Source: an optimization exercise on an open RTL-to-GDS flow (aim: small area and a short achievable clock period). Production flows keep margins and buffers that such runs may drop.
RTL that was checked went through simulation tests only; none was proved equivalent to the original.
The series may have gaps, and a smaller design here may also do less where the tests do not look.
Only the layout flow was run in runs 2 to 6; the RTL was not checked for function there.
Power is estimated from default activity; no workload was simulated.

==> flow/design.v <==
module pipelined_multiplier (
    input clk,                 
    input rst,                 
    input [10:0] n1,           
    input [7:0] n2,        
    output reg [18:0] product  
);
    reg [10:0] reg_n1_stage1;
    reg [7:0] reg_n2_stage1;
    reg [18:0] partial_product_stage2;
    reg [18:0] final_product_stage3;
    always @(posedge clk or posedge rst) begin
        if (rst) begin
            reg_n1_stage1 <= 11'b0;
            reg_n2_stage1 <= 8'b0;
        end else begin
            reg_n1_stage1 <= n1;
            reg_n2_stage1 <= n2;
        end
    end
    always @(posedge clk or posedge rst) begin
        if (rst) begin
            partial_product_stage2 <= 19'b0;
        end else begin
            partial_product_stage2 <= reg_n1_stage1 * reg_n2_stage1; 
        end
    end
    always @(posedge clk or posedge rst) begin
        if (rst) begin
            final_product_stage3 <= 19'b0;
        end else begin
            final_product_stage3 <= {3'b000, partial_product_stage2};     
        end
    end
    always @(posedge clk or posedge rst) begin
        if (rst) begin
            product <= 19'b0;
        end else begin
            product <= final_product_stage3;
        end
    end
endmodule
==> flow/run.sh <==
#!/bin/bash
# synth_recipe.tcl (not shown) runs the flow's synth.tcl, then flattens the netlist and writes it again
# the make line also repeats each setting of config.mk as NAME=value (left out here)
make -C /OpenROAD-flow-scripts/flow DESIGN_CONFIG=/design/flow/config.mk WORK_HOME=/design/flow/orfs CLKGATE_MAP_FILE= SYNTH_SCRIPT=/design/flow/synth_recipe.tcl finish
==> flow/config.mk <==
export PLATFORM = sky130hd
export DESIGN_NAME = pipelined_multiplier
export DESIGN_NICKNAME = pipelined_multiplier
export VERILOG_FILES = /design/flow/design.v
export SDC_FILE = /design/flow/constraint.sdc
export NUM_CORES = 4
export LEC_CHECK = 0
export CAP_MARGIN = 20
export CORE_MARGIN = 2
export CORE_UTILIZATION = 40
export SLEW_MARGIN = 20
==> flow/constraint.sdc <==
create_clock -name core_clock -period 4.5 [get_ports {clk}]
set_input_delay 0.9000 -clock core_clock [delete_from_list [all_inputs] [get_ports {clk}]]
set_output_delay 0.9000 -clock core_clock [all_outputs]
set_load 0.01 [all_outputs]
**Run 1: metal layers overlaid**

Only two layers are drawn.
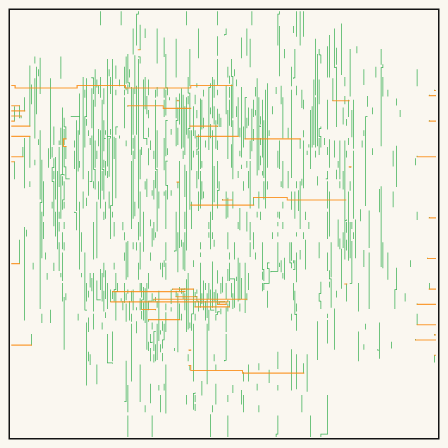
- metal 2: green (wire length 4360 um)
- metal 3: orange (wire length 367 um)
Total Wirelength: 8340 um
via count: 3006
final routed wire length divided by cell count: 13.5 um

**Run 1: placement view**

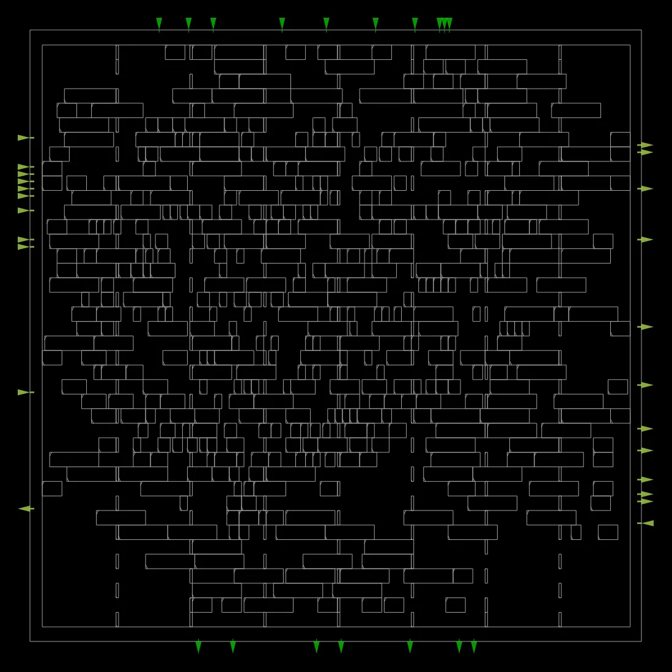
sequential cell area share: 33.1%
Std-Cell Rows: 40
Seq cells: 76

**Run 1: the metal 3 layer**

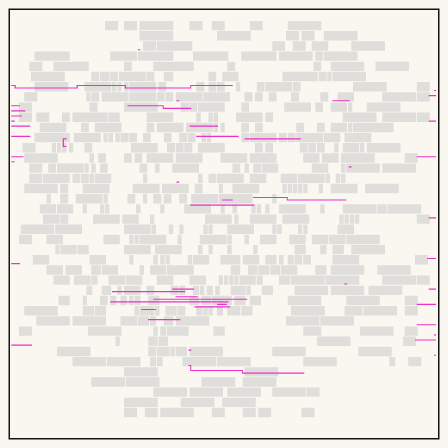
- wire length on this layer: 367 um
- share of all routed wire: 4.4%
- main direction: horizontal
- longest straight run: 31.3 um
M3 GR Usage: 4.18%

**Run 1: register map, names as in the netlist**

Scale bar: 20 um.
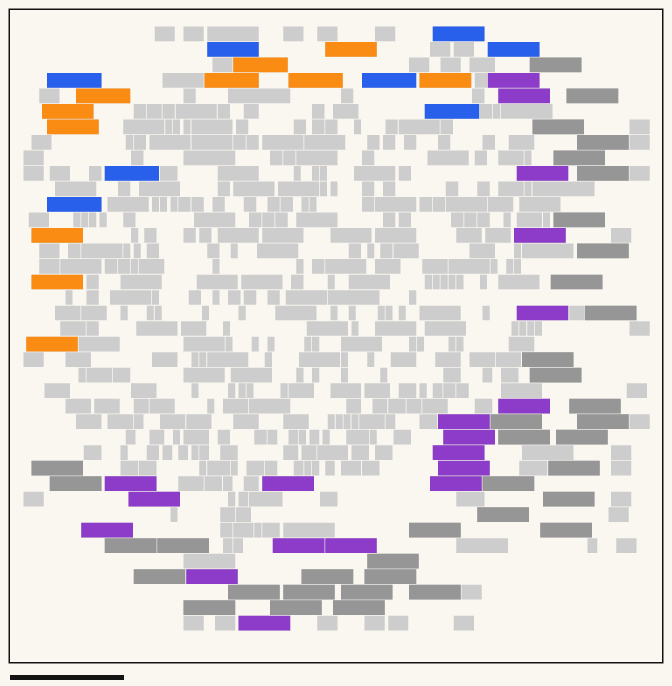
- `reg_n1_stage1`: orange (flops 11)
- `reg_n2_stage1`: blue (flops 8)
- `partial_product_stage2`: purple (flops 19)
core occupancy in the finished layout: 48.4%
seq pwr: 987 uW
Sequential Area: 1910 um2

==> impl_summary.txt, run 1 <==
----------------------------------------------------
[Clocking]
  Total number of clock tree sinks ... 76
  Count of hold-fix buffers inserted at cts ... 0
  H-tree level count ... 3
  Insertion delay of the later-clocked pin in the worst-skew pair ... 0.34 ns
  Clock tree from TritonCTS ... built
  Clock transition time at the flip-flop clock pins of the worst setup and hold paths ... 0.06 ns
  CTS root buffer ... sky130_fd_sc_hd__clkbuf_16
  Cts bufs inserted ... 9
  Number of buffers on the longest clock path ... 2

[Run status]
  Outcome ... no timing/DRC/antenna violations

[Finish]
  Post-Layout Cell Count ... 618
  Most used cells in the layout excluding fill and tap cells ... sky130_fd_sc_hd__inv_1, sky130_fd_sc_hd__and2_1, sky130_fd_sc_hd__dfrtp_1
  Ant diodes ... 0
  Layout cell share with drive strength beyond 1 ... 9.34%
  Summed area of non-filler cells in the final layout ... 5790 um2
  Final #Nets ... 580
  Synthesis-to-finish area growth ... 18.8%
  Filler Cells Inserted ... 1076

[Power]
  Top power consumer group ... combinational logic
  VDD IR max ... 0.286 mV
  Static Leak ... 0.00278 uW
  PD cells ... 565 nW/um2
  Share of power burned in the clock network ... 23.9%
  P_sw ... 1140 uW
  Combinational group share of total power ... 45.9%
  Clock network power consumption ... 781 uW
  Power consumed by combinational cells ... 1500 uW
  Fraction of power consumed by sequential logic ... 30.2%
  Sw Ratio ... 35.0%
  Internal Pwr Total ... 2120 uW

[Global routing]
  GRT Util Overall ... 14.4%
  Number of antenna violations at the first check in global routing ... 0
  Global-route wire length before repair ... 14300 um
  Global route overflow ... 0
  Largest net degree at the start of global routing ... 48
  Vias in the first global route ... 3067

[Logic synthesis]
  Total standard cell area after synthesis ... 4870 um2
  Number of warnings reported in the yosys synthesis log ... 1
  Top post-synthesis cells by area ... sky130_fd_sc_hd__dfrtp_1, sky130_fd_sc_hd__fa_1, sky130_fd_sc_hd__ha_1
  Synth Area per Inst ... 11.5 um2
  Syn Inst Count ... 422
  Main flop type after synthesis ... sky130_fd_sc_hd__dfrtp_1
  Top cell type's share of synthesized area ... 39.1%
  Synth cell count leaders ... sky130_fd_sc_hd__dfrtp_1, sky130_fd_sc_hd__inv_1, sky130_fd_sc_hd__and2_1, sky130_fd_sc_hd__fa_1, sky130_fd_sc_hd__ha_1
  Number of distinct library cell variants in the gate-level netlist after synthesis ... 37
  Most frequent cell after synthesis ... sky130_fd_sc_hd__dfrtp_1
  Async set-reset flop share out of synthesis ... 100%
  Yosys top cell by area ... sky130_fd_sc_hd__dfrtp_1
  Register bit count reported by yosys ... 76
  EDFF count, synth ... 0
  Number of nets in the synthesized netlist ... 536
  Register area share after synthesis ... 39.1%

[Floorplanning]
  Die X-Extent ... 114 um
  Vertical die dimension ... 114 um
  Die area ... 13100 um2
  Initial Util ... 40.7%
  Core Box Area ... 12000 um2
  I/O pin count ... 40

[STA]
  Slew at the pin with the worst max-slew slack ... 0.780 ns
  Slack of the critical path ... 0.157 ns
  Maximum clock frequency ... 0.230 GHz
  Final Skew ... 0.00494 ns
  Headroom to the max-slew limit ... 48.0%
  Number of setup violations in the final report ... 0
  Final Max Slew Viols ... 0
  Number of endpoints with negative hold slack in the final report ... 0
  Unrepaired setup endpoints after global routing ... no
  Accumulated negative setup slack ... 0 ns
  Min Clock Period, post-route ... 4.34 ns
  Final clock period utilization by the worst path ... 96.5%

[Drt]
  Remaining design rule violation count ... 0
  Avg Vias per Cell ... 4.86
  Number of nets with antenna violations after detailed routing ... 0
  Number of DRC violations after detailed-routing iteration 0 ... 132
  Length of the first detailed-routing pass in iterations ... 4

[Hold path]
  Critical hold path startpoint ... partial_product_stage2[2]
  End of the worst hold path ... final_product_stage3[2]
  Worst hold path type ... register to register
  WHS Path Cells ... 0

[Critical path]
  Worst setup path class ... register to register
  Arrival time of data at the critical path endpoint ... 4.57 ns
  Worst setup slack for register-to-register paths ... 0.16 ns
  Crit path launch ... reg_n1_stage1[9]
  Crit Reg-Reg Endpoint ... partial_product_stage2[18]
  Largest fanout of any net on the critical path ... 8
  Critical Path End Type ... register
  Critical R2R Launch ... reg_n1_stage1[9]
  Cells on worst reg2reg path ... 13
  Setup crit end ... partial_product_stage2[18]
  Nature of the critical path startpoint ... register
  Required time of the worst setup path ... 4.73 ns

[Placement]
  IO buf count ... 39
  HPWL after DPL ... 6550 um
  Last weighted congestion value of the routability-driven placer ... 0.902
  Placed cell areas ... 5410 um2
  Placed Instances ... 599
  Worst slack after detailed placement ... 0.0791 ns

[Job]
  Max-capacitance violation count ... 0

----------------------------------------------------
## run 1: area by class of cell
| type | count | area [um2] | area share (%) |
|---|---|---|---|
| multi-input cells | 260 | 2650 | 45.7 |
| flip-flops and latches | 76 | 1910 | 33.1 |
| repair buffers | 45 | 435 | 7.53 |
| inverters | 74 | 279 | 4.82 |
| clock buffers | 13 | 260 | 4.50 |
| well taps | 147 | 184 | 3.18 |
| clock inverters | 3 | 68.8 | 1.19 |
## run 1: per-layer routing
layer / wire length (um) / global-route usage [%]
met3: 366 / 4.18
met4: 185 / 6.42
met1: 3420 / 17.7
met2: 4360 / 23.5
met5: 0 / 0
## run 1: repair_timing
action                     4_1_cts  5_1_grt
setup buffers                    0        3
setup endpoints to repair        0        2
gates resized for setup          0       11
## run 1: flip-flops by register name (all words and copies together), names as in the netlist
| register | count |
|---|---|
| product | 19 |
| partial_product_stage2 | 19 |
| final_product_stage3 | 19 |
| reg_n1_stage1 | 11 |
| reg_n2_stage1 | 8 |
## run 1: stage by stage
| stage | power (uW) | hold WS, ns |
|---|---|---|
| after global placement | 2460 | 0.332 |
| after floorplan | 2080 | 0.331 |
| final | 3270 | 0.344 |
| after global routing | 3550 | 0.353 |
| after detailed placement | 2480 | 0.336 |
| after CTS | 3280 | 0.346 |
## run 1: worst max-delay path: stages, from the launching register on
cell and delay, ns:
sky130_fd_sc_hd__dfrtp_1 0.46, sky130_fd_sc_hd__and2_1 0.22, sky130_fd_sc_hd__fa_1 0.50, sky130_fd_sc_hd__fa_1 0.53
sky130_fd_sc_hd__fa_1 0.49, sky130_fd_sc_hd__inv_1 0.05, sky130_fd_sc_hd__fa_1 0.53, sky130_fd_sc_hd__inv_1 0.04
sky130_fd_sc_hd__ha_1 0.40, sky130_fd_sc_hd__a211oi_2 0.25, sky130_fd_sc_hd__nor2_1 0.09, sky130_fd_sc_hd__a311oi_2 0.36
sky130_fd_sc_hd__o21bai_1 0.15, sky130_fd_sc_hd__xnor2_1 0.14
## run 1: cells by family after synthesis
group | after synthesis | share of synthesized area, %
muxes | 1 | 0.206
xor gates and xnor gates | 14 | 2.52
AOI/OAI and AO/OA | 37 | 6.04
DFF | 76 | 39.1
adders and majority gates | 93 | 32.2
and+or+nand+nor | 115 | 13.1
buffers and inverters | 86 | 6.83
--- run 2 (diff from run 1) ---
==> flow/design.v (replaced) <==
module pipelined_multiplier (
    input clk,
    input rst,
    input [10:0] n1,
    input [7:0] n2,
    output reg [18:0] product
);
    reg [10:0] a1, a2, a3;
    reg [7:0]  b1;
    reg [4:0]  b2;
    reg [1:0]  b3;
    reg [13:0] p2;
    reg [16:0] p3;
    reg        v1, v2, v3;
    always @(posedge clk) begin
        a1 <= n1; b1 <= n2;
        a2 <= a1; b2 <= b1[7:3]; p2 <= a1 * b1[2:0];
        a3 <= a2; b3 <= b2[4:3]; p3 <= p2 + ((a2 * b2[2:0]) << 3);
    end
    always @(posedge clk or posedge rst) begin
        if (rst) begin
            v1 <= 1'b0;
            v2 <= 1'b0;
            v3 <= 1'b0;
        end else begin
            v1 <= 1'b1;
            v2 <= v1;
            v3 <= v2;
        end
    end
    always @(posedge clk or posedge rst) begin
        if (rst)
            product <= 19'b0;
        else if (v3)
            product <= p3 + ((a3 * b3) << 6);
        else
            product <= 19'b0;
    end
endmodule
**Run 2: register map, names as in the netlist**

Scale bar: 20 um.
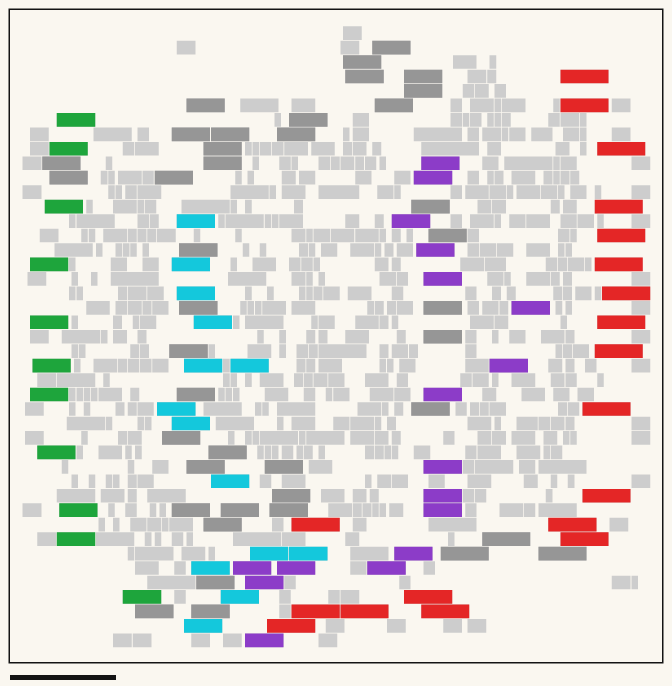
- `p2`: cyan (flops 14)
- `p3`: purple (flops 17)
- `product`: red (flops 19)
- `a1`: green (flops 11)
seq pwr: 1160 uW
core occupancy in the finished layout: 47.1%
Sequential Area: 2130 um2
sequential cell area share: 32.7%

**Run 2: the metal 3 layer**

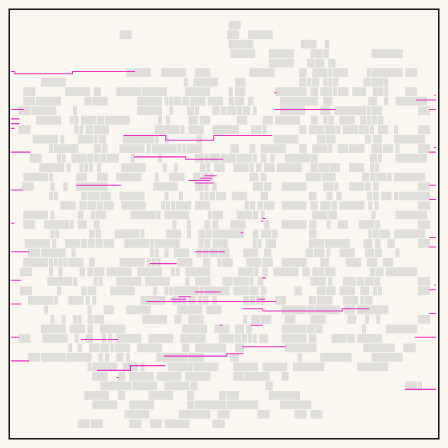
- nets with wire on the layer: 42
- wire length on this layer: 400 um
- share of all routed wire: 4.0%
- longest straight run: 36.8 um
- main direction: horizontal
via count: 4057
Total Wirelength: 10000 um

==> run 2 against run 1 <==
  * Clock skew is essentially flat
  * Still clean on timing, DRC and antenna
  * Combinational power shrank 22%
  * Non-clock buffer count shrank 6
  * Die area grew 15%
  * Final area grew 13%
  * Critical path depth grew 4
  * Largest power group unchanged
==> impl_summary.txt, run 2 <==
----------------------------------------------------
[Job]
  Max-capacitance violation count ... 0

[Finish]
  Post-Layout Cell Count ... 823
  Most used cells in the layout excluding fill and tap cells ... sky130_fd_sc_hd__dfxtp_1, sky130_fd_sc_hd__nand2_1, sky130_fd_sc_hd__ha_1
  Number of flip-flops under the largest register name ... 19
  Ant diodes ... 0
  Final #Nets ... 743
  Layout cell share with drive strength beyond 1 ... 3.89%
  Leading registers by flop count ... product (19), p3 (17), p2 (14)
  Filler Cells Inserted ... 1312
  Register with the highest flop count ... product

[Logic synthesis]
  Main flop type after synthesis ... sky130_fd_sc_hd__dfxtp_1
  Share of cell area taken by muxes after synthesis ... 0.178%
  Xor/xnor share of the synthesized area ... 6.06%
  Register bit count reported by yosys ... 101
  Synth Area per Inst ... 9.42 um2
  Yosys top cell by area ... sky130_fd_sc_hd__dfxtp_1
  Post-Synth Simple-Gate Area ... 17.5%
  Total standard cell area after synthesis ... 5630 um2
  Async set-reset flop share out of synthesis ... 21.8%
  Number of warnings reported in the yosys synthesis log ... 1
  Compound-Gate Fraction of Synth Area ... 12.4%
  Adder-cell share of the synthesized area ... 21.7%
  Top cell type's share of synthesized area ... 28.1%
  EDFF count, synth ... 0

[Critical path]
  Worst setup path class ... register to register
  Critical Path End Type ... register
  Worst setup slack for register-to-register paths ... 0.48 ns
  Setup crit end ... p3[16]
  Nature of the critical path startpoint ... register
  Cells on worst reg2reg path ... 17
  Critical R2R Launch ... b2[2]
  Largest fanout of any net on the critical path ... 11
  Crit path launch ... b2[2]
  Arrival time of data at the critical path endpoint ... 4.25 ns

[Power]
  VDD IR max ... 0.192 mV
  Fraction of power consumed by sequential logic ... 37.2%
  P_sw ... 1030 uW
  PD cells ... 477 nW/um2
  Power consumed by combinational cells ... 1170 uW
  Tot Pwr ... 3110 uW
  Internal Pwr Total ... 2080 uW
  Top power consumer group ... combinational logic
  Clock network power consumption ... 789 uW
  Combinational group share of total power ... 37.5%

[Drt]
  Length of the first detailed-routing pass in iterations ... 4
  Final routed wire length divided by cell count ... 12.2 um
  Remaining design rule violation count ... 0
  Number of DRC violations after detailed-routing iteration 0 ... 124
  Avg Vias per Cell ... 4.93

[Clocking]
  Cts bufs inserted ... 9
  Clock transition time at the flip-flop clock pins of the worst setup and hold paths ... 0.07 ns
  Insertion delay of the later-clocked pin in the worst-skew pair ... 0.35 ns
  Setup Buffers After CTS ... 0
  CTS root buffer ... sky130_fd_sc_hd__clkbuf_16
  Number of gates resized after CTS ... 0

[Run status]
  Outcome ... no timing/DRC/antenna violations

[Floorplanning]
  Initial Util ... 40.7%
  I/O pin count ... 40
  Core Box Area ... 13800 um2
  Die X-Extent ... 123 um
  Die area ... 15000 um2
  Std-Cell Rows ... 43

[STA]
  Final Max Slew Viols ... 0
  Maximum clock frequency ... 0.249 GHz
  Number of setup violations in the final report ... 0
  Final clock period utilization by the worst path ... 89.3%
  Accumulated negative setup slack ... 0 ns
  Unrepaired setup endpoints after global routing ... no
  Headroom to the max-slew limit ... 44.5%

[Placement]
  HPWL after DPL ... 8230 um

[Global routing]
  Vias in the first global route ... 4066
  Global-route wire length before repair ... 17700 um
  Largest net degree at the start of global routing ... 23
  GRT Util Overall ... 15.1%

[Hold path]
  Worst hold path type ... register to register

----------------------------------------------------
-- run 2: cell count changes after synthesis, sizes merged, moves of 8 or more --
cell | previous run | this run
nand2 | 27 | 72
nor2 | 5 | 44
dfrtp | 76 | 22
dfxtp | 0 | 79
ha | 39 | 61
fa | 54 | 23
xor2 | 4 | 17
xnor2 | 10 | 22
nand3 | 1 | 12
a21oi | 11 | 30
o21ai | 8 | 21
inv | 74 | 51
and2 | 73 | 42
nor3 | 1 | 9
-- run 2: how the worst min path moves through the flow --
stage,startpoint,endpoint,slack [ns],cells past startpoint
final,b2[4],b3[1],0.33,0
after CTS,b2[4],b3[1],0.33,0
after global placement,b2[4],b3[1],0.31,0
after global routing,b1[6],b2[3],0.34,0
after floorplan,b1[3],b2[0],0.31,0
after detailed placement,p2[2],p3[2],0.31,0
-- run 2: layer usage --
layer	share of wire, %	vias up
met5	0	-
met4	1.6	0
met2	50	70
met3	4.0	18
met1	44	1893
li1	-	2076
-- run 2: final cells by class --
cell class	instances	area, um2	area share [%]
Clock inverter	6	78.8	1.21
Tap cell	180	225	3.45
Multi-Input combinational cell	435	3270	50.1
Sequential cell	101	2130	32.7
Timing Repair Buffer	39	390	5.99
Inverter	52	195	2.99
Clock buffer	10	229	3.51
-- run 2: worst max-delay path, cell delays in order, from the launching register on --
cell,delay (ns)
sky130_fd_sc_hd__dfxtp_1,0.54
sky130_fd_sc_hd__nand2_1,0.15
sky130_fd_sc_hd__fa_1,0.56
sky130_fd_sc_hd__inv_1,0.05
sky130_fd_sc_hd__ha_1,0.22
sky130_fd_sc_hd__fa_1,0.44
sky130_fd_sc_hd__a211oi_2,0.23
sky130_fd_sc_hd__o21ai_0,0.12
sky130_fd_sc_hd__a21oi_1,0.23
sky130_fd_sc_hd__xnor2_1,0.12
sky130_fd_sc_hd__ha_1,0.36
sky130_fd_sc_hd__nand3_1,0.08
sky130_fd_sc_hd__nor2_1,0.10
sky130_fd_sc_hd__a21oi_1,0.11
sky130_fd_sc_hd__a21oi_1,0.26
sky130_fd_sc_hd__nand3_1,0.13
sky130_fd_sc_hd__nand2b_1,0.10
sky130_fd_sc_hd__o211ai_1,0.09
-- run 2: stage by stage --
stage | cell area (um2) | hold WS (ns)
floorplan | 5630 | 0.310
global placement | 6210 | 0.312
detailed placement | 6210 | 0.313
CTS | 6520 | 0.329
global route | 6520 | 0.340
finish | 6520 | 0.327
--- run 3 (diff from run 2) ---
==> flow/design.v (replaced) <==
module pipelined_multiplier (
    input clk,
    input rst,
    input [10:0] n1,
    input [7:0] n2,
    output reg [18:0] product
);
    reg [10:0] a1, a2, a3;
    reg [7:0]  b1, b2, b3;
    reg        v1, v2, v3;
    always @(posedge clk) begin
        a1 <= n1; b1 <= n2;
        a2 <= a1; b2 <= b1;
        a3 <= a2; b3 <= b2;
    end
    always @(posedge clk or posedge rst) begin
        if (rst) begin
            v1 <= 1'b0;
            v2 <= 1'b0;
            v3 <= 1'b0;
        end else begin
            v1 <= 1'b1;
            v2 <= v1;
            v3 <= v2;
        end
    end
    wire [7:0] b3g = b3 & {8{v3}};
    always @(posedge clk or posedge rst) begin
        if (rst)
            product <= 19'b0;
        else
            product <= a3 * b3g;
    end
endmodule
**Run 3: clock tree branches**

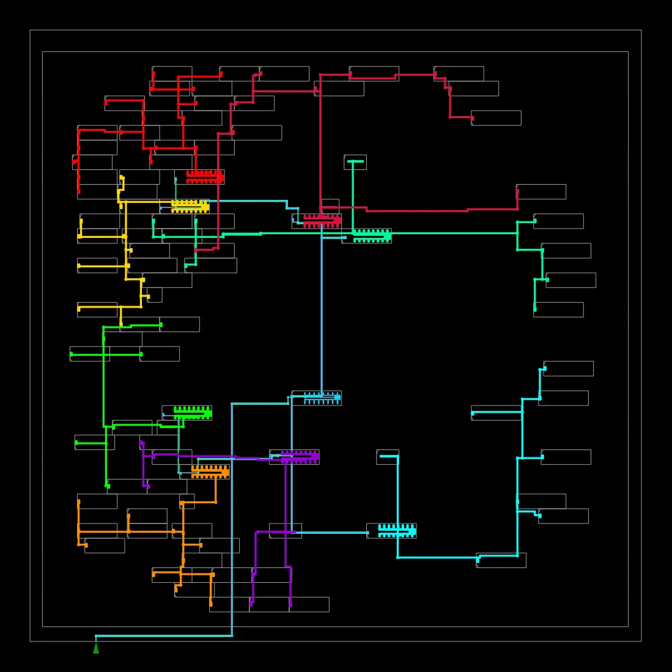
cts bufs inserted: 9
CTS root buffer: sky130_fd_sc_hd__clkbuf_16
total number of clock tree sinks: 79

**Run 3: wires at chosen ports, followed through buffers**

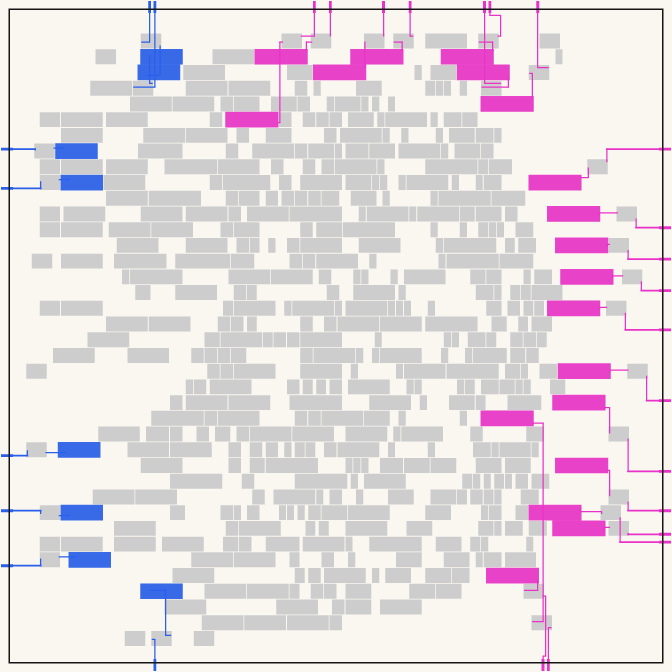
- `product`: magenta (bits 19; direction output; edge 10 right, 7 top, 2 bottom; end cells 19; buffers 19; wire 263 um)
- `n2`: blue (bits 8; direction input; edge 5 left, 2 top, 1 bottom; end cells 8; buffers 8; wire 88.2 um)
IO buf count: 39
I/O pin count: 40

==> run 3 against run 2 <==
  * Critical endpoint is now product[17]
  * Sequential power is 29% lower
  * Still clean
  * Via count is 25% lower
  * Critical path depth fell by 1
  * Die area decreased by 15%
  * First-iteration DRC count increased by 47%
  * Total power is 23% lower
  * Combinational power is 28% lower
  * Synthesized cell count decreased by 26%
==> impl_summary.txt, run 3 <==
----------------------------------------------------
[Finish]
  Most frequent standard cell in the layout excluding fill and tap cells ... sky130_fd_sc_hd__inv_1
  Register with the highest flop count ... product
  Summed area of non-filler cells in the final layout ... 5800 um2
  Most used cells in the layout excluding fill and tap cells ... sky130_fd_sc_hd__inv_1, sky130_fd_sc_hd__and3_1, sky130_fd_sc_hd__dfxtp_1
  Final #Nets ... 600
  Layout cell share with drive strength beyond 1 ... 12.4%
  Number of flip-flops under the largest register name ... 19
  Ant diodes ... 0
  Synthesis-to-finish area growth ... 22.5%

[Logic synthesis]
  Register bit count reported by yosys ... 79
  Number of warnings reported in the yosys synthesis log ... 1
  Yosys top cell by area ... sky130_fd_sc_hd__dfxtp_1
  Async set-reset flop share out of synthesis ... 27.8%
  Top cell type's share of synthesized area ... 24.1%
  Syn Inst Count ... 441
  Register area share after synthesis ... 35.7%
  Most frequent cell after synthesis ... sky130_fd_sc_hd__inv_1
  Number of nets in the synthesized netlist ... 555
  Main flop type after synthesis ... sky130_fd_sc_hd__dfxtp_1
  Number of distinct library cell variants in the gate-level netlist after synthesis ... 39
  Synth Area per Inst ... 10.7 um2
  EDFF count, synth ... 0
  Total standard cell area after synthesis ... 4740 um2
  Top post-synthesis cells by area ... sky130_fd_sc_hd__dfxtp_1, sky130_fd_sc_hd__fa_1, sky130_fd_sc_hd__dfrtp_1
  Synth cell count leaders ... sky130_fd_sc_hd__inv_1, sky130_fd_sc_hd__and3_1, sky130_fd_sc_hd__dfxtp_1, sky130_fd_sc_hd__fa_1, sky130_fd_sc_hd__ha_1

[Drt]
  Length of the first detailed-routing pass in iterations ... 4
  Number of nets with antenna violations after detailed routing ... 0
  Avg Vias per Cell ... 4.82
  Via count ... 3059
  Number of DRC violations after detailed-routing iteration 0 ... 182
  Total Wirelength ... 8480 um
  Remaining design rule violation count ... 0
  Final routed wire length divided by cell count ... 13.4 um

[Critical path]
  Required time of the worst setup path ... 4.76 ns
  Dominant delay contributor by cell family on the critical path ... adder cells
  Total stage count of the critical path ... 16
  Worst setup path class ... register to register
  Most Frequent Cell on Critical Path ... sky130_fd_sc_hd__fa_1
  Worst setup slack for register-to-register paths ... 0.14 ns
  Nature of the critical path startpoint ... register
  Crit path launch ... v3
  Buffer and inverter count on the worst path ... 5
  Cells on worst reg2reg path ... 16
  Ordered list of cells on the worst path ... buf_6, buf_12, and3_1, fa_1, fa_1, fa_1, inv_1, fa_1, inv_1, ha_4, buf_4, o211ai_1, a31oi_2, o21ai_4, o221ai_2, xor2_1
  Setup crit end ... product[17]
  Stage delay of the slowest cell on the critical path ... 0.55 ns
  Slowest CP cell ... sky130_fd_sc_hd__fa_1
  Crit Reg-Reg Endpoint ... product[17]
  Critical Path End Type ... register
  Arrival time of data at the critical path endpoint ... 4.62 ns
  Largest fanout of any net on the critical path ... 23
  Critical R2R Launch ... v3

[Floorplanning]
  Die area ... 12700 um2
  Initial Util ... 41.3%
  Vertical die dimension ... 113 um
  Die X-Extent ... 113 um
  Core Box Area ... 11500 um2
  Std-Cell Rows ... 39

[Power]
  Static Leak ... 0.00294 uW
  Tot Pwr ... 2390 uW
  PD cells ... 412 nW/um2
  VDD IR max ... 0.228 mV

[STA]
  Headroom to the max-slew limit ... 41.6%
  Number of endpoints with negative hold slack in the final report ... 0
  Final Skew ... 0.0120 ns
  Final clock period utilization by the worst path ... 96.8%
  Maximum clock frequency ... 0.230 GHz
  Final Max Slew Viols ... 0
  Min Clock Period, post-route ... 4.36 ns
  Number of setup violations in the final report ... 0
  Slew at the pin with the worst max-slew slack ... 0.875 ns

[Global routing]
  Number of antenna violations at the first check in global routing ... 0
  Global route overflow ... 0
  Global-route wire length before repair ... 14400 um
  Vias in the first global route ... 3077
  Largest net degree at the start of global routing ... 47
  GRT Util Overall ... 14.1%

[Placement]
  HPWL after DPL ... 6330 um
  Last weighted congestion value of the routability-driven placer ... 0.862
  Placed cell areas ... 5320 um2

[Clocking]
  Number of buffers on the longest clock path ... 2
  Count of hold-fix buffers inserted at cts ... 0
  Clock tree from TritonCTS ... built
  Insertion delay of the later-clocked pin in the worst-skew pair ... 0.34 ns
  Clock transition time at the flip-flop clock pins of the worst setup and hold paths ... 0.08 ns
  H-tree level count ... 3

[Hold path]
  WHS Path Cells ... 0
  Worst hold path type ... register to register

[Run status]
  Outcome ... no timing/DRC/antenna violations

[Job]
  Max-capacitance violation count ... 0

----------------------------------------------------
## run 3: stage by stage
step                      cells   TNS, ns  hold slack [ns]  worst slack, ns  utilization (%)
after detailed placement    613  -0.00173            0.312         -0.00173             46.4
after global routing        634   -0.0352            0.326          -0.0235             50.6
final                       634         0            0.319            0.143             50.6
after CTS                   629         0            0.320           0.0628             49.0
after floorplan             441         0            0.310           0.0595                -
after global placement      613         0            0.310            0.108             46.4
## run 3: report_power, final
part	internal [uW]	switching (uW)
clock network	392	328
logic	425	419
registers	788	37.3
## run 3: worst min path at each step
stage | startpoint | slack [ns] | to
finish | b2[0] | 0.32 | b3[0]
global route | b2[0] | 0.33 | b3[0]
CTS | a2[4] | 0.32 | a3[4]
detailed placement | a1[10] | 0.31 | a2[10]
global placement | a2[10] | 0.31 | a3[10]
floorplan | a1[0] | 0.31 | a2[0]
## run 3: logic make-up (layout without fill, tap and decap cells)
family / count (synthesis) / in the layout / synth area share, %
simple gates: 123 / 123 / 15.0
buf+inv: 101 / 151 / 8.24
fa+ha+maj: 93 / 93 / 33.1
flops: 79 / 79 / 35.7
compound gates: 30 / 30 / 5.18
xor+xnor: 13 / 13 / 2.40
other cells: 1 / 1 / 0.0792
mux: 1 / 1 / 0.211
## run 3: final cells by class
cell class | instances | area [um2]
clock buffers | 9 | 225
multi-input cells | 261 | 2770
well taps | 143 | 179
clock inverters | 7 | 73.8
repair buffers | 55 | 557
inverters | 80 | 300
fillers | 1002 | 5670
flip-flops and latches | 79 | 1690
## run 3: repair_timing
item	4_1_cts	5_1_grt
buffers inserted	0	4
endpoints found under the setup margin	1	7
resized for setup	1	21
gates cloned	0	1
pin swaps	0	19
## run 3: metal layers
metal  GRT usage [%]  up-vias  part of all wire [%]
li1                -     1511                     -
met1            18.8     1464                    45
met2            22.4       69                    48
met3            3.43       15                   4.5
met4            5.20        0                   2.1
met5               0        -                     0
--- run 4 (changed files replaced; the others as in run 3) ---
==> flow/design.v <==
module pipelined_multiplier (
    input clk,
    input rst,
    input [10:0] n1,
    input [7:0] n2,
    output reg [18:0] product
);
    reg [10:0] a1;
    reg [7:0] b1;
    reg [18:0] x2, y2;
    reg [18:0] p3;
    reg v1, v2, v3;
    wire pp1;
    wire pp2;
    wire pp3;
    wire pp4;
    wire pp5;
    wire pp6;
    wire pp7;
    wire pp8;
    wire pp9;
    wire pp10;
    wire pp11;
    wire pp12;
    wire pp13;
    wire pp14;
    wire pp15;
    wire pp16;
    wire pp17;
    wire pp18;
    wire pp19;
    wire pp20;
    wire pp21;
    wire pp22;
    wire pp23;
    wire pp24;
    wire pp25;
    wire pp26;
    wire pp27;
    wire pp28;
    wire pp29;
    wire pp30;
    wire pp31;
    wire pp32;
    wire pp33;
    wire pp34;
    wire pp35;
    wire pp36;
    wire pp37;
    wire pp38;
    wire pp39;
    wire pp40;
    wire pp41;
    wire pp42;
    wire pp43;
    wire pp44;
    wire pp45;
    wire pp46;
    wire pp47;
    wire pp48;
    wire pp49;
    wire pp50;
    wire pp51;
    wire pp52;
    wire pp53;
    wire pp54;
    wire pp55;
    wire pp56;
    wire pp57;
    wire pp58;
    wire pp59;
    wire pp60;
    wire pp61;
    wire pp62;
    wire pp63;
    wire pp64;
    wire pp65;
    wire pp66;
    wire pp67;
    wire pp68;
    wire pp69;
    wire pp70;
    wire pp71;
    wire pp72;
    wire pp73;
    wire pp74;
    wire pp75;
    wire pp76;
    wire pp77;
    wire pp78;
    wire pp79;
    wire pp80;
    wire pp81;
    wire pp82;
    wire pp83;
    wire pp84;
    wire pp85;
    wire pp86;
    wire pp87;
    wire pp88;
    wire s89;
    wire c90;
    wire s91;
    wire c92;
    wire s93;
    wire c94;
    wire s95;
    wire c96;
    wire s97;
    wire c98;
    wire s99;
    wire c100;
    wire s101;
    wire c102;
    wire s103;
    wire c104;
    wire s105;
    wire c106;
    wire s107;
    wire c108;
    wire s109;
    wire c110;
    wire s111;
    wire c112;
    wire s113;
    wire c114;
    wire s115;
    wire c116;
    wire s117;
    wire c118;
    wire s119;
    wire c120;
    wire s121;
    wire c122;
    wire s123;
    wire c124;
    wire s125;
    wire c126;
    wire s127;
    wire c128;
    wire s129;
    wire c130;
    wire s131;
    wire c132;
    wire s133;
    wire c134;
    wire s135;
    wire c136;
    wire s137;
    wire c138;
    wire s139;
    wire c140;
    wire s141;
    wire c142;
    wire s143;
    wire c144;
    wire s145;
    wire c146;
    wire s147;
    wire c148;
    wire s149;
    wire c150;
    wire s151;
    wire c152;
    wire s153;
    wire c154;
    wire s155;
    wire c156;
    wire s157;
    wire c158;
    wire s159;
    wire c160;
    wire s161;
    wire c162;
    wire s163;
    wire c164;
    wire s165;
    wire c166;
    wire s167;
    wire c168;
    wire s169;
    wire c170;
    wire s171;
    wire c172;
    wire s173;
    wire c174;
    wire s175;
    wire c176;
    wire s177;
    wire c178;
    wire s179;
    wire c180;
    wire s181;
    wire c182;
    wire s183;
    wire c184;
    wire s185;
    wire c186;
    wire s187;
    wire c188;
    wire s189;
    wire c190;
    wire s191;
    wire c192;
    wire s193;
    wire c194;
    wire s195;
    wire c196;
    wire s197;
    wire c198;
    wire s199;
    wire c200;
    wire s201;
    wire c202;
    wire s203;
    wire c204;
    wire s205;
    wire c206;
    wire s207;
    wire c208;
    assign pp1 = a1[0] & b1[0];
    assign pp2 = a1[0] & b1[1];
    assign pp3 = a1[0] & b1[2];
    assign pp4 = a1[0] & b1[3];
    assign pp5 = a1[0] & b1[4];
    assign pp6 = a1[0] & b1[5];
    assign pp7 = a1[0] & b1[6];
    assign pp8 = a1[0] & b1[7];
    assign pp9 = a1[1] & b1[0];
    assign pp10 = a1[1] & b1[1];
    assign pp11 = a1[1] & b1[2];
    assign pp12 = a1[1] & b1[3];
    assign pp13 = a1[1] & b1[4];
    assign pp14 = a1[1] & b1[5];
    assign pp15 = a1[1] & b1[6];
    assign pp16 = a1[1] & b1[7];
    assign pp17 = a1[2] & b1[0];
    assign pp18 = a1[2] & b1[1];
    assign pp19 = a1[2] & b1[2];
    assign pp20 = a1[2] & b1[3];
    assign pp21 = a1[2] & b1[4];
    assign pp22 = a1[2] & b1[5];
    assign pp23 = a1[2] & b1[6];
    assign pp24 = a1[2] & b1[7];
    assign pp25 = a1[3] & b1[0];
    assign pp26 = a1[3] & b1[1];
    assign pp27 = a1[3] & b1[2];
    assign pp28 = a1[3] & b1[3];
    assign pp29 = a1[3] & b1[4];
    assign pp30 = a1[3] & b1[5];
    assign pp31 = a1[3] & b1[6];
    assign pp32 = a1[3] & b1[7];
    assign pp33 = a1[4] & b1[0];
    assign pp34 = a1[4] & b1[1];
    assign pp35 = a1[4] & b1[2];
    assign pp36 = a1[4] & b1[3];
    assign pp37 = a1[4] & b1[4];
    assign pp38 = a1[4] & b1[5];
    assign pp39 = a1[4] & b1[6];
    assign pp40 = a1[4] & b1[7];
    assign pp41 = a1[5] & b1[0];
    assign pp42 = a1[5] & b1[1];
    assign pp43 = a1[5] & b1[2];
    assign pp44 = a1[5] & b1[3];
    assign pp45 = a1[5] & b1[4];
    assign pp46 = a1[5] & b1[5];
    assign pp47 = a1[5] & b1[6];
    assign pp48 = a1[5] & b1[7];
    assign pp49 = a1[6] & b1[0];
    assign pp50 = a1[6] & b1[1];
    assign pp51 = a1[6] & b1[2];
    assign pp52 = a1[6] & b1[3];
    assign pp53 = a1[6] & b1[4];
    assign pp54 = a1[6] & b1[5];
    assign pp55 = a1[6] & b1[6];
    assign pp56 = a1[6] & b1[7];
    assign pp57 = a1[7] & b1[0];
    assign pp58 = a1[7] & b1[1];
    assign pp59 = a1[7] & b1[2];
    assign pp60 = a1[7] & b1[3];
    assign pp61 = a1[7] & b1[4];
    assign pp62 = a1[7] & b1[5];
    assign pp63 = a1[7] & b1[6];
    assign pp64 = a1[7] & b1[7];
    assign pp65 = a1[8] & b1[0];
    assign pp66 = a1[8] & b1[1];
    assign pp67 = a1[8] & b1[2];
    assign pp68 = a1[8] & b1[3];
    assign pp69 = a1[8] & b1[4];
    assign pp70 = a1[8] & b1[5];
    assign pp71 = a1[8] & b1[6];
    assign pp72 = a1[8] & b1[7];
    assign pp73 = a1[9] & b1[0];
    assign pp74 = a1[9] & b1[1];
    assign pp75 = a1[9] & b1[2];
    assign pp76 = a1[9] & b1[3];
    assign pp77 = a1[9] & b1[4];
    assign pp78 = a1[9] & b1[5];
    assign pp79 = a1[9] & b1[6];
    assign pp80 = a1[9] & b1[7];
    assign pp81 = a1[10] & b1[0];
    assign pp82 = a1[10] & b1[1];
    assign pp83 = a1[10] & b1[2];
    assign pp84 = a1[10] & b1[3];
    assign pp85 = a1[10] & b1[4];
    assign pp86 = a1[10] & b1[5];
    assign pp87 = a1[10] & b1[6];
    assign pp88 = a1[10] & b1[7];
    assign s89 = pp10 ^ pp17 ^ pp3;
    assign c90 = (pp10 & pp17) | (pp10 & pp3) | (pp17 & pp3);
    assign s91 = pp11 ^ pp18 ^ pp25;
    assign c92 = (pp11 & pp18) | (pp11 & pp25) | (pp18 & pp25);
    assign s93 = pp4 ^ c90 ^ s91;
    assign c94 = (pp4 & c90) | (pp4 & s91) | (c90 & s91);
    assign s95 = pp12 ^ pp19 ^ pp26;
    assign c96 = (pp12 & pp19) | (pp12 & pp26) | (pp19 & pp26);
    assign s97 = pp33 ^ pp5 ^ c92;
    assign c98 = (pp33 & pp5) | (pp33 & c92) | (pp5 & c92);
    assign s99 = s95 ^ c94 ^ s97;
    assign c100 = (s95 & c94) | (s95 & s97) | (c94 & s97);
    assign s101 = pp13 ^ pp20 ^ pp27;
    assign c102 = (pp13 & pp20) | (pp13 & pp27) | (pp20 & pp27);
    assign s103 = pp34 ^ pp41 ^ pp6;
    assign c104 = (pp34 & pp41) | (pp34 & pp6) | (pp41 & pp6);
    assign s105 = c96 ^ s101 ^ s103;
    assign c106 = (c96 & s101) | (c96 & s103) | (s101 & s103);
    assign s107 = c98 ^ s105 ^ c100;
    assign c108 = (c98 & s105) | (c98 & c100) | (s105 & c100);
    assign s109 = pp14 ^ pp21 ^ pp28;
    assign c110 = (pp14 & pp21) | (pp14 & pp28) | (pp21 & pp28);
    assign s111 = pp35 ^ pp42 ^ pp49;
    assign c112 = (pp35 & pp42) | (pp35 & pp49) | (pp42 & pp49);
    assign s113 = pp7 ^ c102 ^ c104;
    assign c114 = (pp7 & c102) | (pp7 & c104) | (c102 & c104);
    assign s115 = s109 ^ s111 ^ c106;
    assign c116 = (s109 & s111) | (s109 & c106) | (s111 & c106);
    assign s117 = s113 ^ s115 ^ c108;
    assign c118 = (s113 & s115) | (s113 & c108) | (s115 & c108);
    assign s119 = pp15 ^ pp22 ^ pp29;
    assign c120 = (pp15 & pp22) | (pp15 & pp29) | (pp22 & pp29);
    assign s121 = pp36 ^ pp43 ^ pp50;
    assign c122 = (pp36 & pp43) | (pp36 & pp50) | (pp43 & pp50);
    assign s123 = pp57 ^ pp8 ^ c110;
    assign c124 = (pp57 & pp8) | (pp57 & c110) | (pp8 & c110);
    assign s125 = c112 ^ s119 ^ s121;
    assign c126 = (c112 & s119) | (c112 & s121) | (s119 & s121);
    assign s127 = c114 ^ s123 ^ s125;
    assign c128 = (c114 & s123) | (c114 & s125) | (s123 & s125);
    assign s129 = c116 ^ s127 ^ c118;
    assign c130 = (c116 & s127) | (c116 & c118) | (s127 & c118);
    assign s131 = pp16 ^ pp23 ^ pp30;
    assign c132 = (pp16 & pp23) | (pp16 & pp30) | (pp23 & pp30);
    assign s133 = pp37 ^ pp44 ^ pp51;
    assign c134 = (pp37 & pp44) | (pp37 & pp51) | (pp44 & pp51);
    assign s135 = pp58 ^ pp65 ^ c120;
    assign c136 = (pp58 & pp65) | (pp58 & c120) | (pp65 & c120);
    assign s137 = c122 ^ s131 ^ s133;
    assign c138 = (c122 & s131) | (c122 & s133) | (s131 & s133);
    assign s139 = c124 ^ c126 ^ s135;
    assign c140 = (c124 & c126) | (c124 & s135) | (c126 & s135);
    assign s141 = s137 ^ c128 ^ s139;
    assign c142 = (s137 & c128) | (s137 & s139) | (c128 & s139);
    assign s143 = pp24 ^ pp31 ^ pp38;
    assign c144 = (pp24 & pp31) | (pp24 & pp38) | (pp31 & pp38);
    assign s145 = pp45 ^ pp52 ^ pp59;
    assign c146 = (pp45 & pp52) | (pp45 & pp59) | (pp52 & pp59);
    assign s147 = pp66 ^ pp73 ^ c132;
    assign c148 = (pp66 & pp73) | (pp66 & c132) | (pp73 & c132);
    assign s149 = c134 ^ s143 ^ s145;
    assign c150 = (c134 & s143) | (c134 & s145) | (s143 & s145);
    assign s151 = c136 ^ c138 ^ s147;
    assign c152 = (c136 & c138) | (c136 & s147) | (c138 & s147);
    assign s153 = s149 ^ c140 ^ s151;
    assign c154 = (s149 & c140) | (s149 & s151) | (c140 & s151);
    assign s155 = pp32 ^ pp39 ^ pp46;
    assign c156 = (pp32 & pp39) | (pp32 & pp46) | (pp39 & pp46);
    assign s157 = pp53 ^ pp60 ^ pp67;
    assign c158 = (pp53 & pp60) | (pp53 & pp67) | (pp60 & pp67);
    assign s159 = pp74 ^ pp81 ^ c144;
    assign c160 = (pp74 & pp81) | (pp74 & c144) | (pp81 & c144);
    assign s161 = c146 ^ s155 ^ s157;
    assign c162 = (c146 & s155) | (c146 & s157) | (s155 & s157);
    assign s163 = c148 ^ c150 ^ s159;
    assign c164 = (c148 & c150) | (c148 & s159) | (c150 & s159);
    assign s165 = s161 ^ c152 ^ s163;
    assign c166 = (s161 & c152) | (s161 & s163) | (c152 & s163);
    assign s167 = pp40 ^ pp47 ^ pp54;
    assign c168 = (pp40 & pp47) | (pp40 & pp54) | (pp47 & pp54);
    assign s169 = pp61 ^ pp68 ^ pp75;
    assign c170 = (pp61 & pp68) | (pp61 & pp75) | (pp68 & pp75);
    assign s171 = pp82 ^ c156 ^ c158;
    assign c172 = (pp82 & c156) | (pp82 & c158) | (c156 & c158);
    assign s173 = s167 ^ s169 ^ c160;
    assign c174 = (s167 & s169) | (s167 & c160) | (s169 & c160);
    assign s175 = c162 ^ s171 ^ c164;
    assign c176 = (c162 & s171) | (c162 & c164) | (s171 & c164);
    assign s177 = s173 ^ s175 ^ c166;
    assign c178 = (s173 & s175) | (s173 & c166) | (s175 & c166);
    assign s179 = pp48 ^ pp55 ^ pp62;
    assign c180 = (pp48 & pp55) | (pp48 & pp62) | (pp55 & pp62);
    assign s181 = pp69 ^ pp76 ^ pp83;
    assign c182 = (pp69 & pp76) | (pp69 & pp83) | (pp76 & pp83);
    assign s183 = c168 ^ c170 ^ s179;
    assign c184 = (c168 & c170) | (c168 & s179) | (c170 & s179);
    assign s185 = s181 ^ c172 ^ s183;
    assign c186 = (s181 & c172) | (s181 & s183) | (c172 & s183);
    assign s187 = c174 ^ s185 ^ c176;
    assign c188 = (c174 & s185) | (c174 & c176) | (s185 & c176);
    assign s189 = pp56 ^ pp63 ^ pp70;
    assign c190 = (pp56 & pp63) | (pp56 & pp70) | (pp63 & pp70);
    assign s191 = pp77 ^ pp84 ^ c180;
    assign c192 = (pp77 & pp84) | (pp77 & c180) | (pp84 & c180);
    assign s193 = c182 ^ s189 ^ c184;
    assign c194 = (c182 & s189) | (c182 & c184) | (s189 & c184);
    assign s195 = s191 ^ c186 ^ s193;
    assign c196 = (s191 & c186) | (s191 & s193) | (c186 & s193);
    assign s197 = pp64 ^ pp71 ^ pp78;
    assign c198 = (pp64 & pp71) | (pp64 & pp78) | (pp71 & pp78);
    assign s199 = pp85 ^ c190 ^ s197;
    assign c200 = (pp85 & c190) | (pp85 & s197) | (c190 & s197);
    assign s201 = c192 ^ s199 ^ c194;
    assign c202 = (c192 & s199) | (c192 & c194) | (s199 & c194);
    assign s203 = pp72 ^ pp79 ^ pp86;
    assign c204 = (pp72 & pp79) | (pp72 & pp86) | (pp79 & pp86);
    assign s205 = c198 ^ s203 ^ c200;
    assign c206 = (c198 & s203) | (c198 & c200) | (s203 & c200);
    assign s207 = pp80 ^ pp87 ^ c204;
    assign c208 = (pp80 & pp87) | (pp80 & c204) | (pp87 & c204);
    wire [18:0] xa = {1'b0, pp88, c206, c202, c196, c188, c178, s177, c154, c142, c130, s129, s117, s107, s99, s93, s89, pp2, pp1};
    wire [18:0] xb = {1'b0, c208, s207, s205, s201, s195, s187, 1'b0, s165, s153, s141, 1'b0, 1'b0, 1'b0, 1'b0, 1'b0, 1'b0, pp9, 1'b0};
    always @(posedge clk) begin
        a1 <= n1;
        b1 <= n2;
        x2 <= xa;
        y2 <= xb;
        p3 <= x2 + y2;
    end
    always @(posedge clk or posedge rst) begin
        if (rst) begin
            v1 <= 1'b0;
            v2 <= 1'b0;
            v3 <= 1'b0;
        end else begin
            v1 <= 1'b1;
            v2 <= v1;
            v3 <= v2;
        end
    end
    always @(posedge clk or posedge rst) begin
        if (rst)
            product <= 19'b0;
        else
            product <= p3 & {19{v3}};
    end
endmodule
**Run 4: clock tree branches**

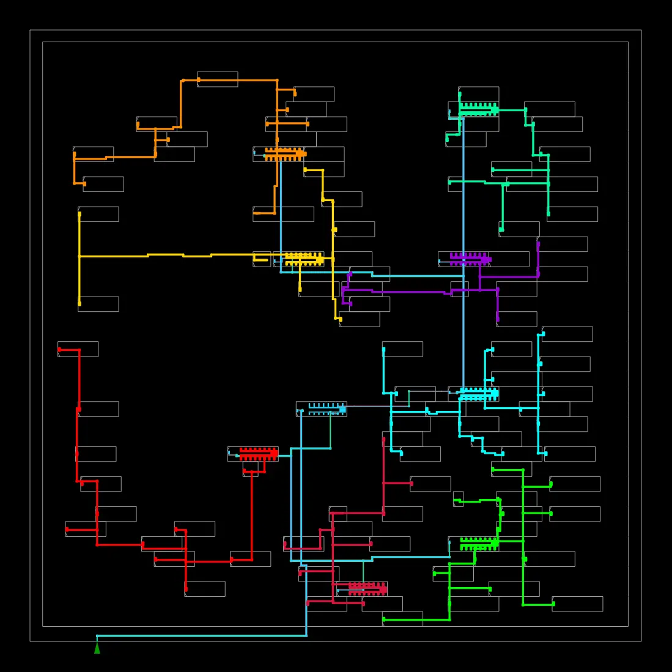
Seq cells: 88
total number of clock tree sinks: 88
H-tree level count: 3

**Run 4: register map, names as in the netlist**

Scale bar: 20 um.
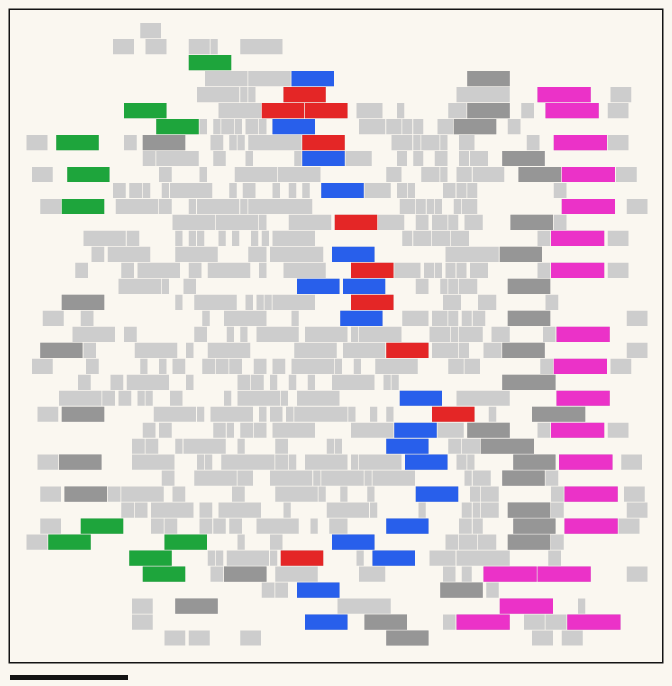
- `a1`: green (flops 11)
- `y2`: red (flops 10)
- `product`: magenta (flops 19)
- `x2`: blue (flops 18)
- not colored: 30
seq pwr: 1090 uW
core occupancy in the finished layout: 47.9%

==> run 4 against run 3 <==
  * Fmax up 35%
  * Combinational power up 5.3%
  * Clock-buffer cell count unchanged
  * Critical endpoint is now x2[7]
  * Register-to-register slack better by 1.1 ns
  * Critical path type unchanged
  * Synthesized cell count down 6.6%
  * Clock skew down 0.0054 ns
  * Synthesized area down 3.4%
  * Critical path depth down 7
  * Hold slack better by 0.020 ns
  * Global-route usage down 0.076 points
==> impl_summary.txt, run 4 <==
----------------------------------------------------
[Finish]
  Summed area of non-filler cells in the final layout ... 5400 um2
  Layout cell share with drive strength beyond 1 ... 4.17%
  Post-Layout Cell Count ... 599
  Final #Nets ... 543
  Ant diodes ... 0
  Most used cells in the layout excluding fill and tap cells ... sky130_fd_sc_hd__and2_1, sky130_fd_sc_hd__dfxtp_1, sky130_fd_sc_hd__inv_1
  Filler Cells Inserted ... 1042
  Leading registers by flop count ... p3 (19), product (19), x2 (18)
  Most frequent standard cell in the layout excluding fill and tap cells ... sky130_fd_sc_hd__and2_1
  Synthesis-to-finish area growth ... 18.0%

[Critical path]
  Stage delay of the slowest cell on the critical path ... 0.52 ns
  Required time of the worst setup path ... 4.72 ns
  Buffer and inverter count on the worst path ... 2
  Nature of the critical path startpoint ... register
  Largest fanout of any net on the critical path ... 11
  Slowest CP cell ... sky130_fd_sc_hd__dfxtp_1
  Arrival time of data at the critical path endpoint ... 3.44 ns
  Worst setup path class ... register to register
  Critical Path End Type ... register
  Crit path launch ... b1[1]
  Ordered list of cells on the worst path ... and2_1, fa_1, fa_1, fa_1, inv_1, fa_1, inv_1, fa_1, fa_1
  Most Frequent Cell on Critical Path ... sky130_fd_sc_hd__fa_1
  Dominant delay contributor by cell family on the critical path ... adder cells
  Critical R2R Launch ... b1[1]

[Floorplanning]
  I/O pin count ... 40
  Core Box Area ... 11300 um2
  Std-Cell Rows ... 39
  Die X-Extent ... 111 um
  Vertical die dimension ... 111 um
  Initial Util ... 40.6%
  Die area ... 12300 um2

[Global routing]
  Vias in the first global route ... 2783
  GRT Util Overall ... 14.0%
  Number of antenna violations at the first check in global routing ... 0
  Global-route wire length before repair ... 13500 um
  Largest net degree at the start of global routing ... 23
  Global route overflow ... 0

[Drt]
  Length of routed wiring on met1 ... 3680 um
  Met3 layer wire length in the routed design ... 263 um
  Number of DRC violations after detailed-routing iteration 0 ... 66
  Remaining design rule violation count ... 0
  Avg Vias per Cell ... 4.44
  Sum of met2 wire segment lengths after detailed routing ... 3720 um
  Total Wirelength ... 7810 um
  Via count ... 2658
  Final routed wire length divided by cell count ... 13.0 um
  Number of nets with antenna violations after detailed routing ... 0
  Uppermost layer routed ... met4
  Length of the first detailed-routing pass in iterations ... 4

[Clocking]
  Setup Buffers After CTS ... 0
  Count of hold-fix buffers inserted at cts ... 0
  Cts bufs inserted ... 9
  Clock tree from TritonCTS ... built
  Clock transition time at the flip-flop clock pins of the worst setup and hold paths ... 0.06 ns
  Insertion delay of the later-clocked pin in the worst-skew pair ... 0.35 ns
  Number of buffers on the longest clock path ... 2
  CTS root buffer ... sky130_fd_sc_hd__clkbuf_16
  Number of gates resized after CTS ... 0

[STA]
  Final clock period utilization by the worst path ... 71.6%
  Number of setup violations in the final report ... 0
  Number of endpoints with negative hold slack in the final report ... 0
  Unrepaired setup endpoints after global routing ... no
  Slack of the critical path ... 1.28 ns
  Headroom to the max-slew limit ... 48.1%
  Final Skew ... 0.00667 ns
  Accumulated negative setup slack ... 0 ns
  Slew at the pin with the worst max-slew slack ... 0.778 ns
  Worst hold slack across all endpoints ... 0.339 ns
  Min Clock Period, post-route ... 3.22 ns
  Final Max Slew Viols ... 0
  Maximum clock frequency ... 0.311 GHz

[Logic synthesis]
  Number of nets in the synthesized netlist ... 504
  Main flop type after synthesis ... sky130_fd_sc_hd__dfxtp_1
  Async set-reset flop share out of synthesis ... 25.0%
  Register bit count reported by yosys ... 88
  Synth cell count leaders ... sky130_fd_sc_hd__and2_1, sky130_fd_sc_hd__dfxtp_1, sky130_fd_sc_hd__inv_1, sky130_fd_sc_hd__fa_1, sky130_fd_sc_hd__nand2_1
  Yosys top cell by area ... sky130_fd_sc_hd__dfxtp_1
  Synth Area per Inst ... 11.1 um2
  Total standard cell area after synthesis ... 4580 um2
  Register area share after synthesis ... 40.9%
  Top cell type's share of synthesized area ... 28.9%
  Number of warnings reported in the yosys synthesis log ... 1
  Most frequent cell after synthesis ... sky130_fd_sc_hd__and2_1
  Number of distinct library cell variants in the gate-level netlist after synthesis ... 36
  EDFF count, synth ... 0
  Top post-synthesis cells by area ... sky130_fd_sc_hd__dfxtp_1, sky130_fd_sc_hd__fa_1, sky130_fd_sc_hd__dfrtp_1
  Syn Inst Count ... 412

[Run status]
  Outcome ... no timing/DRC/antenna violations

[Power]
  VDD IR max ... 0.178 mV
  PD cells ... 505 nW/um2
  Tot Pwr ... 2730 uW
  Static Leak ... 0.00247 uW

[Hold path]
  Worst hold path type ... register to register
  Critical hold path startpoint ... x2[0]

[Placement]
  Placed Instances ... 583
  Placed cell areas ... 5100 um2
  HPWL after DPL ... 6070 um
  Worst slack after detailed placement ... 1.30 ns
  Last weighted congestion value of the routability-driven placer ... 0.850
  IO buf count ... 39

[Job]
  Max-capacitance violation count ... 0

----------------------------------------------------
==> run 4: cell types whose count changed in the layout (fill, tap and decap cells not counted), moves of 12 or more <==
cell	change
sky130_fd_sc_hd__and2_1	+82
sky130_fd_sc_hd__and3_1	-72
sky130_fd_sc_hd__ha_1	-22
sky130_fd_sc_hd__nand2_1	+22
sky130_fd_sc_hd__inv_1	-18
sky130_fd_sc_hd__buf_4	-12
==> run 4: worst paths after layout <==
path	cells after the start	end	slack, ns
max	9	x2[7]	1.28
min	0	p3[0]	0.34
max reg2reg	9	x2[7]	1.28
min reg2reg	0	p3[0]	0.34
max in group asynchronous	2	product[16]	3.00
min in group asynchronous	2	product[7]	1.01
==> run 4: area by class of cell <==
type / count / area, um2 / share of cell area (%)
Multi-Input combinational cell: 252 / 2430 / 45.0
Clock inverter: 7 / 76.3 / 1.41
Sequential cell: 88 / 1870 / 34.7
Clock buffer: 9 / 225 / 4.17
Tap cell: 143 / 179 / 3.31
Timing Repair Buffer: 39 / 390 / 7.23
Inverter: 61 / 229 / 4.24
==> run 4: layer usage <==
metal / global-route usage [%] / vias to the layer above
met5: 0 / -
met3: 3.12 / 12
met2: 22.5 / 47
li1: - / 1337
met1: 18.1 / 1262
met4: 6.58 / 0
==> run 4: kinds of logic (layout without fill, tap and decap cells) <==
kind of cell    after synthesis  in the layout  synth area share, %
simple gates                139            139                 17.0
flops                        88             88                 40.9
buf+inv                      72            116                 5.99
fa+ha+maj                    71             71                 29.3
compound gates               28             28                 4.29
xor+xnor                     12             12                 2.30
other cells                   1              1               0.0820
mux                           1              1                0.219
==> run 4: power by group <==
group          leakage (uW)  switching, uW  internal, uW
combinational       0.00148            453           435
clock              0.000143            317           435
sequential         0.000838           89.7          1000
total               0.00247            860          1870
==> run 4: worst register-to-register path, cell delays in order (launching register included) <==
cell	delay, ns
sky130_fd_sc_hd__dfxtp_1	0.52
sky130_fd_sc_hd__and2_1	0.21
sky130_fd_sc_hd__fa_1	0.45
sky130_fd_sc_hd__fa_1	0.41
sky130_fd_sc_hd__fa_1	0.41
sky130_fd_sc_hd__inv_1	0.08
sky130_fd_sc_hd__fa_1	0.16
sky130_fd_sc_hd__inv_1	0.05
sky130_fd_sc_hd__fa_1	0.38
sky130_fd_sc_hd__fa_1	0.43
--- run 5 (diff from run 4) ---
--- a/flow/design.v
+++ b/flow/design.v
@@ -6,9 +6,8 @@
     output reg [18:0] product
 );
-    reg [10:0] a1;
-    reg [7:0] b1;
-    reg [18:0] x2, y2;
-    reg [18:0] p3;
+    reg [10:0] a1, a2, a3;
+    reg [7:0] b1, b2, b3;
     reg v1, v2, v3;
+    wire [7:0] b3g = b3 & {8{v3}};
     wire pp1;
     wire pp2;
@@ -219,92 +218,92 @@
     wire s207;
     wire c208;
-    assign pp1 = a1[0] & b1[0];
-    assign pp2 = a1[0] & b1[1];
-    assign pp3 = a1[0] & b1[2];
-    assign pp4 = a1[0] & b1[3];
-    assign pp5 = a1[0] & b1[4];
-    assign pp6 = a1[0] & b1[5];
-    assign pp7 = a1[0] & b1[6];
-    assign pp8 = a1[0] & b1[7];
-    assign pp9 = a1[1] & b1[0];
-    assign pp10 = a1[1] & b1[1];
-    assign pp11 = a1[1] & b1[2];
-    assign pp12 = a1[1] & b1[3];
-    assign pp13 = a1[1] & b1[4];
-    assign pp14 = a1[1] & b1[5];
-    assign pp15 = a1[1] & b1[6];
-    assign pp16 = a1[1] & b1[7];
-    assign pp17 = a1[2] & b1[0];
-    assign pp18 = a1[2] & b1[1];
-    assign pp19 = a1[2] & b1[2];
-    assign pp20 = a1[2] & b1[3];
-    assign pp21 = a1[2] & b1[4];
-    assign pp22 = a1[2] & b1[5];
-    assign pp23 = a1[2] & b1[6];
-    assign pp24 = a1[2] & b1[7];
-    assign pp25 = a1[3] & b1[0];
-    assign pp26 = a1[3] & b1[1];
-    assign pp27 = a1[3] & b1[2];
-    assign pp28 = a1[3] & b1[3];
-    assign pp29 = a1[3] & b1[4];
-    assign pp30 = a1[3] & b1[5];
-    assign pp31 = a1[3] & b1[6];
-    assign pp32 = a1[3] & b1[7];
-    assign pp33 = a1[4] & b1[0];
-    assign pp34 = a1[4] & b1[1];
-    assign pp35 = a1[4] & b1[2];
-    assign pp36 = a1[4] & b1[3];
-    assign pp37 = a1[4] & b1[4];
-    assign pp38 = a1[4] & b1[5];
-    assign pp39 = a1[4] & b1[6];
-    assign pp40 = a1[4] & b1[7];
-    assign pp41 = a1[5] & b1[0];
-    assign pp42 = a1[5] & b1[1];
-    assign pp43 = a1[5] & b1[2];
-    assign pp44 = a1[5] & b1[3];
-    assign pp45 = a1[5] & b1[4];
-    assign pp46 = a1[5] & b1[5];
-    assign pp47 = a1[5] & b1[6];
-    assign pp48 = a1[5] & b1[7];
-    assign pp49 = a1[6] & b1[0];
-    assign pp50 = a1[6] & b1[1];
-    assign pp51 = a1[6] & b1[2];
-    assign pp52 = a1[6] & b1[3];
-    assign pp53 = a1[6] & b1[4];
-    assign pp54 = a1[6] & b1[5];
-    assign pp55 = a1[6] & b1[6];
-    assign pp56 = a1[6] & b1[7];
-    assign pp57 = a1[7] & b1[0];
-    assign pp58 = a1[7] & b1[1];
-    assign pp59 = a1[7] & b1[2];
-    assign pp60 = a1[7] & b1[3];
-    assign pp61 = a1[7] & b1[4];
-    assign pp62 = a1[7] & b1[5];
-    assign pp63 = a1[7] & b1[6];
-    assign pp64 = a1[7] & b1[7];
-    assign pp65 = a1[8] & b1[0];
-    assign pp66 = a1[8] & b1[1];
-    assign pp67 = a1[8] & b1[2];
-    assign pp68 = a1[8] & b1[3];
-    assign pp69 = a1[8] & b1[4];
-    assign pp70 = a1[8] & b1[5];
-    assign pp71 = a1[8] & b1[6];
-    assign pp72 = a1[8] & b1[7];
-    assign pp73 = a1[9] & b1[0];
-    assign pp74 = a1[9] & b1[1];
-    assign pp75 = a1[9] & b1[2];
-    assign pp76 = a1[9] & b1[3];
-    assign pp77 = a1[9] & b1[4];
-    assign pp78 = a1[9] & b1[5];
-    assign pp79 = a1[9] & b1[6];
-    assign pp80 = a1[9] & b1[7];
-    assign pp81 = a1[10] & b1[0];
-    assign pp82 = a1[10] & b1[1];
-    assign pp83 = a1[10] & b1[2];
-    assign pp84 = a1[10] & b1[3];
-    assign pp85 = a1[10] & b1[4];
-    assign pp86 = a1[10] & b1[5];
-    assign pp87 = a1[10] & b1[6];
-    assign pp88 = a1[10] & b1[7];
+    assign pp1 = a3[0] & b3g[0];
+    assign pp2 = a3[0] & b3g[1];
+    assign pp3 = a3[0] & b3g[2];
+    assign pp4 = a3[0] & b3g[3];
+    assign pp5 = a3[0] & b3g[4];
+    assign pp6 = a3[0] & b3g[5];
+    assign pp7 = a3[0] & b3g[6];
+    assign pp8 = a3[0] & b3g[7];
+    assign pp9 = a3[1] & b3g[0];
+    assign pp10 = a3[1] & b3g[1];
+    assign pp11 = a3[1] & b3g[2];
+    assign pp12 = a3[1] & b3g[3];
+    assign pp13 = a3[1] & b3g[4];
+    assign pp14 = a3[1] & b3g[5];
+    assign pp15 = a3[1] & b3g[6];
+    assign pp16 = a3[1] & b3g[7];
+    assign pp17 = a3[2] & b3g[0];
+    assign pp18 = a3[2] & b3g[1];
+    assign pp19 = a3[2] & b3g[2];
+    assign pp20 = a3[2] & b3g[3];
+    assign pp21 = a3[2] & b3g[4];
+    assign pp22 = a3[2] & b3g[5];
+    assign pp23 = a3[2] & b3g[6];
+    assign pp24 = a3[2] & b3g[7];
+    assign pp25 = a3[3] & b3g[0];
+    assign pp26 = a3[3] & b3g[1];
+    assign pp27 = a3[3] & b3g[2];
+    assign pp28 = a3[3] & b3g[3];
+    assign pp29 = a3[3] & b3g[4];
+    assign pp30 = a3[3] & b3g[5];
+    assign pp31 = a3[3] & b3g[6];
+    assign pp32 = a3[3] & b3g[7];
+    assign pp33 = a3[4] & b3g[0];
+    assign pp34 = a3[4] & b3g[1];
+    assign pp35 = a3[4] & b3g[2];
+    assign pp36 = a3[4] & b3g[3];
+    assign pp37 = a3[4] & b3g[4];
+    assign pp38 = a3[4] & b3g[5];
+    assign pp39 = a3[4] & b3g[6];
+    assign pp40 = a3[4] & b3g[7];
+    assign pp41 = a3[5] & b3g[0];
+    assign pp42 = a3[5] & b3g[1];
+    assign pp43 = a3[5] & b3g[2];
+    assign pp44 = a3[5] & b3g[3];
+    assign pp45 = a3[5] & b3g[4];
+    assign pp46 = a3[5] & b3g[5];
+    assign pp47 = a3[5] & b3g[6];
+    assign pp48 = a3[5] & b3g[7];
+    assign pp49 = a3[6] & b3g[0];
+    assign pp50 = a3[6] & b3g[1];
+    assign pp51 = a3[6] & b3g[2];
+    assign pp52 = a3[6] & b3g[3];
+    assign pp53 = a3[6] & b3g[4];
+    assign pp54 = a3[6] & b3g[5];
+    assign pp55 = a3[6] & b3g[6];
+    assign pp56 = a3[6] & b3g[7];
+    assign pp57 = a3[7] & b3g[0];
+    assign pp58 = a3[7] & b3g[1];
+    assign pp59 = a3[7] & b3g[2];
+    assign pp60 = a3[7] & b3g[3];
+    assign pp61 = a3[7] & b3g[4];
+    assign pp62 = a3[7] & b3g[5];
+    assign pp63 = a3[7] & b3g[6];
+    assign pp64 = a3[7] & b3g[7];
+    assign pp65 = a3[8] & b3g[0];
+    assign pp66 = a3[8] & b3g[1];
+    assign pp67 = a3[8] & b3g[2];
+    assign pp68 = a3[8] & b3g[3];
+    assign pp69 = a3[8] & b3g[4];
+    assign pp70 = a3[8] & b3g[5];
+    assign pp71 = a3[8] & b3g[6];
+    assign pp72 = a3[8] & b3g[7];
+    assign pp73 = a3[9] & b3g[0];
+    assign pp74 = a3[9] & b3g[1];
+    assign pp75 = a3[9] & b3g[2];
+    assign pp76 = a3[9] & b3g[3];
+    assign pp77 = a3[9] & b3g[4];
+    assign pp78 = a3[9] & b3g[5];
+    assign pp79 = a3[9] & b3g[6];
+    assign pp80 = a3[9] & b3g[7];
+    assign pp81 = a3[10] & b3g[0];
+    assign pp82 = a3[10] & b3g[1];
+    assign pp83 = a3[10] & b3g[2];
+    assign pp84 = a3[10] & b3g[3];
+    assign pp85 = a3[10] & b3g[4];
+    assign pp86 = a3[10] & b3g[5];
+    assign pp87 = a3[10] & b3g[6];
+    assign pp88 = a3[10] & b3g[7];
     assign s89 = pp10 ^ pp17 ^ pp3;
     assign c90 = (pp10 & pp17) | (pp10 & pp3) | (pp17 & pp3);
@@ -430,9 +429,7 @@
     wire [18:0] xb = {1'b0, c208, s207, s205, s201, s195, s187, 1'b0, s165, s153, s141, 1'b0, 1'b0, 1'b0, 1'b0, 1'b0, 1'b0, pp9, 1'b0};
     always @(posedge clk) begin
-        a1 <= n1;
-        b1 <= n2;
-        x2 <= xa;
-        y2 <= xb;
-        p3 <= x2 + y2;
+        a1 <= n1; b1 <= n2;
+        a2 <= a1; b2 <= b1;
+        a3 <= a2; b3 <= b2;
     end
     always @(posedge clk or posedge rst) begin
@@ -451,5 +448,5 @@
             product <= 19'b0;
         else
-            product <= p3 & {19{v3}};
+            product <= xa + xb;
     end
 endmodule
**Run 5: placement view**

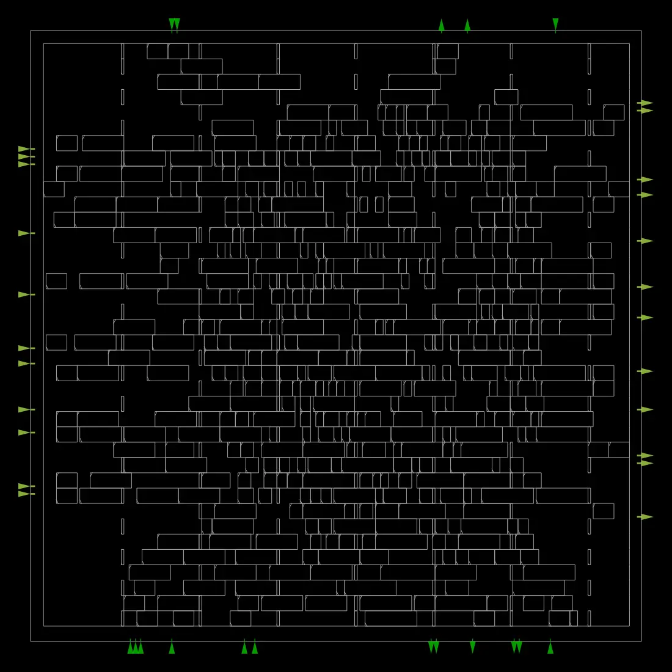
Seq cells: 79
core occupancy in the finished layout: 52.2%

**Run 5: the metal 3 layer**

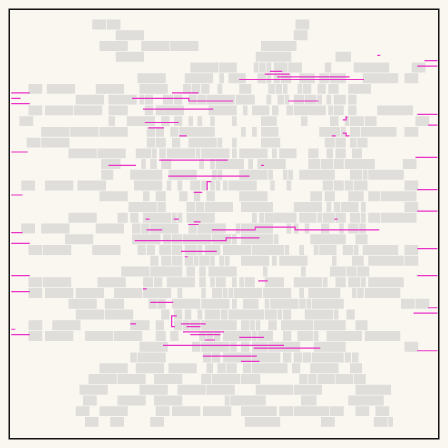
- longest straight run: 31.3 um
- share of all routed wire: 5.4%
- main direction: horizontal
M3 GR Usage: 3.86%
Total Wirelength: 8810 um
via count: 3015

==> run 5 against run 4 <==
  * Still clean
  * Sequential power is 24% lower
  * Hold slack worse by 0.023 ns
  * Wire length is 13% higher
  * Total power is 22% lower
  * Clock skew rose by 0.0070 ns
  * Clock power is 34% lower
  * Synthesized cell count shrank 2.7%
  * Critical endpoint is now product[12]
  * Largest cell class unchanged
==> impl_summary.txt, run 5 <==
----------------------------------------------------
[Critical path]
  Buffer and inverter count on the worst path ... 3
  Crit Reg-Reg Endpoint ... product[12]
  Cells on worst reg2reg path ... 13
  Dominant delay contributor by cell family on the critical path ... adder cells
  Worst setup slack for register-to-register paths ... 0.08 ns
  Stage delay of the slowest cell on the critical path ... 0.49 ns
  Critical R2R Launch ... v3
  Required time of the worst setup path ... 4.77 ns
  Nature of the critical path startpoint ... register
  Largest fanout of any net on the critical path ... 5
  Arrival time of data at the critical path endpoint ... 4.69 ns
  Worst setup path class ... register to register
  Critical Path End Type ... register
  Slowest CP cell ... sky130_fd_sc_hd__dfrtp_2
  Ordered list of cells on the worst path ... buf_6, clkbuf_16, and3_4, fa_1, fa_2, inv_2, fa_1, fa_2, fa_1, or3b_4, or3_4, a311o_1, xnor2_1
  Most Frequent Cell on Critical Path ... sky130_fd_sc_hd__fa_1

[Clocking]
  Clock tree from TritonCTS ... built
  Cts bufs inserted ... 9
  Number of buffers on the longest clock path ... 2
  CTS root buffer ... sky130_fd_sc_hd__clkbuf_8
  Total number of clock tree sinks ... 79
  Clock transition time at the flip-flop clock pins of the worst setup and hold paths ... 0.10 ns
  H-tree level count ... 3
  Count of hold-fix buffers inserted at cts ... 0
  Insertion delay of the later-clocked pin in the worst-skew pair ... 0.37 ns

[Logic synthesis]
  Number of distinct library cell variants in the gate-level netlist after synthesis ... 39
  Register bit count reported by yosys ... 79
  Most frequent cell after synthesis ... sky130_fd_sc_hd__inv_1
  Syn Inst Count ... 401
  Async set-reset flop share out of synthesis ... 27.8%
  Number of nets in the synthesized netlist ... 493
  Yosys top cell by area ... sky130_fd_sc_hd__fa_1
  Top post-synthesis cells by area ... sky130_fd_sc_hd__fa_1, sky130_fd_sc_hd__dfxtp_1, sky130_fd_sc_hd__dfrtp_1
  Total standard cell area after synthesis ... 4360 um2
  Register area share after synthesis ... 38.8%
  Main flop type after synthesis ... sky130_fd_sc_hd__dfxtp_1
  Synth cell count leaders ... sky130_fd_sc_hd__inv_1, sky130_fd_sc_hd__fa_1, sky130_fd_sc_hd__and3_1, sky130_fd_sc_hd__dfxtp_1, sky130_fd_sc_hd__dfrtp_1
  Number of warnings reported in the yosys synthesis log ... 1
  EDFF count, synth ... 0
  Synth Area per Inst ... 10.9 um2
  Top cell type's share of synthesized area ... 27.6%

[STA]
  Final Max Slew Viols ... 0
  Worst hold slack across all endpoints ... 0.316 ns
  Headroom to the max-slew limit ... 45.7%
  Min Clock Period, post-route ... 4.42 ns
  Final Skew ... 0.0137 ns
  Unrepaired setup endpoints after global routing ... yes
  Slew at the pin with the worst max-slew slack ... 0.813 ns
  Final clock period utilization by the worst path ... 98.2%
  Number of endpoints with negative hold slack in the final report ... 0
  Maximum clock frequency ... 0.226 GHz
  Number of setup violations in the final report ... 0

[Run status]
  Outcome ... no timing/DRC/antenna violations

[Drt]
  Length of the first detailed-routing pass in iterations ... 4
  Avg Vias per Cell ... 4.85
  Number of DRC violations after detailed-routing iteration 0 ... 210
  Number of nets with antenna violations after detailed routing ... 0
  Final routed wire length divided by cell count ... 14.2 um
  Remaining design rule violation count ... 0

[Hold path]
  WHS Path Cells ... 0
  Worst hold path type ... register to register
  Critical hold path startpoint ... b2[7]
  End of the worst hold path ... b3[7]

[Floorplanning]
  Die X-Extent ... 108 um
  Die area ... 11700 um2
  Std-Cell Rows ... 38
  Vertical die dimension ... 108 um
  Core Box Area ... 10700 um2
  I/O pin count ... 40
  Initial Util ... 40.6%

[Finish]
  Filler Cells Inserted ... 985
  Sequential Area ... 1690 um2
  Most used cells in the layout excluding fill and tap cells ... sky130_fd_sc_hd__inv_1, sky130_fd_sc_hd__dfxtp_1, sky130_fd_sc_hd__and3_1
  Number of flip-flops under the largest register name ... 19
  Layout cell share with drive strength beyond 1 ... 20.7%
  Ant diodes ... 0
  Synthesis-to-finish area growth ... 28.8%
  Footprint of the multi-input gates ... 2490 um2
  Register with the highest flop count ... product
  Most frequent standard cell in the layout excluding fill and tap cells ... sky130_fd_sc_hd__inv_1
  Final #Nets ... 569

[Global routing]
  Global-route wire length before repair ... 13900 um
  Global route overflow ... 0
  Number of antenna violations at the first check in global routing ... 0
  GRT Util Overall ... 15.7%
  Largest net degree at the start of global routing ... 40
  Vias in the first global route ... 3027

[Power]
  VDD IR max ... 0.155 mV
  PD cells ... 378 nW/um2
  Static Leak ... 0.00267 uW
  Tot Pwr ... 2120 uW

[Placement]
  IO buf count ... 39
  Last weighted congestion value of the routability-driven placer ... 0.914
  HPWL after DPL ... 6290 um

[Job]
  Max-capacitance violation count ... 0

----------------------------------------------------
run 5: cell types whose count changed in the layout (fill, tap and decap cells not counted), sizes merged, moves of 4 or more:
cell / previous run / this run
nor2: 5 / 10
buf: 0 / 38
inv: 64 / 73
clkbuf: 9 / 13
nand2: 32 / 19
nand3: 9 / 21
and3: 1 / 57
and2: 83 / 3
dfxtp: 66 / 57
run 5: through the flow:
step	TNS, ns	worst slack, ns	cell area (um2)	utilization [%]	std cells
finish	0	0.0817	5610	52.2	622
CTS	0	0.0108	5290	49.2	610
global route	-0.211	-0.0678	5610	52.2	622
global placement	0	0.0233	5100	47.5	594
floorplan	0	0.000489	4360	-	401
detailed placement	-0.105	-0.105	5100	47.5	594
run 5: cell families (layout without fill, tap and decap cells):
kind of cell | Yosys count | after routing | synth area share (%)
other | 1 | 1 | 0.0861
buffers and inverters | 85 | 166 | 7.35
AND/OR/NAND/NOR | 128 | 128 | 16.5
adder cells (fa/ha/maj) | 71 | 71 | 30.7
multiplexers | 2 | 2 | 0.488
XOR/XNOR | 12 | 12 | 2.41
flip-flops | 79 | 79 | 38.8
AO/OA/AOI/OAI | 23 | 23 | 3.62
run 5: how the worst max path moves through the flow:
stage / start / endpoint / slack [ns] / cells after the start
after CTS: v3 / product[12] / 0.01 / 13
after floorplan: v3 / product[12] / 0.0005 / 15
after global placement: v3 / product[16] / 0.02 / 15
after global routing: v3 / product[14] / -0.07 / 16
after detailed placement: v3 / product[16] / -0.11 / 16
final: v3 / product[12] / 0.08 / 13
run 5: power breakdown:
part	switching (uW)	internal, uW
Clock	288	207
Sequential	34.9	791
Combinational	376	424
Total	698	1420
run 5: what timing repair did:
action                                  CTS  global route
setup buffers                             0             7
endpoints found under the setup margin    1             7
endpoints found under the hold margin     0             0
pin swaps                                 0            30
resized for setup                         3            45
cloned                                    0             5
run 5: cell type report:
cell class | instances | area share, %
Multi-Input combinational cell | 237 | 44.4
Sequential cell | 79 | 30.2
Timing Repair Buffer | 81 | 14.5
Inverter | 69 | 4.62
Tap cell | 140 | 3.12
Clock buffer | 9 | 2.21
Clock inverter | 7 | 0.936
run 5: routing by layer:
layer	wire length, um	share of wire, %	vias to the layer above	global-route usage, %
li1	-	-	1441	-
met4	204	2.3	0	7.51
met5	0	0	-	0
met2	4330	49	106	25.3
met3	479	5.4	15	3.86
met1	3800	43	1453	19.8
## Run 6: files that changed since run 5, shown whole
==> flow/design.v <==
module pipelined_multiplier (
    input clk,
    input rst,
    input [10:0] n1,
    input [7:0] n2,
    output reg [18:0] product
);
    reg [10:0] a1;
    reg [7:0] b1;
    reg [31:0] r2;
    reg [18:0] r3;
    reg v1, v2, v3;
    wire pp1;
    wire pp2;
    wire pp3;
    wire pp4;
    wire pp5;
    wire pp6;
    wire pp7;
    wire pp8;
    wire pp9;
    wire pp10;
    wire pp11;
    wire pp12;
    wire pp13;
    wire pp14;
    wire pp15;
    wire pp16;
    wire pp17;
    wire pp18;
    wire pp19;
    wire pp20;
    wire pp21;
    wire pp22;
    wire pp23;
    wire pp24;
    wire pp25;
    wire pp26;
    wire pp27;
    wire pp28;
    wire pp29;
    wire pp30;
    wire pp31;
    wire pp32;
    wire pp33;
    wire pp34;
    wire pp35;
    wire pp36;
    wire pp37;
    wire pp38;
    wire pp39;
    wire pp40;
    wire pp41;
    wire pp42;
    wire pp43;
    wire pp44;
    wire pp45;
    wire pp46;
    wire pp47;
    wire pp48;
    wire pp49;
    wire pp50;
    wire pp51;
    wire pp52;
    wire pp53;
    wire pp54;
    wire pp55;
    wire pp56;
    wire pp57;
    wire pp58;
    wire pp59;
    wire pp60;
    wire pp61;
    wire pp62;
    wire pp63;
    wire pp64;
    wire pp65;
    wire pp66;
    wire pp67;
    wire pp68;
    wire pp69;
    wire pp70;
    wire pp71;
    wire pp72;
    wire pp73;
    wire pp74;
    wire pp75;
    wire pp76;
    wire pp77;
    wire pp78;
    wire pp79;
    wire pp80;
    wire pp81;
    wire pp82;
    wire pp83;
    wire pp84;
    wire pp85;
    wire pp86;
    wire pp87;
    wire pp88;
    wire s89;
    wire c90;
    wire s91;
    wire c92;
    wire s93;
    wire c94;
    wire s95;
    wire c96;
    wire s97;
    wire c98;
    wire s99;
    wire c100;
    wire s101;
    wire c102;
    wire s103;
    wire c104;
    wire s105;
    wire c106;
    wire s107;
    wire c108;
    wire s109;
    wire c110;
    wire s111;
    wire c112;
    wire s113;
    wire c114;
    wire s115;
    wire c116;
    wire s117;
    wire c118;
    wire s119;
    wire c120;
    wire s121;
    wire c122;
    wire s123;
    wire c124;
    wire s125;
    wire c126;
    wire s127;
    wire c128;
    wire s129;
    wire c130;
    wire s131;
    wire c132;
    wire s133;
    wire c134;
    wire s135;
    wire c136;
    wire s137;
    wire c138;
    wire s139;
    wire c140;
    wire s141;
    wire c142;
    wire s143;
    wire c144;
    wire s145;
    wire c146;
    wire s147;
    wire c148;
    wire s149;
    wire c150;
    wire s151;
    wire c152;
    wire s153;
    wire c154;
    wire s155;
    wire c156;
    wire s157;
    wire c158;
    wire s159;
    wire c160;
    wire s161;
    wire c162;
    wire s163;
    wire c164;
    wire s165;
    wire c166;
    wire s167;
    wire c168;
    wire s169;
    wire c170;
    wire s171;
    wire c172;
    wire s173;
    wire c174;
    wire s175;
    wire c176;
    wire s177;
    wire c178;
    wire s179;
    wire c180;
    wire s181;
    wire c182;
    wire s183;
    wire c184;
    wire s185;
    wire c186;
    wire s187;
    wire c188;
    wire s189;
    wire c190;
    wire s191;
    wire c192;
    wire s193;
    wire c194;
    wire s195;
    wire c196;
    wire s197;
    wire c198;
    wire s199;
    wire c200;
    wire s201;
    wire c202;
    wire s203;
    wire c204;
    wire s205;
    wire c206;
    wire s207;
    wire c208;
    assign pp1 = a1[0] & b1[0];
    assign pp2 = a1[0] & b1[1];
    assign pp3 = a1[0] & b1[2];
    assign pp4 = a1[0] & b1[3];
    assign pp5 = a1[0] & b1[4];
    assign pp6 = a1[0] & b1[5];
    assign pp7 = a1[0] & b1[6];
    assign pp8 = a1[0] & b1[7];
    assign pp9 = a1[1] & b1[0];
    assign pp10 = a1[1] & b1[1];
    assign pp11 = a1[1] & b1[2];
    assign pp12 = a1[1] & b1[3];
    assign pp13 = a1[1] & b1[4];
    assign pp14 = a1[1] & b1[5];
    assign pp15 = a1[1] & b1[6];
    assign pp16 = a1[1] & b1[7];
    assign pp17 = a1[2] & b1[0];
    assign pp18 = a1[2] & b1[1];
    assign pp19 = a1[2] & b1[2];
    assign pp20 = a1[2] & b1[3];
    assign pp21 = a1[2] & b1[4];
    assign pp22 = a1[2] & b1[5];
    assign pp23 = a1[2] & b1[6];
    assign pp24 = a1[2] & b1[7];
    assign pp25 = a1[3] & b1[0];
    assign pp26 = a1[3] & b1[1];
    assign pp27 = a1[3] & b1[2];
    assign pp28 = a1[3] & b1[3];
    assign pp29 = a1[3] & b1[4];
    assign pp30 = a1[3] & b1[5];
    assign pp31 = a1[3] & b1[6];
    assign pp32 = a1[3] & b1[7];
    assign pp33 = a1[4] & b1[0];
    assign pp34 = a1[4] & b1[1];
    assign pp35 = a1[4] & b1[2];
    assign pp36 = a1[4] & b1[3];
    assign pp37 = a1[4] & b1[4];
    assign pp38 = a1[4] & b1[5];
    assign pp39 = a1[4] & b1[6];
    assign pp40 = a1[4] & b1[7];
    assign pp41 = a1[5] & b1[0];
    assign pp42 = a1[5] & b1[1];
    assign pp43 = a1[5] & b1[2];
    assign pp44 = a1[5] & b1[3];
    assign pp45 = a1[5] & b1[4];
    assign pp46 = a1[5] & b1[5];
    assign pp47 = a1[5] & b1[6];
    assign pp48 = a1[5] & b1[7];
    assign pp49 = a1[6] & b1[0];
    assign pp50 = a1[6] & b1[1];
    assign pp51 = a1[6] & b1[2];
    assign pp52 = a1[6] & b1[3];
    assign pp53 = a1[6] & b1[4];
    assign pp54 = a1[6] & b1[5];
    assign pp55 = a1[6] & b1[6];
    assign pp56 = a1[6] & b1[7];
    assign pp57 = a1[7] & b1[0];
    assign pp58 = a1[7] & b1[1];
    assign pp59 = a1[7] & b1[2];
    assign pp60 = a1[7] & b1[3];
    assign pp61 = a1[7] & b1[4];
    assign pp62 = a1[7] & b1[5];
    assign pp63 = a1[7] & b1[6];
    assign pp64 = a1[7] & b1[7];
    assign pp65 = a1[8] & b1[0];
    assign pp66 = a1[8] & b1[1];
    assign pp67 = a1[8] & b1[2];
    assign pp68 = a1[8] & b1[3];
    assign pp69 = a1[8] & b1[4];
    assign pp70 = a1[8] & b1[5];
    assign pp71 = a1[8] & b1[6];
    assign pp72 = a1[8] & b1[7];
    assign pp73 = a1[9] & b1[0];
    assign pp74 = a1[9] & b1[1];
    assign pp75 = a1[9] & b1[2];
    assign pp76 = a1[9] & b1[3];
    assign pp77 = a1[9] & b1[4];
    assign pp78 = a1[9] & b1[5];
    assign pp79 = a1[9] & b1[6];
    assign pp80 = a1[9] & b1[7];
    assign pp81 = a1[10] & b1[0];
    assign pp82 = a1[10] & b1[1];
    assign pp83 = a1[10] & b1[2];
    assign pp84 = a1[10] & b1[3];
    assign pp85 = a1[10] & b1[4];
    assign pp86 = a1[10] & b1[5];
    assign pp87 = a1[10] & b1[6];
    assign pp88 = a1[10] & b1[7];
    assign s89 = pp10 ^ pp17 ^ pp3;
    assign c90 = (pp10 & pp17) | (pp10 & pp3) | (pp17 & pp3);
    assign s91 = pp11 ^ pp18 ^ pp25;
    assign c92 = (pp11 & pp18) | (pp11 & pp25) | (pp18 & pp25);
    assign s93 = pp4 ^ c90 ^ s91;
    assign c94 = (pp4 & c90) | (pp4 & s91) | (c90 & s91);
    assign s95 = pp12 ^ pp19 ^ pp26;
    assign c96 = (pp12 & pp19) | (pp12 & pp26) | (pp19 & pp26);
    assign s97 = pp33 ^ pp5 ^ c92;
    assign c98 = (pp33 & pp5) | (pp33 & c92) | (pp5 & c92);
    assign s99 = s95 ^ c94 ^ s97;
    assign c100 = (s95 & c94) | (s95 & s97) | (c94 & s97);
    assign s101 = pp13 ^ pp20 ^ pp27;
    assign c102 = (pp13 & pp20) | (pp13 & pp27) | (pp20 & pp27);
    assign s103 = pp34 ^ pp41 ^ pp6;
    assign c104 = (pp34 & pp41) | (pp34 & pp6) | (pp41 & pp6);
    assign s105 = c96 ^ s101 ^ s103;
    assign c106 = (c96 & s101) | (c96 & s103) | (s101 & s103);
    assign s107 = c98 ^ s105 ^ c100;
    assign c108 = (c98 & s105) | (c98 & c100) | (s105 & c100);
    assign s109 = pp14 ^ pp21 ^ pp28;
    assign c110 = (pp14 & pp21) | (pp14 & pp28) | (pp21 & pp28);
    assign s111 = pp35 ^ pp42 ^ pp49;
    assign c112 = (pp35 & pp42) | (pp35 & pp49) | (pp42 & pp49);
    assign s113 = pp7 ^ c102 ^ c104;
    assign c114 = (pp7 & c102) | (pp7 & c104) | (c102 & c104);
    assign s115 = s109 ^ s111 ^ c106;
    assign c116 = (s109 & s111) | (s109 & c106) | (s111 & c106);
    assign s117 = pp15 ^ pp22 ^ pp29;
    assign c118 = (pp15 & pp22) | (pp15 & pp29) | (pp22 & pp29);
    assign s119 = pp36 ^ pp43 ^ pp50;
    assign c120 = (pp36 & pp43) | (pp36 & pp50) | (pp43 & pp50);
    assign s121 = pp57 ^ pp8 ^ c110;
    assign c122 = (pp57 & pp8) | (pp57 & c110) | (pp8 & c110);
    assign s123 = c112 ^ s117 ^ s119;
    assign c124 = (c112 & s117) | (c112 & s119) | (s117 & s119);
    assign s125 = c114 ^ s121 ^ s123;
    assign c126 = (c114 & s121) | (c114 & s123) | (s121 & s123);
    assign s127 = pp16 ^ pp23 ^ pp30;
    assign c128 = (pp16 & pp23) | (pp16 & pp30) | (pp23 & pp30);
    assign s129 = pp37 ^ pp44 ^ pp51;
    assign c130 = (pp37 & pp44) | (pp37 & pp51) | (pp44 & pp51);
    assign s131 = pp58 ^ pp65 ^ c118;
    assign c132 = (pp58 & pp65) | (pp58 & c118) | (pp65 & c118);
    assign s133 = c120 ^ s127 ^ s129;
    assign c134 = (c120 & s127) | (c120 & s129) | (s127 & s129);
    assign s135 = c122 ^ c124 ^ s131;
    assign c136 = (c122 & c124) | (c122 & s131) | (c124 & s131);
    assign s137 = s133 ^ c126 ^ s135;
    assign c138 = (s133 & c126) | (s133 & s135) | (c126 & s135);
    assign s139 = pp24 ^ pp31 ^ pp38;
    assign c140 = (pp24 & pp31) | (pp24 & pp38) | (pp31 & pp38);
    assign s141 = pp45 ^ pp52 ^ pp59;
    assign c142 = (pp45 & pp52) | (pp45 & pp59) | (pp52 & pp59);
    assign s143 = pp66 ^ pp73 ^ c128;
    assign c144 = (pp66 & pp73) | (pp66 & c128) | (pp73 & c128);
    assign s145 = c130 ^ s139 ^ s141;
    assign c146 = (c130 & s139) | (c130 & s141) | (s139 & s141);
    assign s147 = c132 ^ c134 ^ s143;
    assign c148 = (c132 & c134) | (c132 & s143) | (c134 & s143);
    assign s149 = s145 ^ c136 ^ s147;
    assign c150 = (s145 & c136) | (s145 & s147) | (c136 & s147);
    assign s151 = pp32 ^ pp39 ^ pp46;
    assign c152 = (pp32 & pp39) | (pp32 & pp46) | (pp39 & pp46);
    assign s153 = pp53 ^ pp60 ^ pp67;
    assign c154 = (pp53 & pp60) | (pp53 & pp67) | (pp60 & pp67);
    assign s155 = pp74 ^ pp81 ^ c140;
    assign c156 = (pp74 & pp81) | (pp74 & c140) | (pp81 & c140);
    assign s157 = c142 ^ s151 ^ s153;
    assign c158 = (c142 & s151) | (c142 & s153) | (s151 & s153);
    assign s159 = c144 ^ c146 ^ s155;
    assign c160 = (c144 & c146) | (c144 & s155) | (c146 & s155);
    assign s161 = s157 ^ c148 ^ s159;
    assign c162 = (s157 & c148) | (s157 & s159) | (c148 & s159);
    assign s163 = pp40 ^ pp47 ^ pp54;
    assign c164 = (pp40 & pp47) | (pp40 & pp54) | (pp47 & pp54);
    assign s165 = pp61 ^ pp68 ^ pp75;
    assign c166 = (pp61 & pp68) | (pp61 & pp75) | (pp68 & pp75);
    assign s167 = pp82 ^ c152 ^ c154;
    assign c168 = (pp82 & c152) | (pp82 & c154) | (c152 & c154);
    assign s169 = s163 ^ s165 ^ c156;
    assign c170 = (s163 & s165) | (s163 & c156) | (s165 & c156);
    assign s171 = c158 ^ s167 ^ c160;
    assign c172 = (c158 & s167) | (c158 & c160) | (s167 & c160);
    assign s173 = pp48 ^ pp55 ^ pp62;
    assign c174 = (pp48 & pp55) | (pp48 & pp62) | (pp55 & pp62);
    assign s175 = pp69 ^ pp76 ^ pp83;
    assign c176 = (pp69 & pp76) | (pp69 & pp83) | (pp76 & pp83);
    assign s177 = c164 ^ c166 ^ s173;
    assign c178 = (c164 & c166) | (c164 & s173) | (c166 & s173);
    assign s179 = s175 ^ c168 ^ s177;
    assign c180 = (s175 & c168) | (s175 & s177) | (c168 & s177);
    assign s181 = pp56 ^ pp63 ^ pp70;
    assign c182 = (pp56 & pp63) | (pp56 & pp70) | (pp63 & pp70);
    assign s183 = pp77 ^ pp84 ^ c174;
    assign c184 = (pp77 & pp84) | (pp77 & c174) | (pp84 & c174);
    assign s185 = c176 ^ s181 ^ c178;
    assign c186 = (c176 & s181) | (c176 & c178) | (s181 & c178);
    assign s187 = s183 ^ c180 ^ s185;
    assign c188 = (s183 & c180) | (s183 & s185) | (c180 & s185);
    assign s189 = pp64 ^ pp71 ^ pp78;
    assign c190 = (pp64 & pp71) | (pp64 & pp78) | (pp71 & pp78);
    assign s191 = pp85 ^ c182 ^ s189;
    assign c192 = (pp85 & c182) | (pp85 & s189) | (c182 & s189);
    assign s193 = c184 ^ s191 ^ c186;
    assign c194 = (c184 & s191) | (c184 & c186) | (s191 & c186);
    assign s195 = pp72 ^ pp79 ^ pp86;
    assign c196 = (pp72 & pp79) | (pp72 & pp86) | (pp79 & pp86);
    assign s197 = c190 ^ s195 ^ c192;
    assign c198 = (c190 & s195) | (c190 & c192) | (s195 & c192);
    assign s199 = pp80 ^ pp87 ^ c196;
    assign c200 = (pp80 & pp87) | (pp80 & c196) | (pp87 & c196);
    assign s201 = r2[7] ^ r2[8] ^ r2[9];
    assign c202 = (r2[7] & r2[8]) | (r2[7] & r2[9]) | (r2[8] & r2[9]);
    assign s203 = r2[10] ^ r2[11] ^ c202;
    assign c204 = (r2[10] & r2[11]) | (r2[10] & c202) | (r2[11] & c202);
    assign s205 = r2[17] ^ r2[18] ^ r2[19];
    assign c206 = (r2[17] & r2[18]) | (r2[17] & r2[19]) | (r2[18] & r2[19]);
    assign s207 = r2[20] ^ r2[21] ^ r2[22];
    assign c208 = (r2[20] & r2[21]) | (r2[20] & r2[22]) | (r2[21] & r2[22]);
    wire [18:0] sum2 = {1'b0, r2[30], r2[28], r2[26], r2[24], r2[23], c206, s205, r2[15], r2[13], r2[12], s203, s201, r2[6], r2[5], r2[4], r2[3], r2[1], r2[0]} + {1'b0, r2[31], r2[29], r2[27], r2[25], c208, s207, 1'b0, r2[16], r2[14], c204, 1'b0, 1'b0, 1'b0, 1'b0, 1'b0, 1'b0, r2[2], 1'b0};
    always @(posedge clk) begin
        a1 <= n1;
        b1 <= n2;
        r2[0] <= pp1;
        r2[1] <= pp2;
        r2[2] <= pp9;
        r2[3] <= s89;
        r2[4] <= s93;
        r2[5] <= s99;
        r2[6] <= s107;
        r2[7] <= s113;
        r2[8] <= s115;
        r2[9] <= c108;
        r2[10] <= c116;
        r2[11] <= s125;
        r2[12] <= s137;
        r2[13] <= c138;
        r2[14] <= s149;
        r2[15] <= c150;
        r2[16] <= s161;
        r2[17] <= s169;
        r2[18] <= s171;
        r2[19] <= c162;
        r2[20] <= c170;
        r2[21] <= s179;
        r2[22] <= c172;
        r2[23] <= s187;
        r2[24] <= c188;
        r2[25] <= s193;
        r2[26] <= c194;
        r2[27] <= s197;
        r2[28] <= c198;
        r2[29] <= s199;
        r2[30] <= pp88;
        r2[31] <= c200;
        r3 <= sum2;
    end
    always @(posedge clk or posedge rst) begin
        if (rst) begin
            v1 <= 1'b0;
            v2 <= 1'b0;
            v3 <= 1'b0;
        end else begin
            v1 <= 1'b1;
            v2 <= v1;
            v3 <= v2;
        end
    end
    always @(posedge clk or posedge rst) begin
        if (rst)
            product <= 19'b0;
        else
            product <= r3 & {19{v3}};
    end
endmodule
**Run 6: wires at chosen ports, followed through buffers**

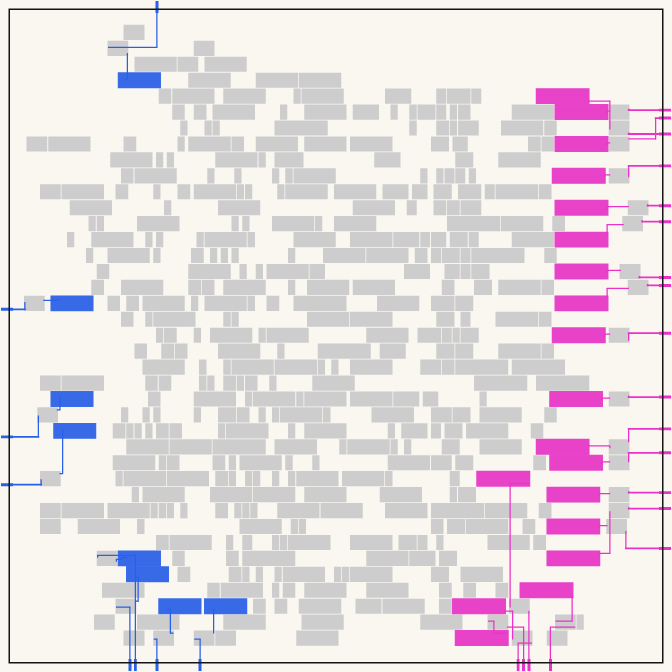
- `product`: magenta (bits 19; direction output; edge 15 right, 4 bottom; end cells 19; buffers 19; wire 208 um)
- `n2`: blue (bits 8; direction input; edge 4 bottom, 3 left, 1 top; end cells 8; buffers 8; wire 110 um)

**Run 6: clock tree branches**

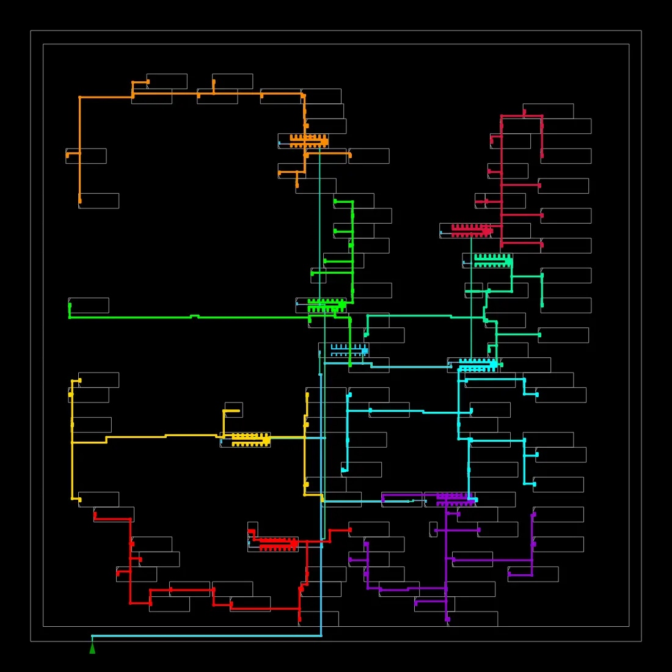
total number of clock tree sinks: 92
Seq cells: 92

==> run 6 against run 5 <==
  * Sequential power is 37% higher
  * Core utilization is 4.5 points lower
  * Largest cell class unchanged
  * Global-route usage is 2.3 points lower
  * Total power up 30%
  * Wire length is 16% lower
  * Combinational power grew 18%
==> impl_summary.txt, run 6 <==
----------------------------------------------------
[Power]
  Static Leak ... 0.00247 uW
  VDD IR max ... 0.201 mV
  Tot Pwr ... 2770 uW
  PD cells ... 512 nW/um2

[Logic synthesis]
  Largest family of logic cells by synthesized area ... adder cells
  Top post-synthesis cells by area ... sky130_fd_sc_hd__dfxtp_1, sky130_fd_sc_hd__fa_1, sky130_fd_sc_hd__dfrtp_1
  Top cell type's share of synthesized area ... 30.5%
  Async set-reset flop share out of synthesis ... 23.9%
  Register area share after synthesis ... 42.4%
  Post-Synth Simple-Gate Area ... 16.6%
  Synth cell count leaders ... sky130_fd_sc_hd__dfxtp_1, sky130_fd_sc_hd__and2_1, sky130_fd_sc_hd__inv_1, sky130_fd_sc_hd__fa_1, sky130_fd_sc_hd__nand2_1
  Total standard cell area after synthesis ... 4600 um2
  Number of warnings reported in the yosys synthesis log ... 1
  Main flop type after synthesis ... sky130_fd_sc_hd__dfxtp_1
  Share of cell area taken by muxes after synthesis ... 0.462%
  Adder-cell share of the synthesized area ... 29.1%
  Synth Area per Inst ... 11.2 um2
  Number of nets in the synthesized netlist ... 503
  Most frequent cell after synthesis ... sky130_fd_sc_hd__dfxtp_1
  Yosys top cell by area ... sky130_fd_sc_hd__dfxtp_1
  Compound-Gate Fraction of Synth Area ... 3.07%
  EDFF count, synth ... 0
  Syn Inst Count ... 411
  Xor/xnor share of the synthesized area ... 2.28%
  Register bit count reported by yosys ... 92
  Number of distinct library cell variants in the gate-level netlist after synthesis ... 41

[Finish]
  Most used cells in the layout excluding fill and tap cells ... sky130_fd_sc_hd__dfxtp_1, sky130_fd_sc_hd__inv_1, sky130_fd_sc_hd__and2_1
  Ant diodes ... 0
  Post-Layout Cell Count ... 597
  Layout cell share with drive strength beyond 1 ... 4.85%
  Summed area of non-filler cells in the final layout ... 5400 um2
  Synthesis-to-finish area growth ... 17.4%
  Core occupancy in the finished layout ... 47.7%
  Number of flip-flops under the largest register name ... 32
  Final #Nets ... 541
  Leading registers by flop count ... r2 (32), product (19), r3 (19)
  Register with the highest flop count ... r2
  Most frequent standard cell in the layout excluding fill and tap cells ... sky130_fd_sc_hd__dfxtp_1

[Clocking]
  Clock transition time at the flip-flop clock pins of the worst setup and hold paths ... 0.06 ns
  CTS root buffer ... sky130_fd_sc_hd__clkbuf_16
  Number of gates resized after CTS ... 0
  Clock tree from TritonCTS ... built
  Cts bufs inserted ... 9
  Setup Buffers After CTS ... 0
  Insertion delay of the later-clocked pin in the worst-skew pair ... 0.33 ns
  H-tree level count ... 3
  Number of buffers on the longest clock path ... 2
  Count of hold-fix buffers inserted at cts ... 0

[Critical path]
  Critical Path End Type ... register
  Nature of the critical path startpoint ... register
  Crit path launch ... b1[6]
  Largest fanout of any net on the critical path ... 11
  Required time of the worst setup path ... 4.71 ns
  Critical R2R Launch ... b1[6]
  Arrival time of data at the critical path endpoint ... 2.97 ns
  Worst setup path class ... register to register

[Drt]
  Length of the first detailed-routing pass in iterations ... 4
  Final routed wire length divided by cell count ... 12.4 um
  Number of DRC violations after detailed-routing iteration 0 ... 60
  Remaining design rule violation count ... 0
  Total Wirelength ... 7390 um
  Avg Vias per Cell ... 4.50
  Number of nets with antenna violations after detailed routing ... 0
  Via count ... 2685

[STA]
  Slack of the critical path ... 1.74 ns
  Number of setup violations in the final report ... 0
  Accumulated negative setup slack ... 0 ns
  Number of endpoints with negative hold slack in the final report ... 0
  Min Clock Period, post-route ... 2.76 ns
  Final clock period utilization by the worst path ... 61.4%
  Headroom to the max-slew limit ... 48.3%
  Final Max Slew Viols ... 0
  Final Skew ... 0.00669 ns
  Maximum clock frequency ... 0.362 GHz
  Unrepaired setup endpoints after global routing ... no
  Worst hold slack across all endpoints ... 0.340 ns
  Slew at the pin with the worst max-slew slack ... 0.774 ns

[Global routing]
  Global-route wire length before repair ... 13200 um
  Largest net degree at the start of global routing ... 23
  Number of antenna violations at the first check in global routing ... 0
  GRT Util Overall ... 13.4%
  Vias in the first global route ... 2776
  Global route overflow ... 0

[Placement]
  IO buf count ... 39
  Placed Instances ... 581
  HPWL after DPL ... 5870 um
  Placed cell areas ... 5130 um2
  Last weighted congestion value of the routability-driven placer ... 0.842
  Worst slack after detailed placement ... 1.74 ns

[Floorplanning]
  Die area ... 12400 um2
  Initial Util ... 40.6%
  Vertical die dimension ... 111 um
  Std-Cell Rows ... 39
  Die X-Extent ... 111 um
  I/O pin count ... 40
  Core Box Area ... 11300 um2

[Job]
  Max-capacitance violation count ... 0

[Hold path]
  Worst hold path type ... register to register
  Critical hold path startpoint ... r2[0]

[Run status]
  Outcome ... no timing/DRC/antenna violations

----------------------------------------------------
## run 6: cell types whose count changed in the layout (fill, tap and decap cells not counted), sizes merged, moves of 13 or more
| cell | before | now |
|---|---|---|
| and2 | 3 | 62 |
| and3 | 57 | 4 |
| buf | 38 | 0 |
| dfxtp | 57 | 70 |
| nand2 | 19 | 49 |
| nand3 | 21 | 3 |
## run 6: final timing paths
path	endpoint	slack [ns]	cells after the start
max	r2[12]	1.74	7
min	r3[0]	0.34	0
max reg2reg	r2[12]	1.74	7
min reg2reg	r3[0]	0.34	0
max in group asynchronous	product[14]	3.00	2
min in group asynchronous	product[1]	1.01	2
## run 6: per-layer routing
layer | share of wire (%) | GRT usage, %
met1 | 47 | 17.2
met2 | 48 | 21.8
met3 | 4.5 | 3.34
met4 | 0.64 | 5.19
met5 | 0 | 0
## run 6: where the power goes
| group | switching, uW | leakage, uW | total (uW) | internal (uW) |
|---|---|---|---|---|
| Clock | 301 | 0.000136 | 692 | 391 |
| Combinational | 466 | 0.00146 | 943 | 477 |
| Sequential | 86.2 | 0.000871 | 1130 | 1040 |
## run 6: kinds of logic (layout without fill, tap and decap cells)
kind of cell / Yosys count / in the layout
AOI/OAI and AO/OA: 20 / 20
xor gates and xnor gates: 12 / 12
adders and majority gates: 71 / 71
buffers and inverters: 74 / 117
DFF: 92 / 92
muxes: 2 / 2
other: 1 / 1
and+or+nand+nor: 139 / 139
## run 6: cell type report
class / instances / area [um2]
clock inverter: 5 / 35.0
sequential: 92 / 1950
clock buffer: 11 / 243
fill: 1100 / 5920
tap: 143 / 179
inverter: 62 / 233
timing repair buffer: 39 / 390
multi-input combinational: 245 / 2370
## run 6: worst max-delay path: stages (launching register included)
cell and delay, ns:
sky130_fd_sc_hd__dfxtp_1 0.40, sky130_fd_sc_hd__and2_1 0.22, sky130_fd_sc_hd__fa_1 0.53, sky130_fd_sc_hd__inv_1 0.06, sky130_fd_sc_hd__fa_1 0.43, sky130_fd_sc_hd__fa_1 0.51
sky130_fd_sc_hd__inv_1 0.05, sky130_fd_sc_hd__fa_1 0.43
==> run 7: too many edits to list; what changed since run 6 <==
flow/design.v: 484 -> 529 lines; modules unchanged: 0
  pipelined_multiplier: edited, 484 -> 529 lines
**Run 7: clock tree branches**

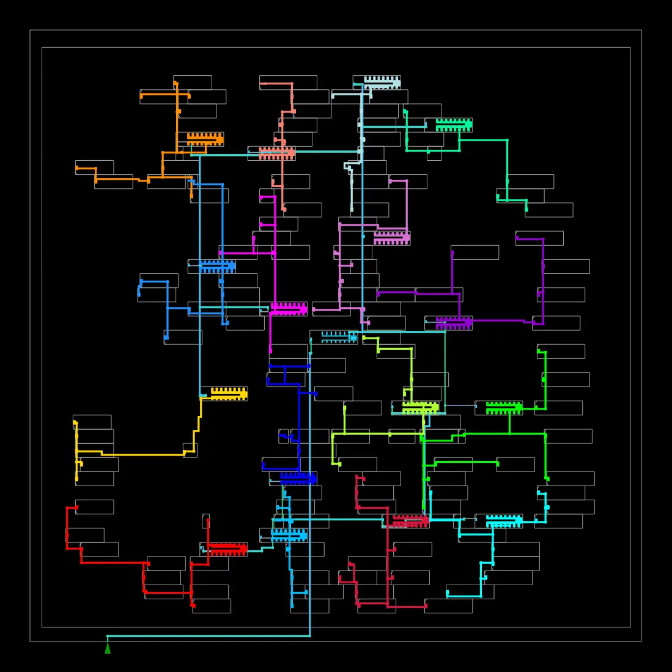
H-tree level count: 4
Seq cells: 119
cts bufs inserted: 17

**Run 7: register map, names as in the netlist**

Scale bar: 20 um.
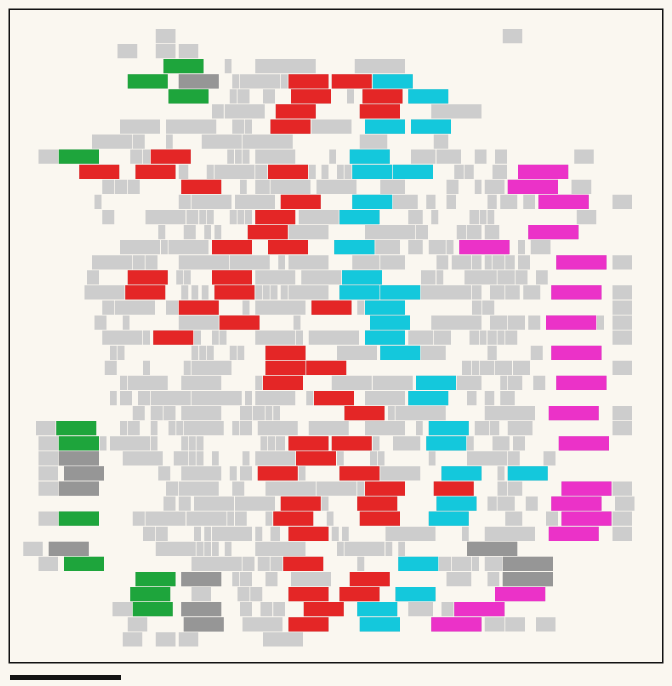
- `a1`: green (flops 11)
- `product`: magenta (flops 19)
- `r2`: red (flops 49)
- `r3`: cyan (flops 29)
Sequential Area: 2490 um2
core occupancy in the finished layout: 49.9%
seq pwr: 1400 uW
sequential cell area share: 39.6%

==> run 7 against run 6 <==
  * Still clean
  * Sequential power up 24%
  * Largest cell class is now flip-flops and latches
  * Highest routed layer unchanged
  * Synthesized area up 12%
  * Critical path type is now register to output port
  * Largest power group unchanged
  * Final cell count up 14%
==> impl_summary.txt, run 7 <==
----------------------------------------------------
[STA]
  Final Max Slew Viols ... 0
  Number of endpoints with negative hold slack in the final report ... 0
  Final Skew ... 0.00802 ns
  Slack of the critical path ... 2.32 ns
  Min Clock Period, post-route ... 2.18 ns
  Accumulated negative setup slack ... 0 ns
  Slew at the pin with the worst max-slew slack ... 0.772 ns
  Number of setup violations in the final report ... 0
  Final clock period utilization by the worst path ... 48.5%
  Headroom to the max-slew limit ... 48.5%
  Unrepaired setup endpoints after global routing ... no
  Worst hold slack across all endpoints ... 0.320 ns

[Logic synthesis]
  Register bit count reported by yosys ... 119
  Main flop type after synthesis ... sky130_fd_sc_hd__dfxtp_1
  Number of nets in the synthesized netlist ... 538
  Most frequent cell after synthesis ... sky130_fd_sc_hd__dfxtp_1
  Number of distinct library cell variants in the gate-level netlist after synthesis ... 39
  Register area share after synthesis ... 48.3%
  Synth cell count leaders ... sky130_fd_sc_hd__dfxtp_1, sky130_fd_sc_hd__inv_1, sky130_fd_sc_hd__and2_1, sky130_fd_sc_hd__fa_1, sky130_fd_sc_hd__nand2_1
  Synth Area per Inst ... 11.6 um2
  Number of warnings reported in the yosys synthesis log ... 1
  Async set-reset flop share out of synthesis ... 18.5%
  EDFF count, synth ... 0
  Syn Inst Count ... 446
  Yosys top cell by area ... sky130_fd_sc_hd__dfxtp_1
  Top post-synthesis cells by area ... sky130_fd_sc_hd__dfxtp_1, sky130_fd_sc_hd__fa_1, sky130_fd_sc_hd__dfrtp_1

[Clocking]
  Setup Buffers After CTS ... 0
  CTS root buffer ... sky130_fd_sc_hd__clkbuf_16
  Clock tree from TritonCTS ... built
  Total number of clock tree sinks ... 119
  Clock transition time at the flip-flop clock pins of the worst setup and hold paths ... 0.05 ns
  Count of hold-fix buffers inserted at cts ... 0
  Number of buffers on the longest clock path ... 2
  Number of gates resized after CTS ... 0
  Insertion delay of the later-clocked pin in the worst-skew pair ... 0.41 ns

[Finish]
  Number of flip-flops under the largest register name ... 49
  Synthesis-to-finish area growth ... 22.1%
  Leading registers by flop count ... r2 (49), r3 (29), product (19)
  Register with the highest flop count ... r2
  Filler Cells Inserted ... 1142
  Most used cells in the layout excluding fill and tap cells ... sky130_fd_sc_hd__dfxtp_1, sky130_fd_sc_hd__inv_1, sky130_fd_sc_hd__and2_1
  Ant diodes ... 0
  Final #Nets ... 585
  Most frequent standard cell in the layout excluding fill and tap cells ... sky130_fd_sc_hd__dfxtp_1
  Layout cell share with drive strength beyond 1 ... 6.92%

[Drt]
  Remaining design rule violation count ... 0
  Avg Vias per Cell ... 4.40
  Number of DRC violations after detailed-routing iteration 0 ... 120
  Length of the first detailed-routing pass in iterations ... 4
  Final routed wire length divided by cell count ... 12.8 um
  Total Wirelength ... 8680 um
  Via count ... 2982

[Critical path]
  Buffer and inverter count on the worst path ... 1
  Slowest CP cell ... sky130_fd_sc_hd__clkdlybuf4s50_1
  Worst setup path class ... register to output port
  Critical R2R Launch ... r3[8]
  Largest fanout of any net on the critical path ... 1
  Setup crit end ... product[17]
  Ordered list of cells on the worst path ... clkdlybuf4s50_1
  Stage delay of the slowest cell on the critical path ... 0.53 ns
  Cells on worst reg2reg path ... 6
  Arrival time of data at the critical path endpoint ... 1.28 ns
  Critical Path End Type ... output port
  Crit path launch ... product[17]
  Crit Reg-Reg Endpoint ... product[17]
  Total stage count of the critical path ... 1
  Required time of the worst setup path ... 3.60 ns
  Worst setup slack for register-to-register paths ... 2.44 ns
  Dominant delay contributor by cell family on the critical path ... buffers and inverters
  Nature of the critical path startpoint ... register

[Floorplanning]
  Die area ... 13800 um2
  I/O pin count ... 40
  Die X-Extent ... 118 um
  Core Box Area ... 12600 um2
  Std-Cell Rows ... 41
  Vertical die dimension ... 118 um
  Initial Util ... 40.9%

[Global routing]
  GRT Util Overall ... 14.3%
  Number of antenna violations at the first check in global routing ... 0
  Global-route wire length before repair ... 15500 um
  Vias in the first global route ... 3270
  Global route overflow ... 0
  Largest net degree at the start of global routing ... 23

[Power]
  Internal Pwr Total ... 2560 uW
  Static Leak ... 0.00287 uW
  VDD IR max ... 0.247 mV
  Fraction of power consumed by sequential logic ... 39.3%
  Share of power burned in the clock network ... 35.5%
  Sw Ratio ... 28.2%
  P_sw ... 1010 uW
  PD cells ... 567 nW/um2
  Combinational group share of total power ... 25.2%

[Hold path]
  Worst hold path type ... register to register

[Placement]
  Last weighted congestion value of the routability-driven placer ... 0.879
  Worst slack after detailed placement ... 2.44 ns
  IO buf count ... 39
  HPWL after DPL ... 6470 um

[Run status]
  Outcome ... no timing/DRC/antenna violations

[Job]
  Max-capacitance violation count ... 0

----------------------------------------------------
run 7: power groups by stage:
stage               Combinational (uW)  Clock (uW)  Sequential, uW
global route                      1040        1360            1430
global placement                   874           0            1420
finish                             900        1270            1400
floorplan                          619           0            1410
detailed placement                 910           0            1430
CTS                                915        1300            1410
run 7: layout make-up:
| class | count | area, um2 | area share, % |
|---|---|---|---|
| Timing Repair Buffer | 39 | 390 | 6.20 |
| Inverter | 70 | 263 | 4.17 |
| Clock inverter | 7 | 67.6 | 1.07 |
| Clock buffer | 25 | 507 | 8.05 |
| Sequential cell | 119 | 2490 | 39.6 |
| Multi-Input combinational cell | 246 | 2360 | 37.5 |
| Tap cell | 172 | 215 | 3.42 |
run 7: how the worst min path moves through the flow:
| stage | startpoint | end | cells after the start |
|---|---|---|---|
| floorplan | r2[0] | r3[0] | 0 |
| global placement | r2[4] | r3[4] | 0 |
| detailed placement | r2[46] | r3[25] | 0 |
| CTS | r2[2] | r3[2] | 0 |
| global route | r2[47] | r3[27] | 0 |
| finish | r2[2] | r3[2] | 0 |
run 7: logic make-up after synthesis:
family	Yosys count	synth area share, %
other	1	0.0727
DFF	119	48.3
muxes	3	0.582
xor gates and xnor gates	10	1.70
buffers and inverters	81	5.89
adders and majority gates	71	25.9
AOI/OAI and AO/OA	25	3.39
and+or+nand+nor	136	14.1
run 7: stage by stage:
step | utilization, % | power (uW) | cell area (um2) | instances
floorplan | - | 2030 | 5160 | 446
global placement | 45.4 | 2300 | 5720 | 646
detailed placement | 45.4 | 2340 | 5720 | 646
CTS | 49.9 | 3620 | 6300 | 678
global route | 49.9 | 3830 | 6300 | 678
finish | 49.9 | 3570 | 6300 | 678
run 7: layer usage:
metal / share of wire [%] / wire, um / GRT usage, % / vias to the layer above
li1: - / - / - / 1442
met1: 45 / 3910 / 17.2 / 1452
met2: 48 / 4130 / 23.2 / 69
met3: 4.7 / 410 / 4.26 / 19
met4: 2.7 / 232 / 7.45 / 0
met5: 0 / 0 / 0 / -
--- run 8 (diff from run 7) ---
==> flow/flow/run.sh (new file) <==
#!/bin/bash
# Own layout flow: the standard ORFS flow (standard.sh) with two changes:
#  - synthesis: the same script as synth_recipe.tcl, except that the second
#    part of Yosys's synth (fine:) runs with -noabc, so the bit-level adders
#    of the design reach extract_fa as written and map onto full-adder cells
#    without inverters between them (the final ABC mapping still runs);
#  - port buffers: buffer_ports uses sky130_fd_sc_hd__buf_2 instead of the
#    cell it picks by itself (clkdlybuf4s50_1).
# Each tool's output goes to its own log file in the work folder.
set -euo pipefail
work=$(pwd)
first='proc synth {args} { yosys synth -nofsm -noshare {*}$args }'
if [[ "$(head -1 synth_recipe.tcl)" == "$first" ]]; then
  {
    echo 'proc synth {args} { if {[lsearch $args "fine:"] >= 0} { yosys synth -nofsm -noshare -noabc {*}$args } else { yosys synth -nofsm -noshare {*}$args } }'
    tail -n +2 synth_recipe.tcl
  } > "$work/own_synth.tcl"
else
  cp synth_recipe.tcl "$work/own_synth.tcl"
fi
extra=()
if [[ -f flow/extra.mk ]]; then
  while IFS= read -r line; do
    [[ -n "$line" && "$line" != \#* ]] && extra+=("$line")
  done < flow/extra.mk
fi
bash standard.sh SYNTH_SCRIPT="$work/own_synth.tcl" \
  "BUFFER_PORTS_ARGS=-buffer_cell sky130_fd_sc_hd__buf_2" ${extra[@]+"${extra[@]}"} finish \
  > "$work/orfs_make.log" 2>&1
==> flow/standard.sh (new file) <==
#!/bin/bash
# synth_recipe.tcl (not shown) runs the flow's synth.tcl, then flattens the netlist and writes it again
# the make line also repeats each setting of config.mk as NAME=value (left out here)
make -C /OpenROAD-flow-scripts/flow DESIGN_CONFIG=/design/flow/config.mk WORK_HOME=/design/flow/orfs CLKGATE_MAP_FILE= SYNTH_SCRIPT=/design/flow/synth_recipe.tcl "${@:-finish}"
removed: flow/run.sh
**Run 8: clock tree branches**

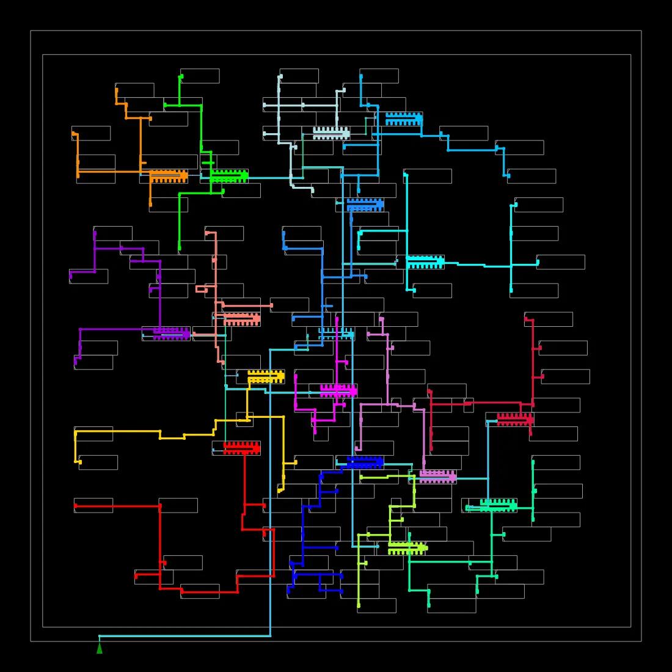
total number of clock tree sinks: 119

**Run 8: placement view**

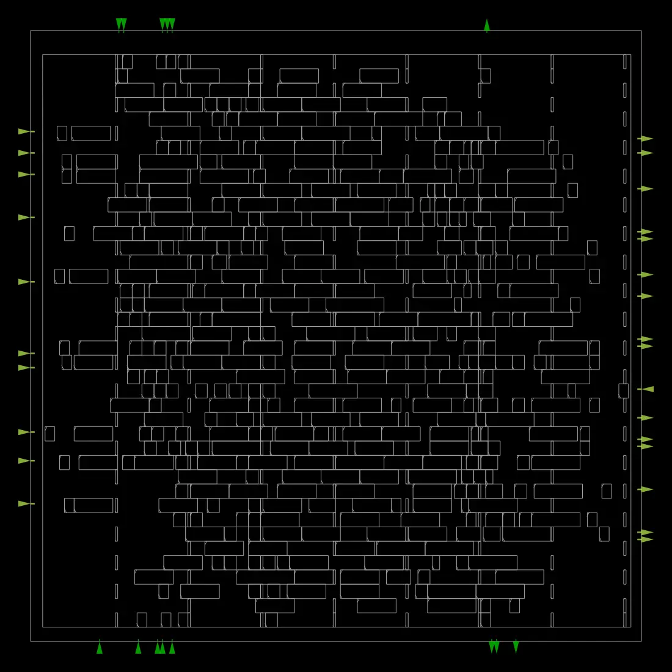
Core Box Area: 12200 um2
sequential cell area share: 41.3%

==> run 8 against run 7 <==
  * Still clean
  * Sequential cell count stayed put
  * Final cell count is 10% lower
  * Via count is 8.7% lower
  * Register-to-register slack hardly changed
  * Global-route usage is 0.20 points lower
  * Sequential share of layout area is 1.8 points higher
  * Total power is 5.0% higher
  * Die area is 2.5% lower
  * Combinational power is 1% higher
  * Non-clock buffer count stayed put
  * Clock-buffer cell count is 5 lower
  * Critical path type is now register to register
  * Highest routed layer unchanged
==> impl_summary.txt, run 8 <==
----------------------------------------------------
[Logic synthesis]
  Most frequent cell after synthesis ... sky130_fd_sc_hd__and2_1
  Register bit count reported by yosys ... 119
  Yosys top cell by area ... sky130_fd_sc_hd__dfxtp_1
  Total standard cell area after synthesis ... 5020 um2
  EDFF count, synth ... 0
  Async set-reset flop share out of synthesis ... 18.5%
  Register area share after synthesis ... 49.6%
  Number of distinct library cell variants in the gate-level netlist after synthesis ... 33
  Syn Inst Count ... 379
  Top post-synthesis cells by area ... sky130_fd_sc_hd__dfxtp_1, sky130_fd_sc_hd__fa_1, sky130_fd_sc_hd__and2_1

[Global routing]
  GRT Util Overall ... 14.1%
  Largest net degree at the start of global routing ... 23
  Number of antenna violations at the first check in global routing ... 0
  Global route overflow ... 0
  Vias in the first global route ... 2989

[STA]
  Slew at the pin with the worst max-slew slack ... 0.769 ns
  Final Skew ... 0.00790 ns
  Headroom to the max-slew limit ... 48.7%
  Final Max Slew Viols ... 0
  Number of setup violations in the final report ... 0
  Worst hold slack across all endpoints ... 0.327 ns
  Unrepaired setup endpoints after global routing ... no
  Accumulated negative setup slack ... 0 ns
  Final clock period utilization by the worst path ... 45.9%
  Min Clock Period, post-route ... 2.07 ns

[Clocking]
  Number of gates resized after CTS ... 0
  CTS root buffer ... sky130_fd_sc_hd__clkbuf_16
  Insertion delay of the later-clocked pin in the worst-skew pair ... 0.40 ns
  H-tree level count ... 4
  Count of hold-fix buffers inserted at cts ... 0

[Drt]
  Number of nets with antenna violations after detailed routing ... 0
  Length of the first detailed-routing pass in iterations ... 4
  Final routed wire length divided by cell count ... 13.7 um
  Total Wirelength ... 8310 um
  Number of DRC violations after detailed-routing iteration 0 ... 84
  Remaining design rule violation count ... 0

[Finish]
  Post-Layout Cell Count ... 607
  Register with the highest flop count ... r2
  Synthesis-to-finish area growth ... 20.0%
  Most used cells in the layout excluding fill and tap cells ... sky130_fd_sc_hd__and2_1, sky130_fd_sc_hd__dfxtp_1, sky130_fd_sc_hd__fa_1

[Placement]
  Placed Instances ... 575
  Last weighted congestion value of the routability-driven placer ... 0.834
  HPWL after DPL ... 5970 um

[Floorplanning]
  Std-Cell Rows ... 40
  Die area ... 13500 um2
  Initial Util ... 41.3%
  Vertical die dimension ... 116 um

[Hold path]
  Worst hold path type ... register to register

[Job]
  Max-capacitance violation count ... 0

[Power]
  PD cells ... 621 nW/um2
  Static Leak ... 0.00267 uW
  Combinational group share of total power ... 24.3%

[Run status]
  Outcome ... no timing/DRC/antenna violations

[Critical path]
  Critical Path End Type ... register

----------------------------------------------------
-- run 8: metal layers --
metal  vias up  track usage [%]  wire length [um]
met2        52             22.2              3860
li1       1311                -                 -
met3        17             4.18               337
met4         0             6.98               189
met5         -                0                 0
met1      1344             17.8              3920
-- run 8: final timing paths --
kind,cells past startpoint,to,start,slack [ns]
hold reg to reg,0,r3[2],r2[2],0.33
max in group asynchronous,2,v1,rst,3.38
setup reg to reg,7,product[16],r3[8],2.43
min in group asynchronous,2,product[12],rst,0.64
setup / recovery,7,product[16],r3[8],2.43
hold / removal,0,r3[2],r2[2],0.33
-- run 8: final cells by class --
type | count | area (um2) | share of cell area, %
Sequential cell | 119 | 2490 | 41.3
Multi-Input combinational cell | 246 | 2480 | 41.1
Clock buffer | 20 | 468 | 7.76
Tap cell | 168 | 210 | 3.49
Timing Repair Buffer | 39 | 195 | 3.24
Clock inverter | 12 | 173 | 2.86
Inverter | 3 | 11.3 | 0.187
-- run 8: power groups by stage --
stage	sequential, uW	clock (uW)	combinational [uW]
3_3_place_gp	1420	0	878
5_1_grt	1430	1520	1040
6_report	1400	1430	910
2_1_floorplan	1420	0	674
3_5_place_dp	1420	0	904
4_1_cts	1400	1460	918
-- run 8: per-stage QoR --
stage | area (um2) | total power, uW | utilization, %
6_report | 6030 | 3750 | 49.6
5_1_grt | 6030 | 3990 | 49.6
4_1_cts | 6030 | 3780 | 49.6
3_5_place_dp | 5390 | 2330 | 44.3
3_3_place_gp | 5390 | 2300 | 44.3
2_1_floorplan | 5020 | 2090 | -
-- run 8: cell families (layout without fill, tap and decap cells) --
group | count (synthesis) | in the layout | synth area share [%]
AO/OA/AOI/OAI | 25 | 25 | 4.11
XOR/XNOR | 14 | 14 | 2.44
adder cells (fa/ha/maj) | 71 | 71 | 26.6
buffers and inverters | 14 | 74 | 1.05
flip-flops | 119 | 119 | 49.6
other | 1 | 1 | 0.0746
AND/OR/NAND/NOR | 135 | 135 | 16.1
-- run 8: worst max-delay path, cell delays in order, from the launching register on --
cell and delay (ns):
sky130_fd_sc_hd__dfxtp_1 0.31, sky130_fd_sc_hd__fa_1 0.42, sky130_fd_sc_hd__ha_1 0.34, sky130_fd_sc_hd__nand4_1 0.13, sky130_fd_sc_hd__o21ai_1 0.31, sky130_fd_sc_hd__a31oi_1 0.16, sky130_fd_sc_hd__xnor2_1 0.14, sky130_fd_sc_hd__and2_1 0.15

==> notes/layouts.md <==
Pictures saved along the way, in no particular order.

Clock tree branches.
(a)
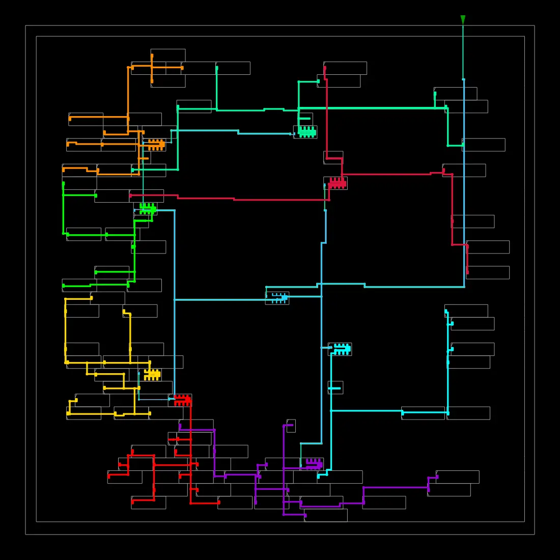
(b)
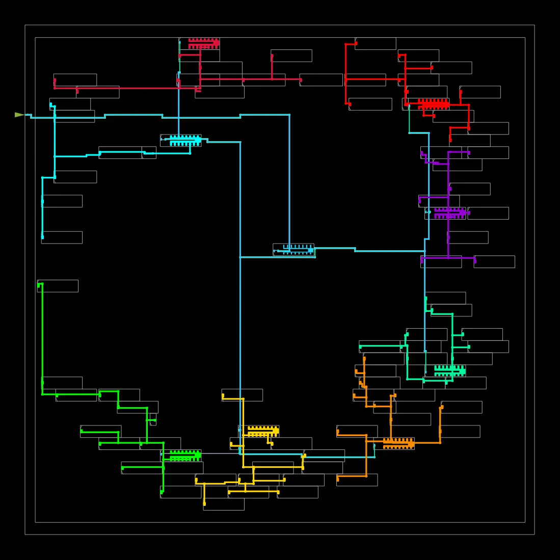
(c)
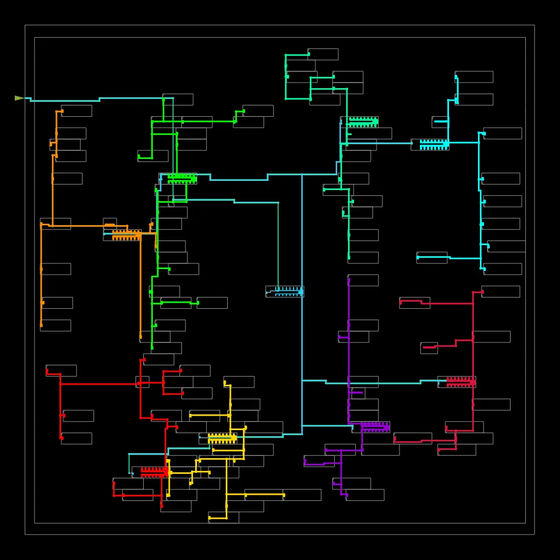
(a) is run 5.
(b) is run 1.
(c) is run 2.
- most sequential cells: (c)


==> screenshots <==
The metal 3 layer.
image #1
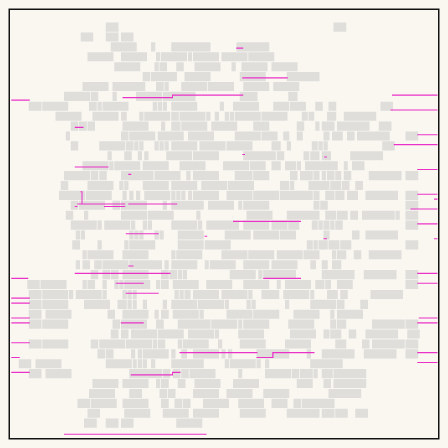
image #2
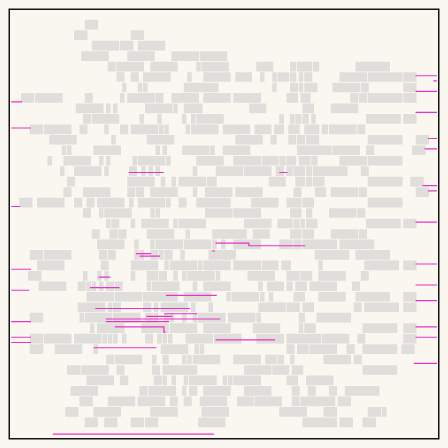
image #3
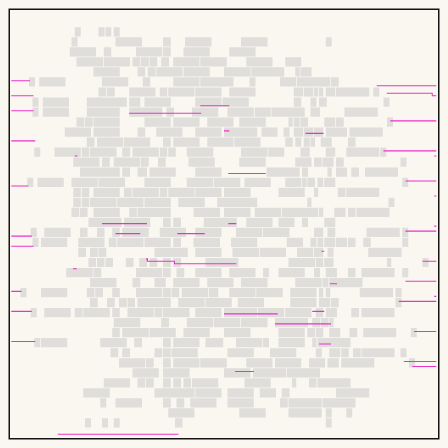
image #4
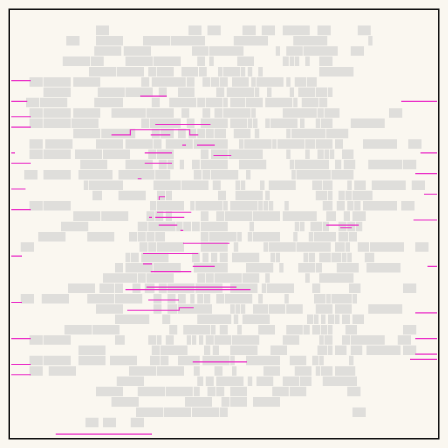
image #5
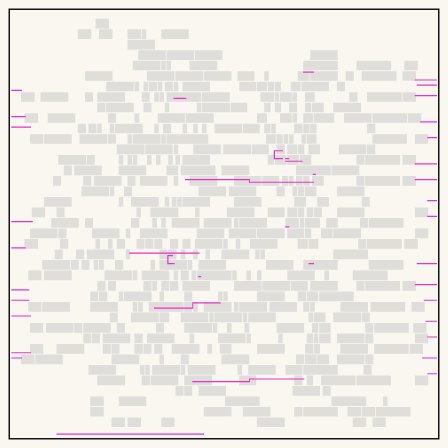
- run 3 = image #4
- run 8 = image #3
- run 7 = image #1
- run 4 = image #5
- run 6 = image #2

Key to image #4:
- wire length on this layer: 379 um
- share of all routed wire: 4.5%
- nets with wire on the layer: 39

## re-timing with driven ports
Ports are ideal in the flow. The routed layouts listed here were re-timed in OpenROAD.
Step 1: set_driving_cell puts a clkbuf_16 on clk and a buf_2 on each other input, an assumption about the parent block.
Step 2 also shifts input and output timing later by t, the mid clock arrival at the registers, as if the neighbouring blocks saw the same clock.
a / b / c = no drivers / after step 1 / after step 2; a / b = the first two.
run	t, ns	slack for setup (ns)	worst slew at a driven data input, ns
run 1	0.381	0.157 / 0.157 / 0.157	0.03
run 2	0.389	0.479 / 0.479 / 0.479	0.03
run 3	0.371	0.143 / 0.143 / 0.143	0.03
run 4	0.376	1.280 / 1.280 / 1.280	0.03
run 5	0.399	0.082 / 0.082 / 0.082	0.03
run 6	0.363	1.735 / 1.735 / 1.735	0.04
run 7	0.440	2.319 / 2.284 / 2.435	0.03
run 8	0.438	2.435 / 2.435 / 2.435	0.03
After both steps setup and hold are still met in every run listed.
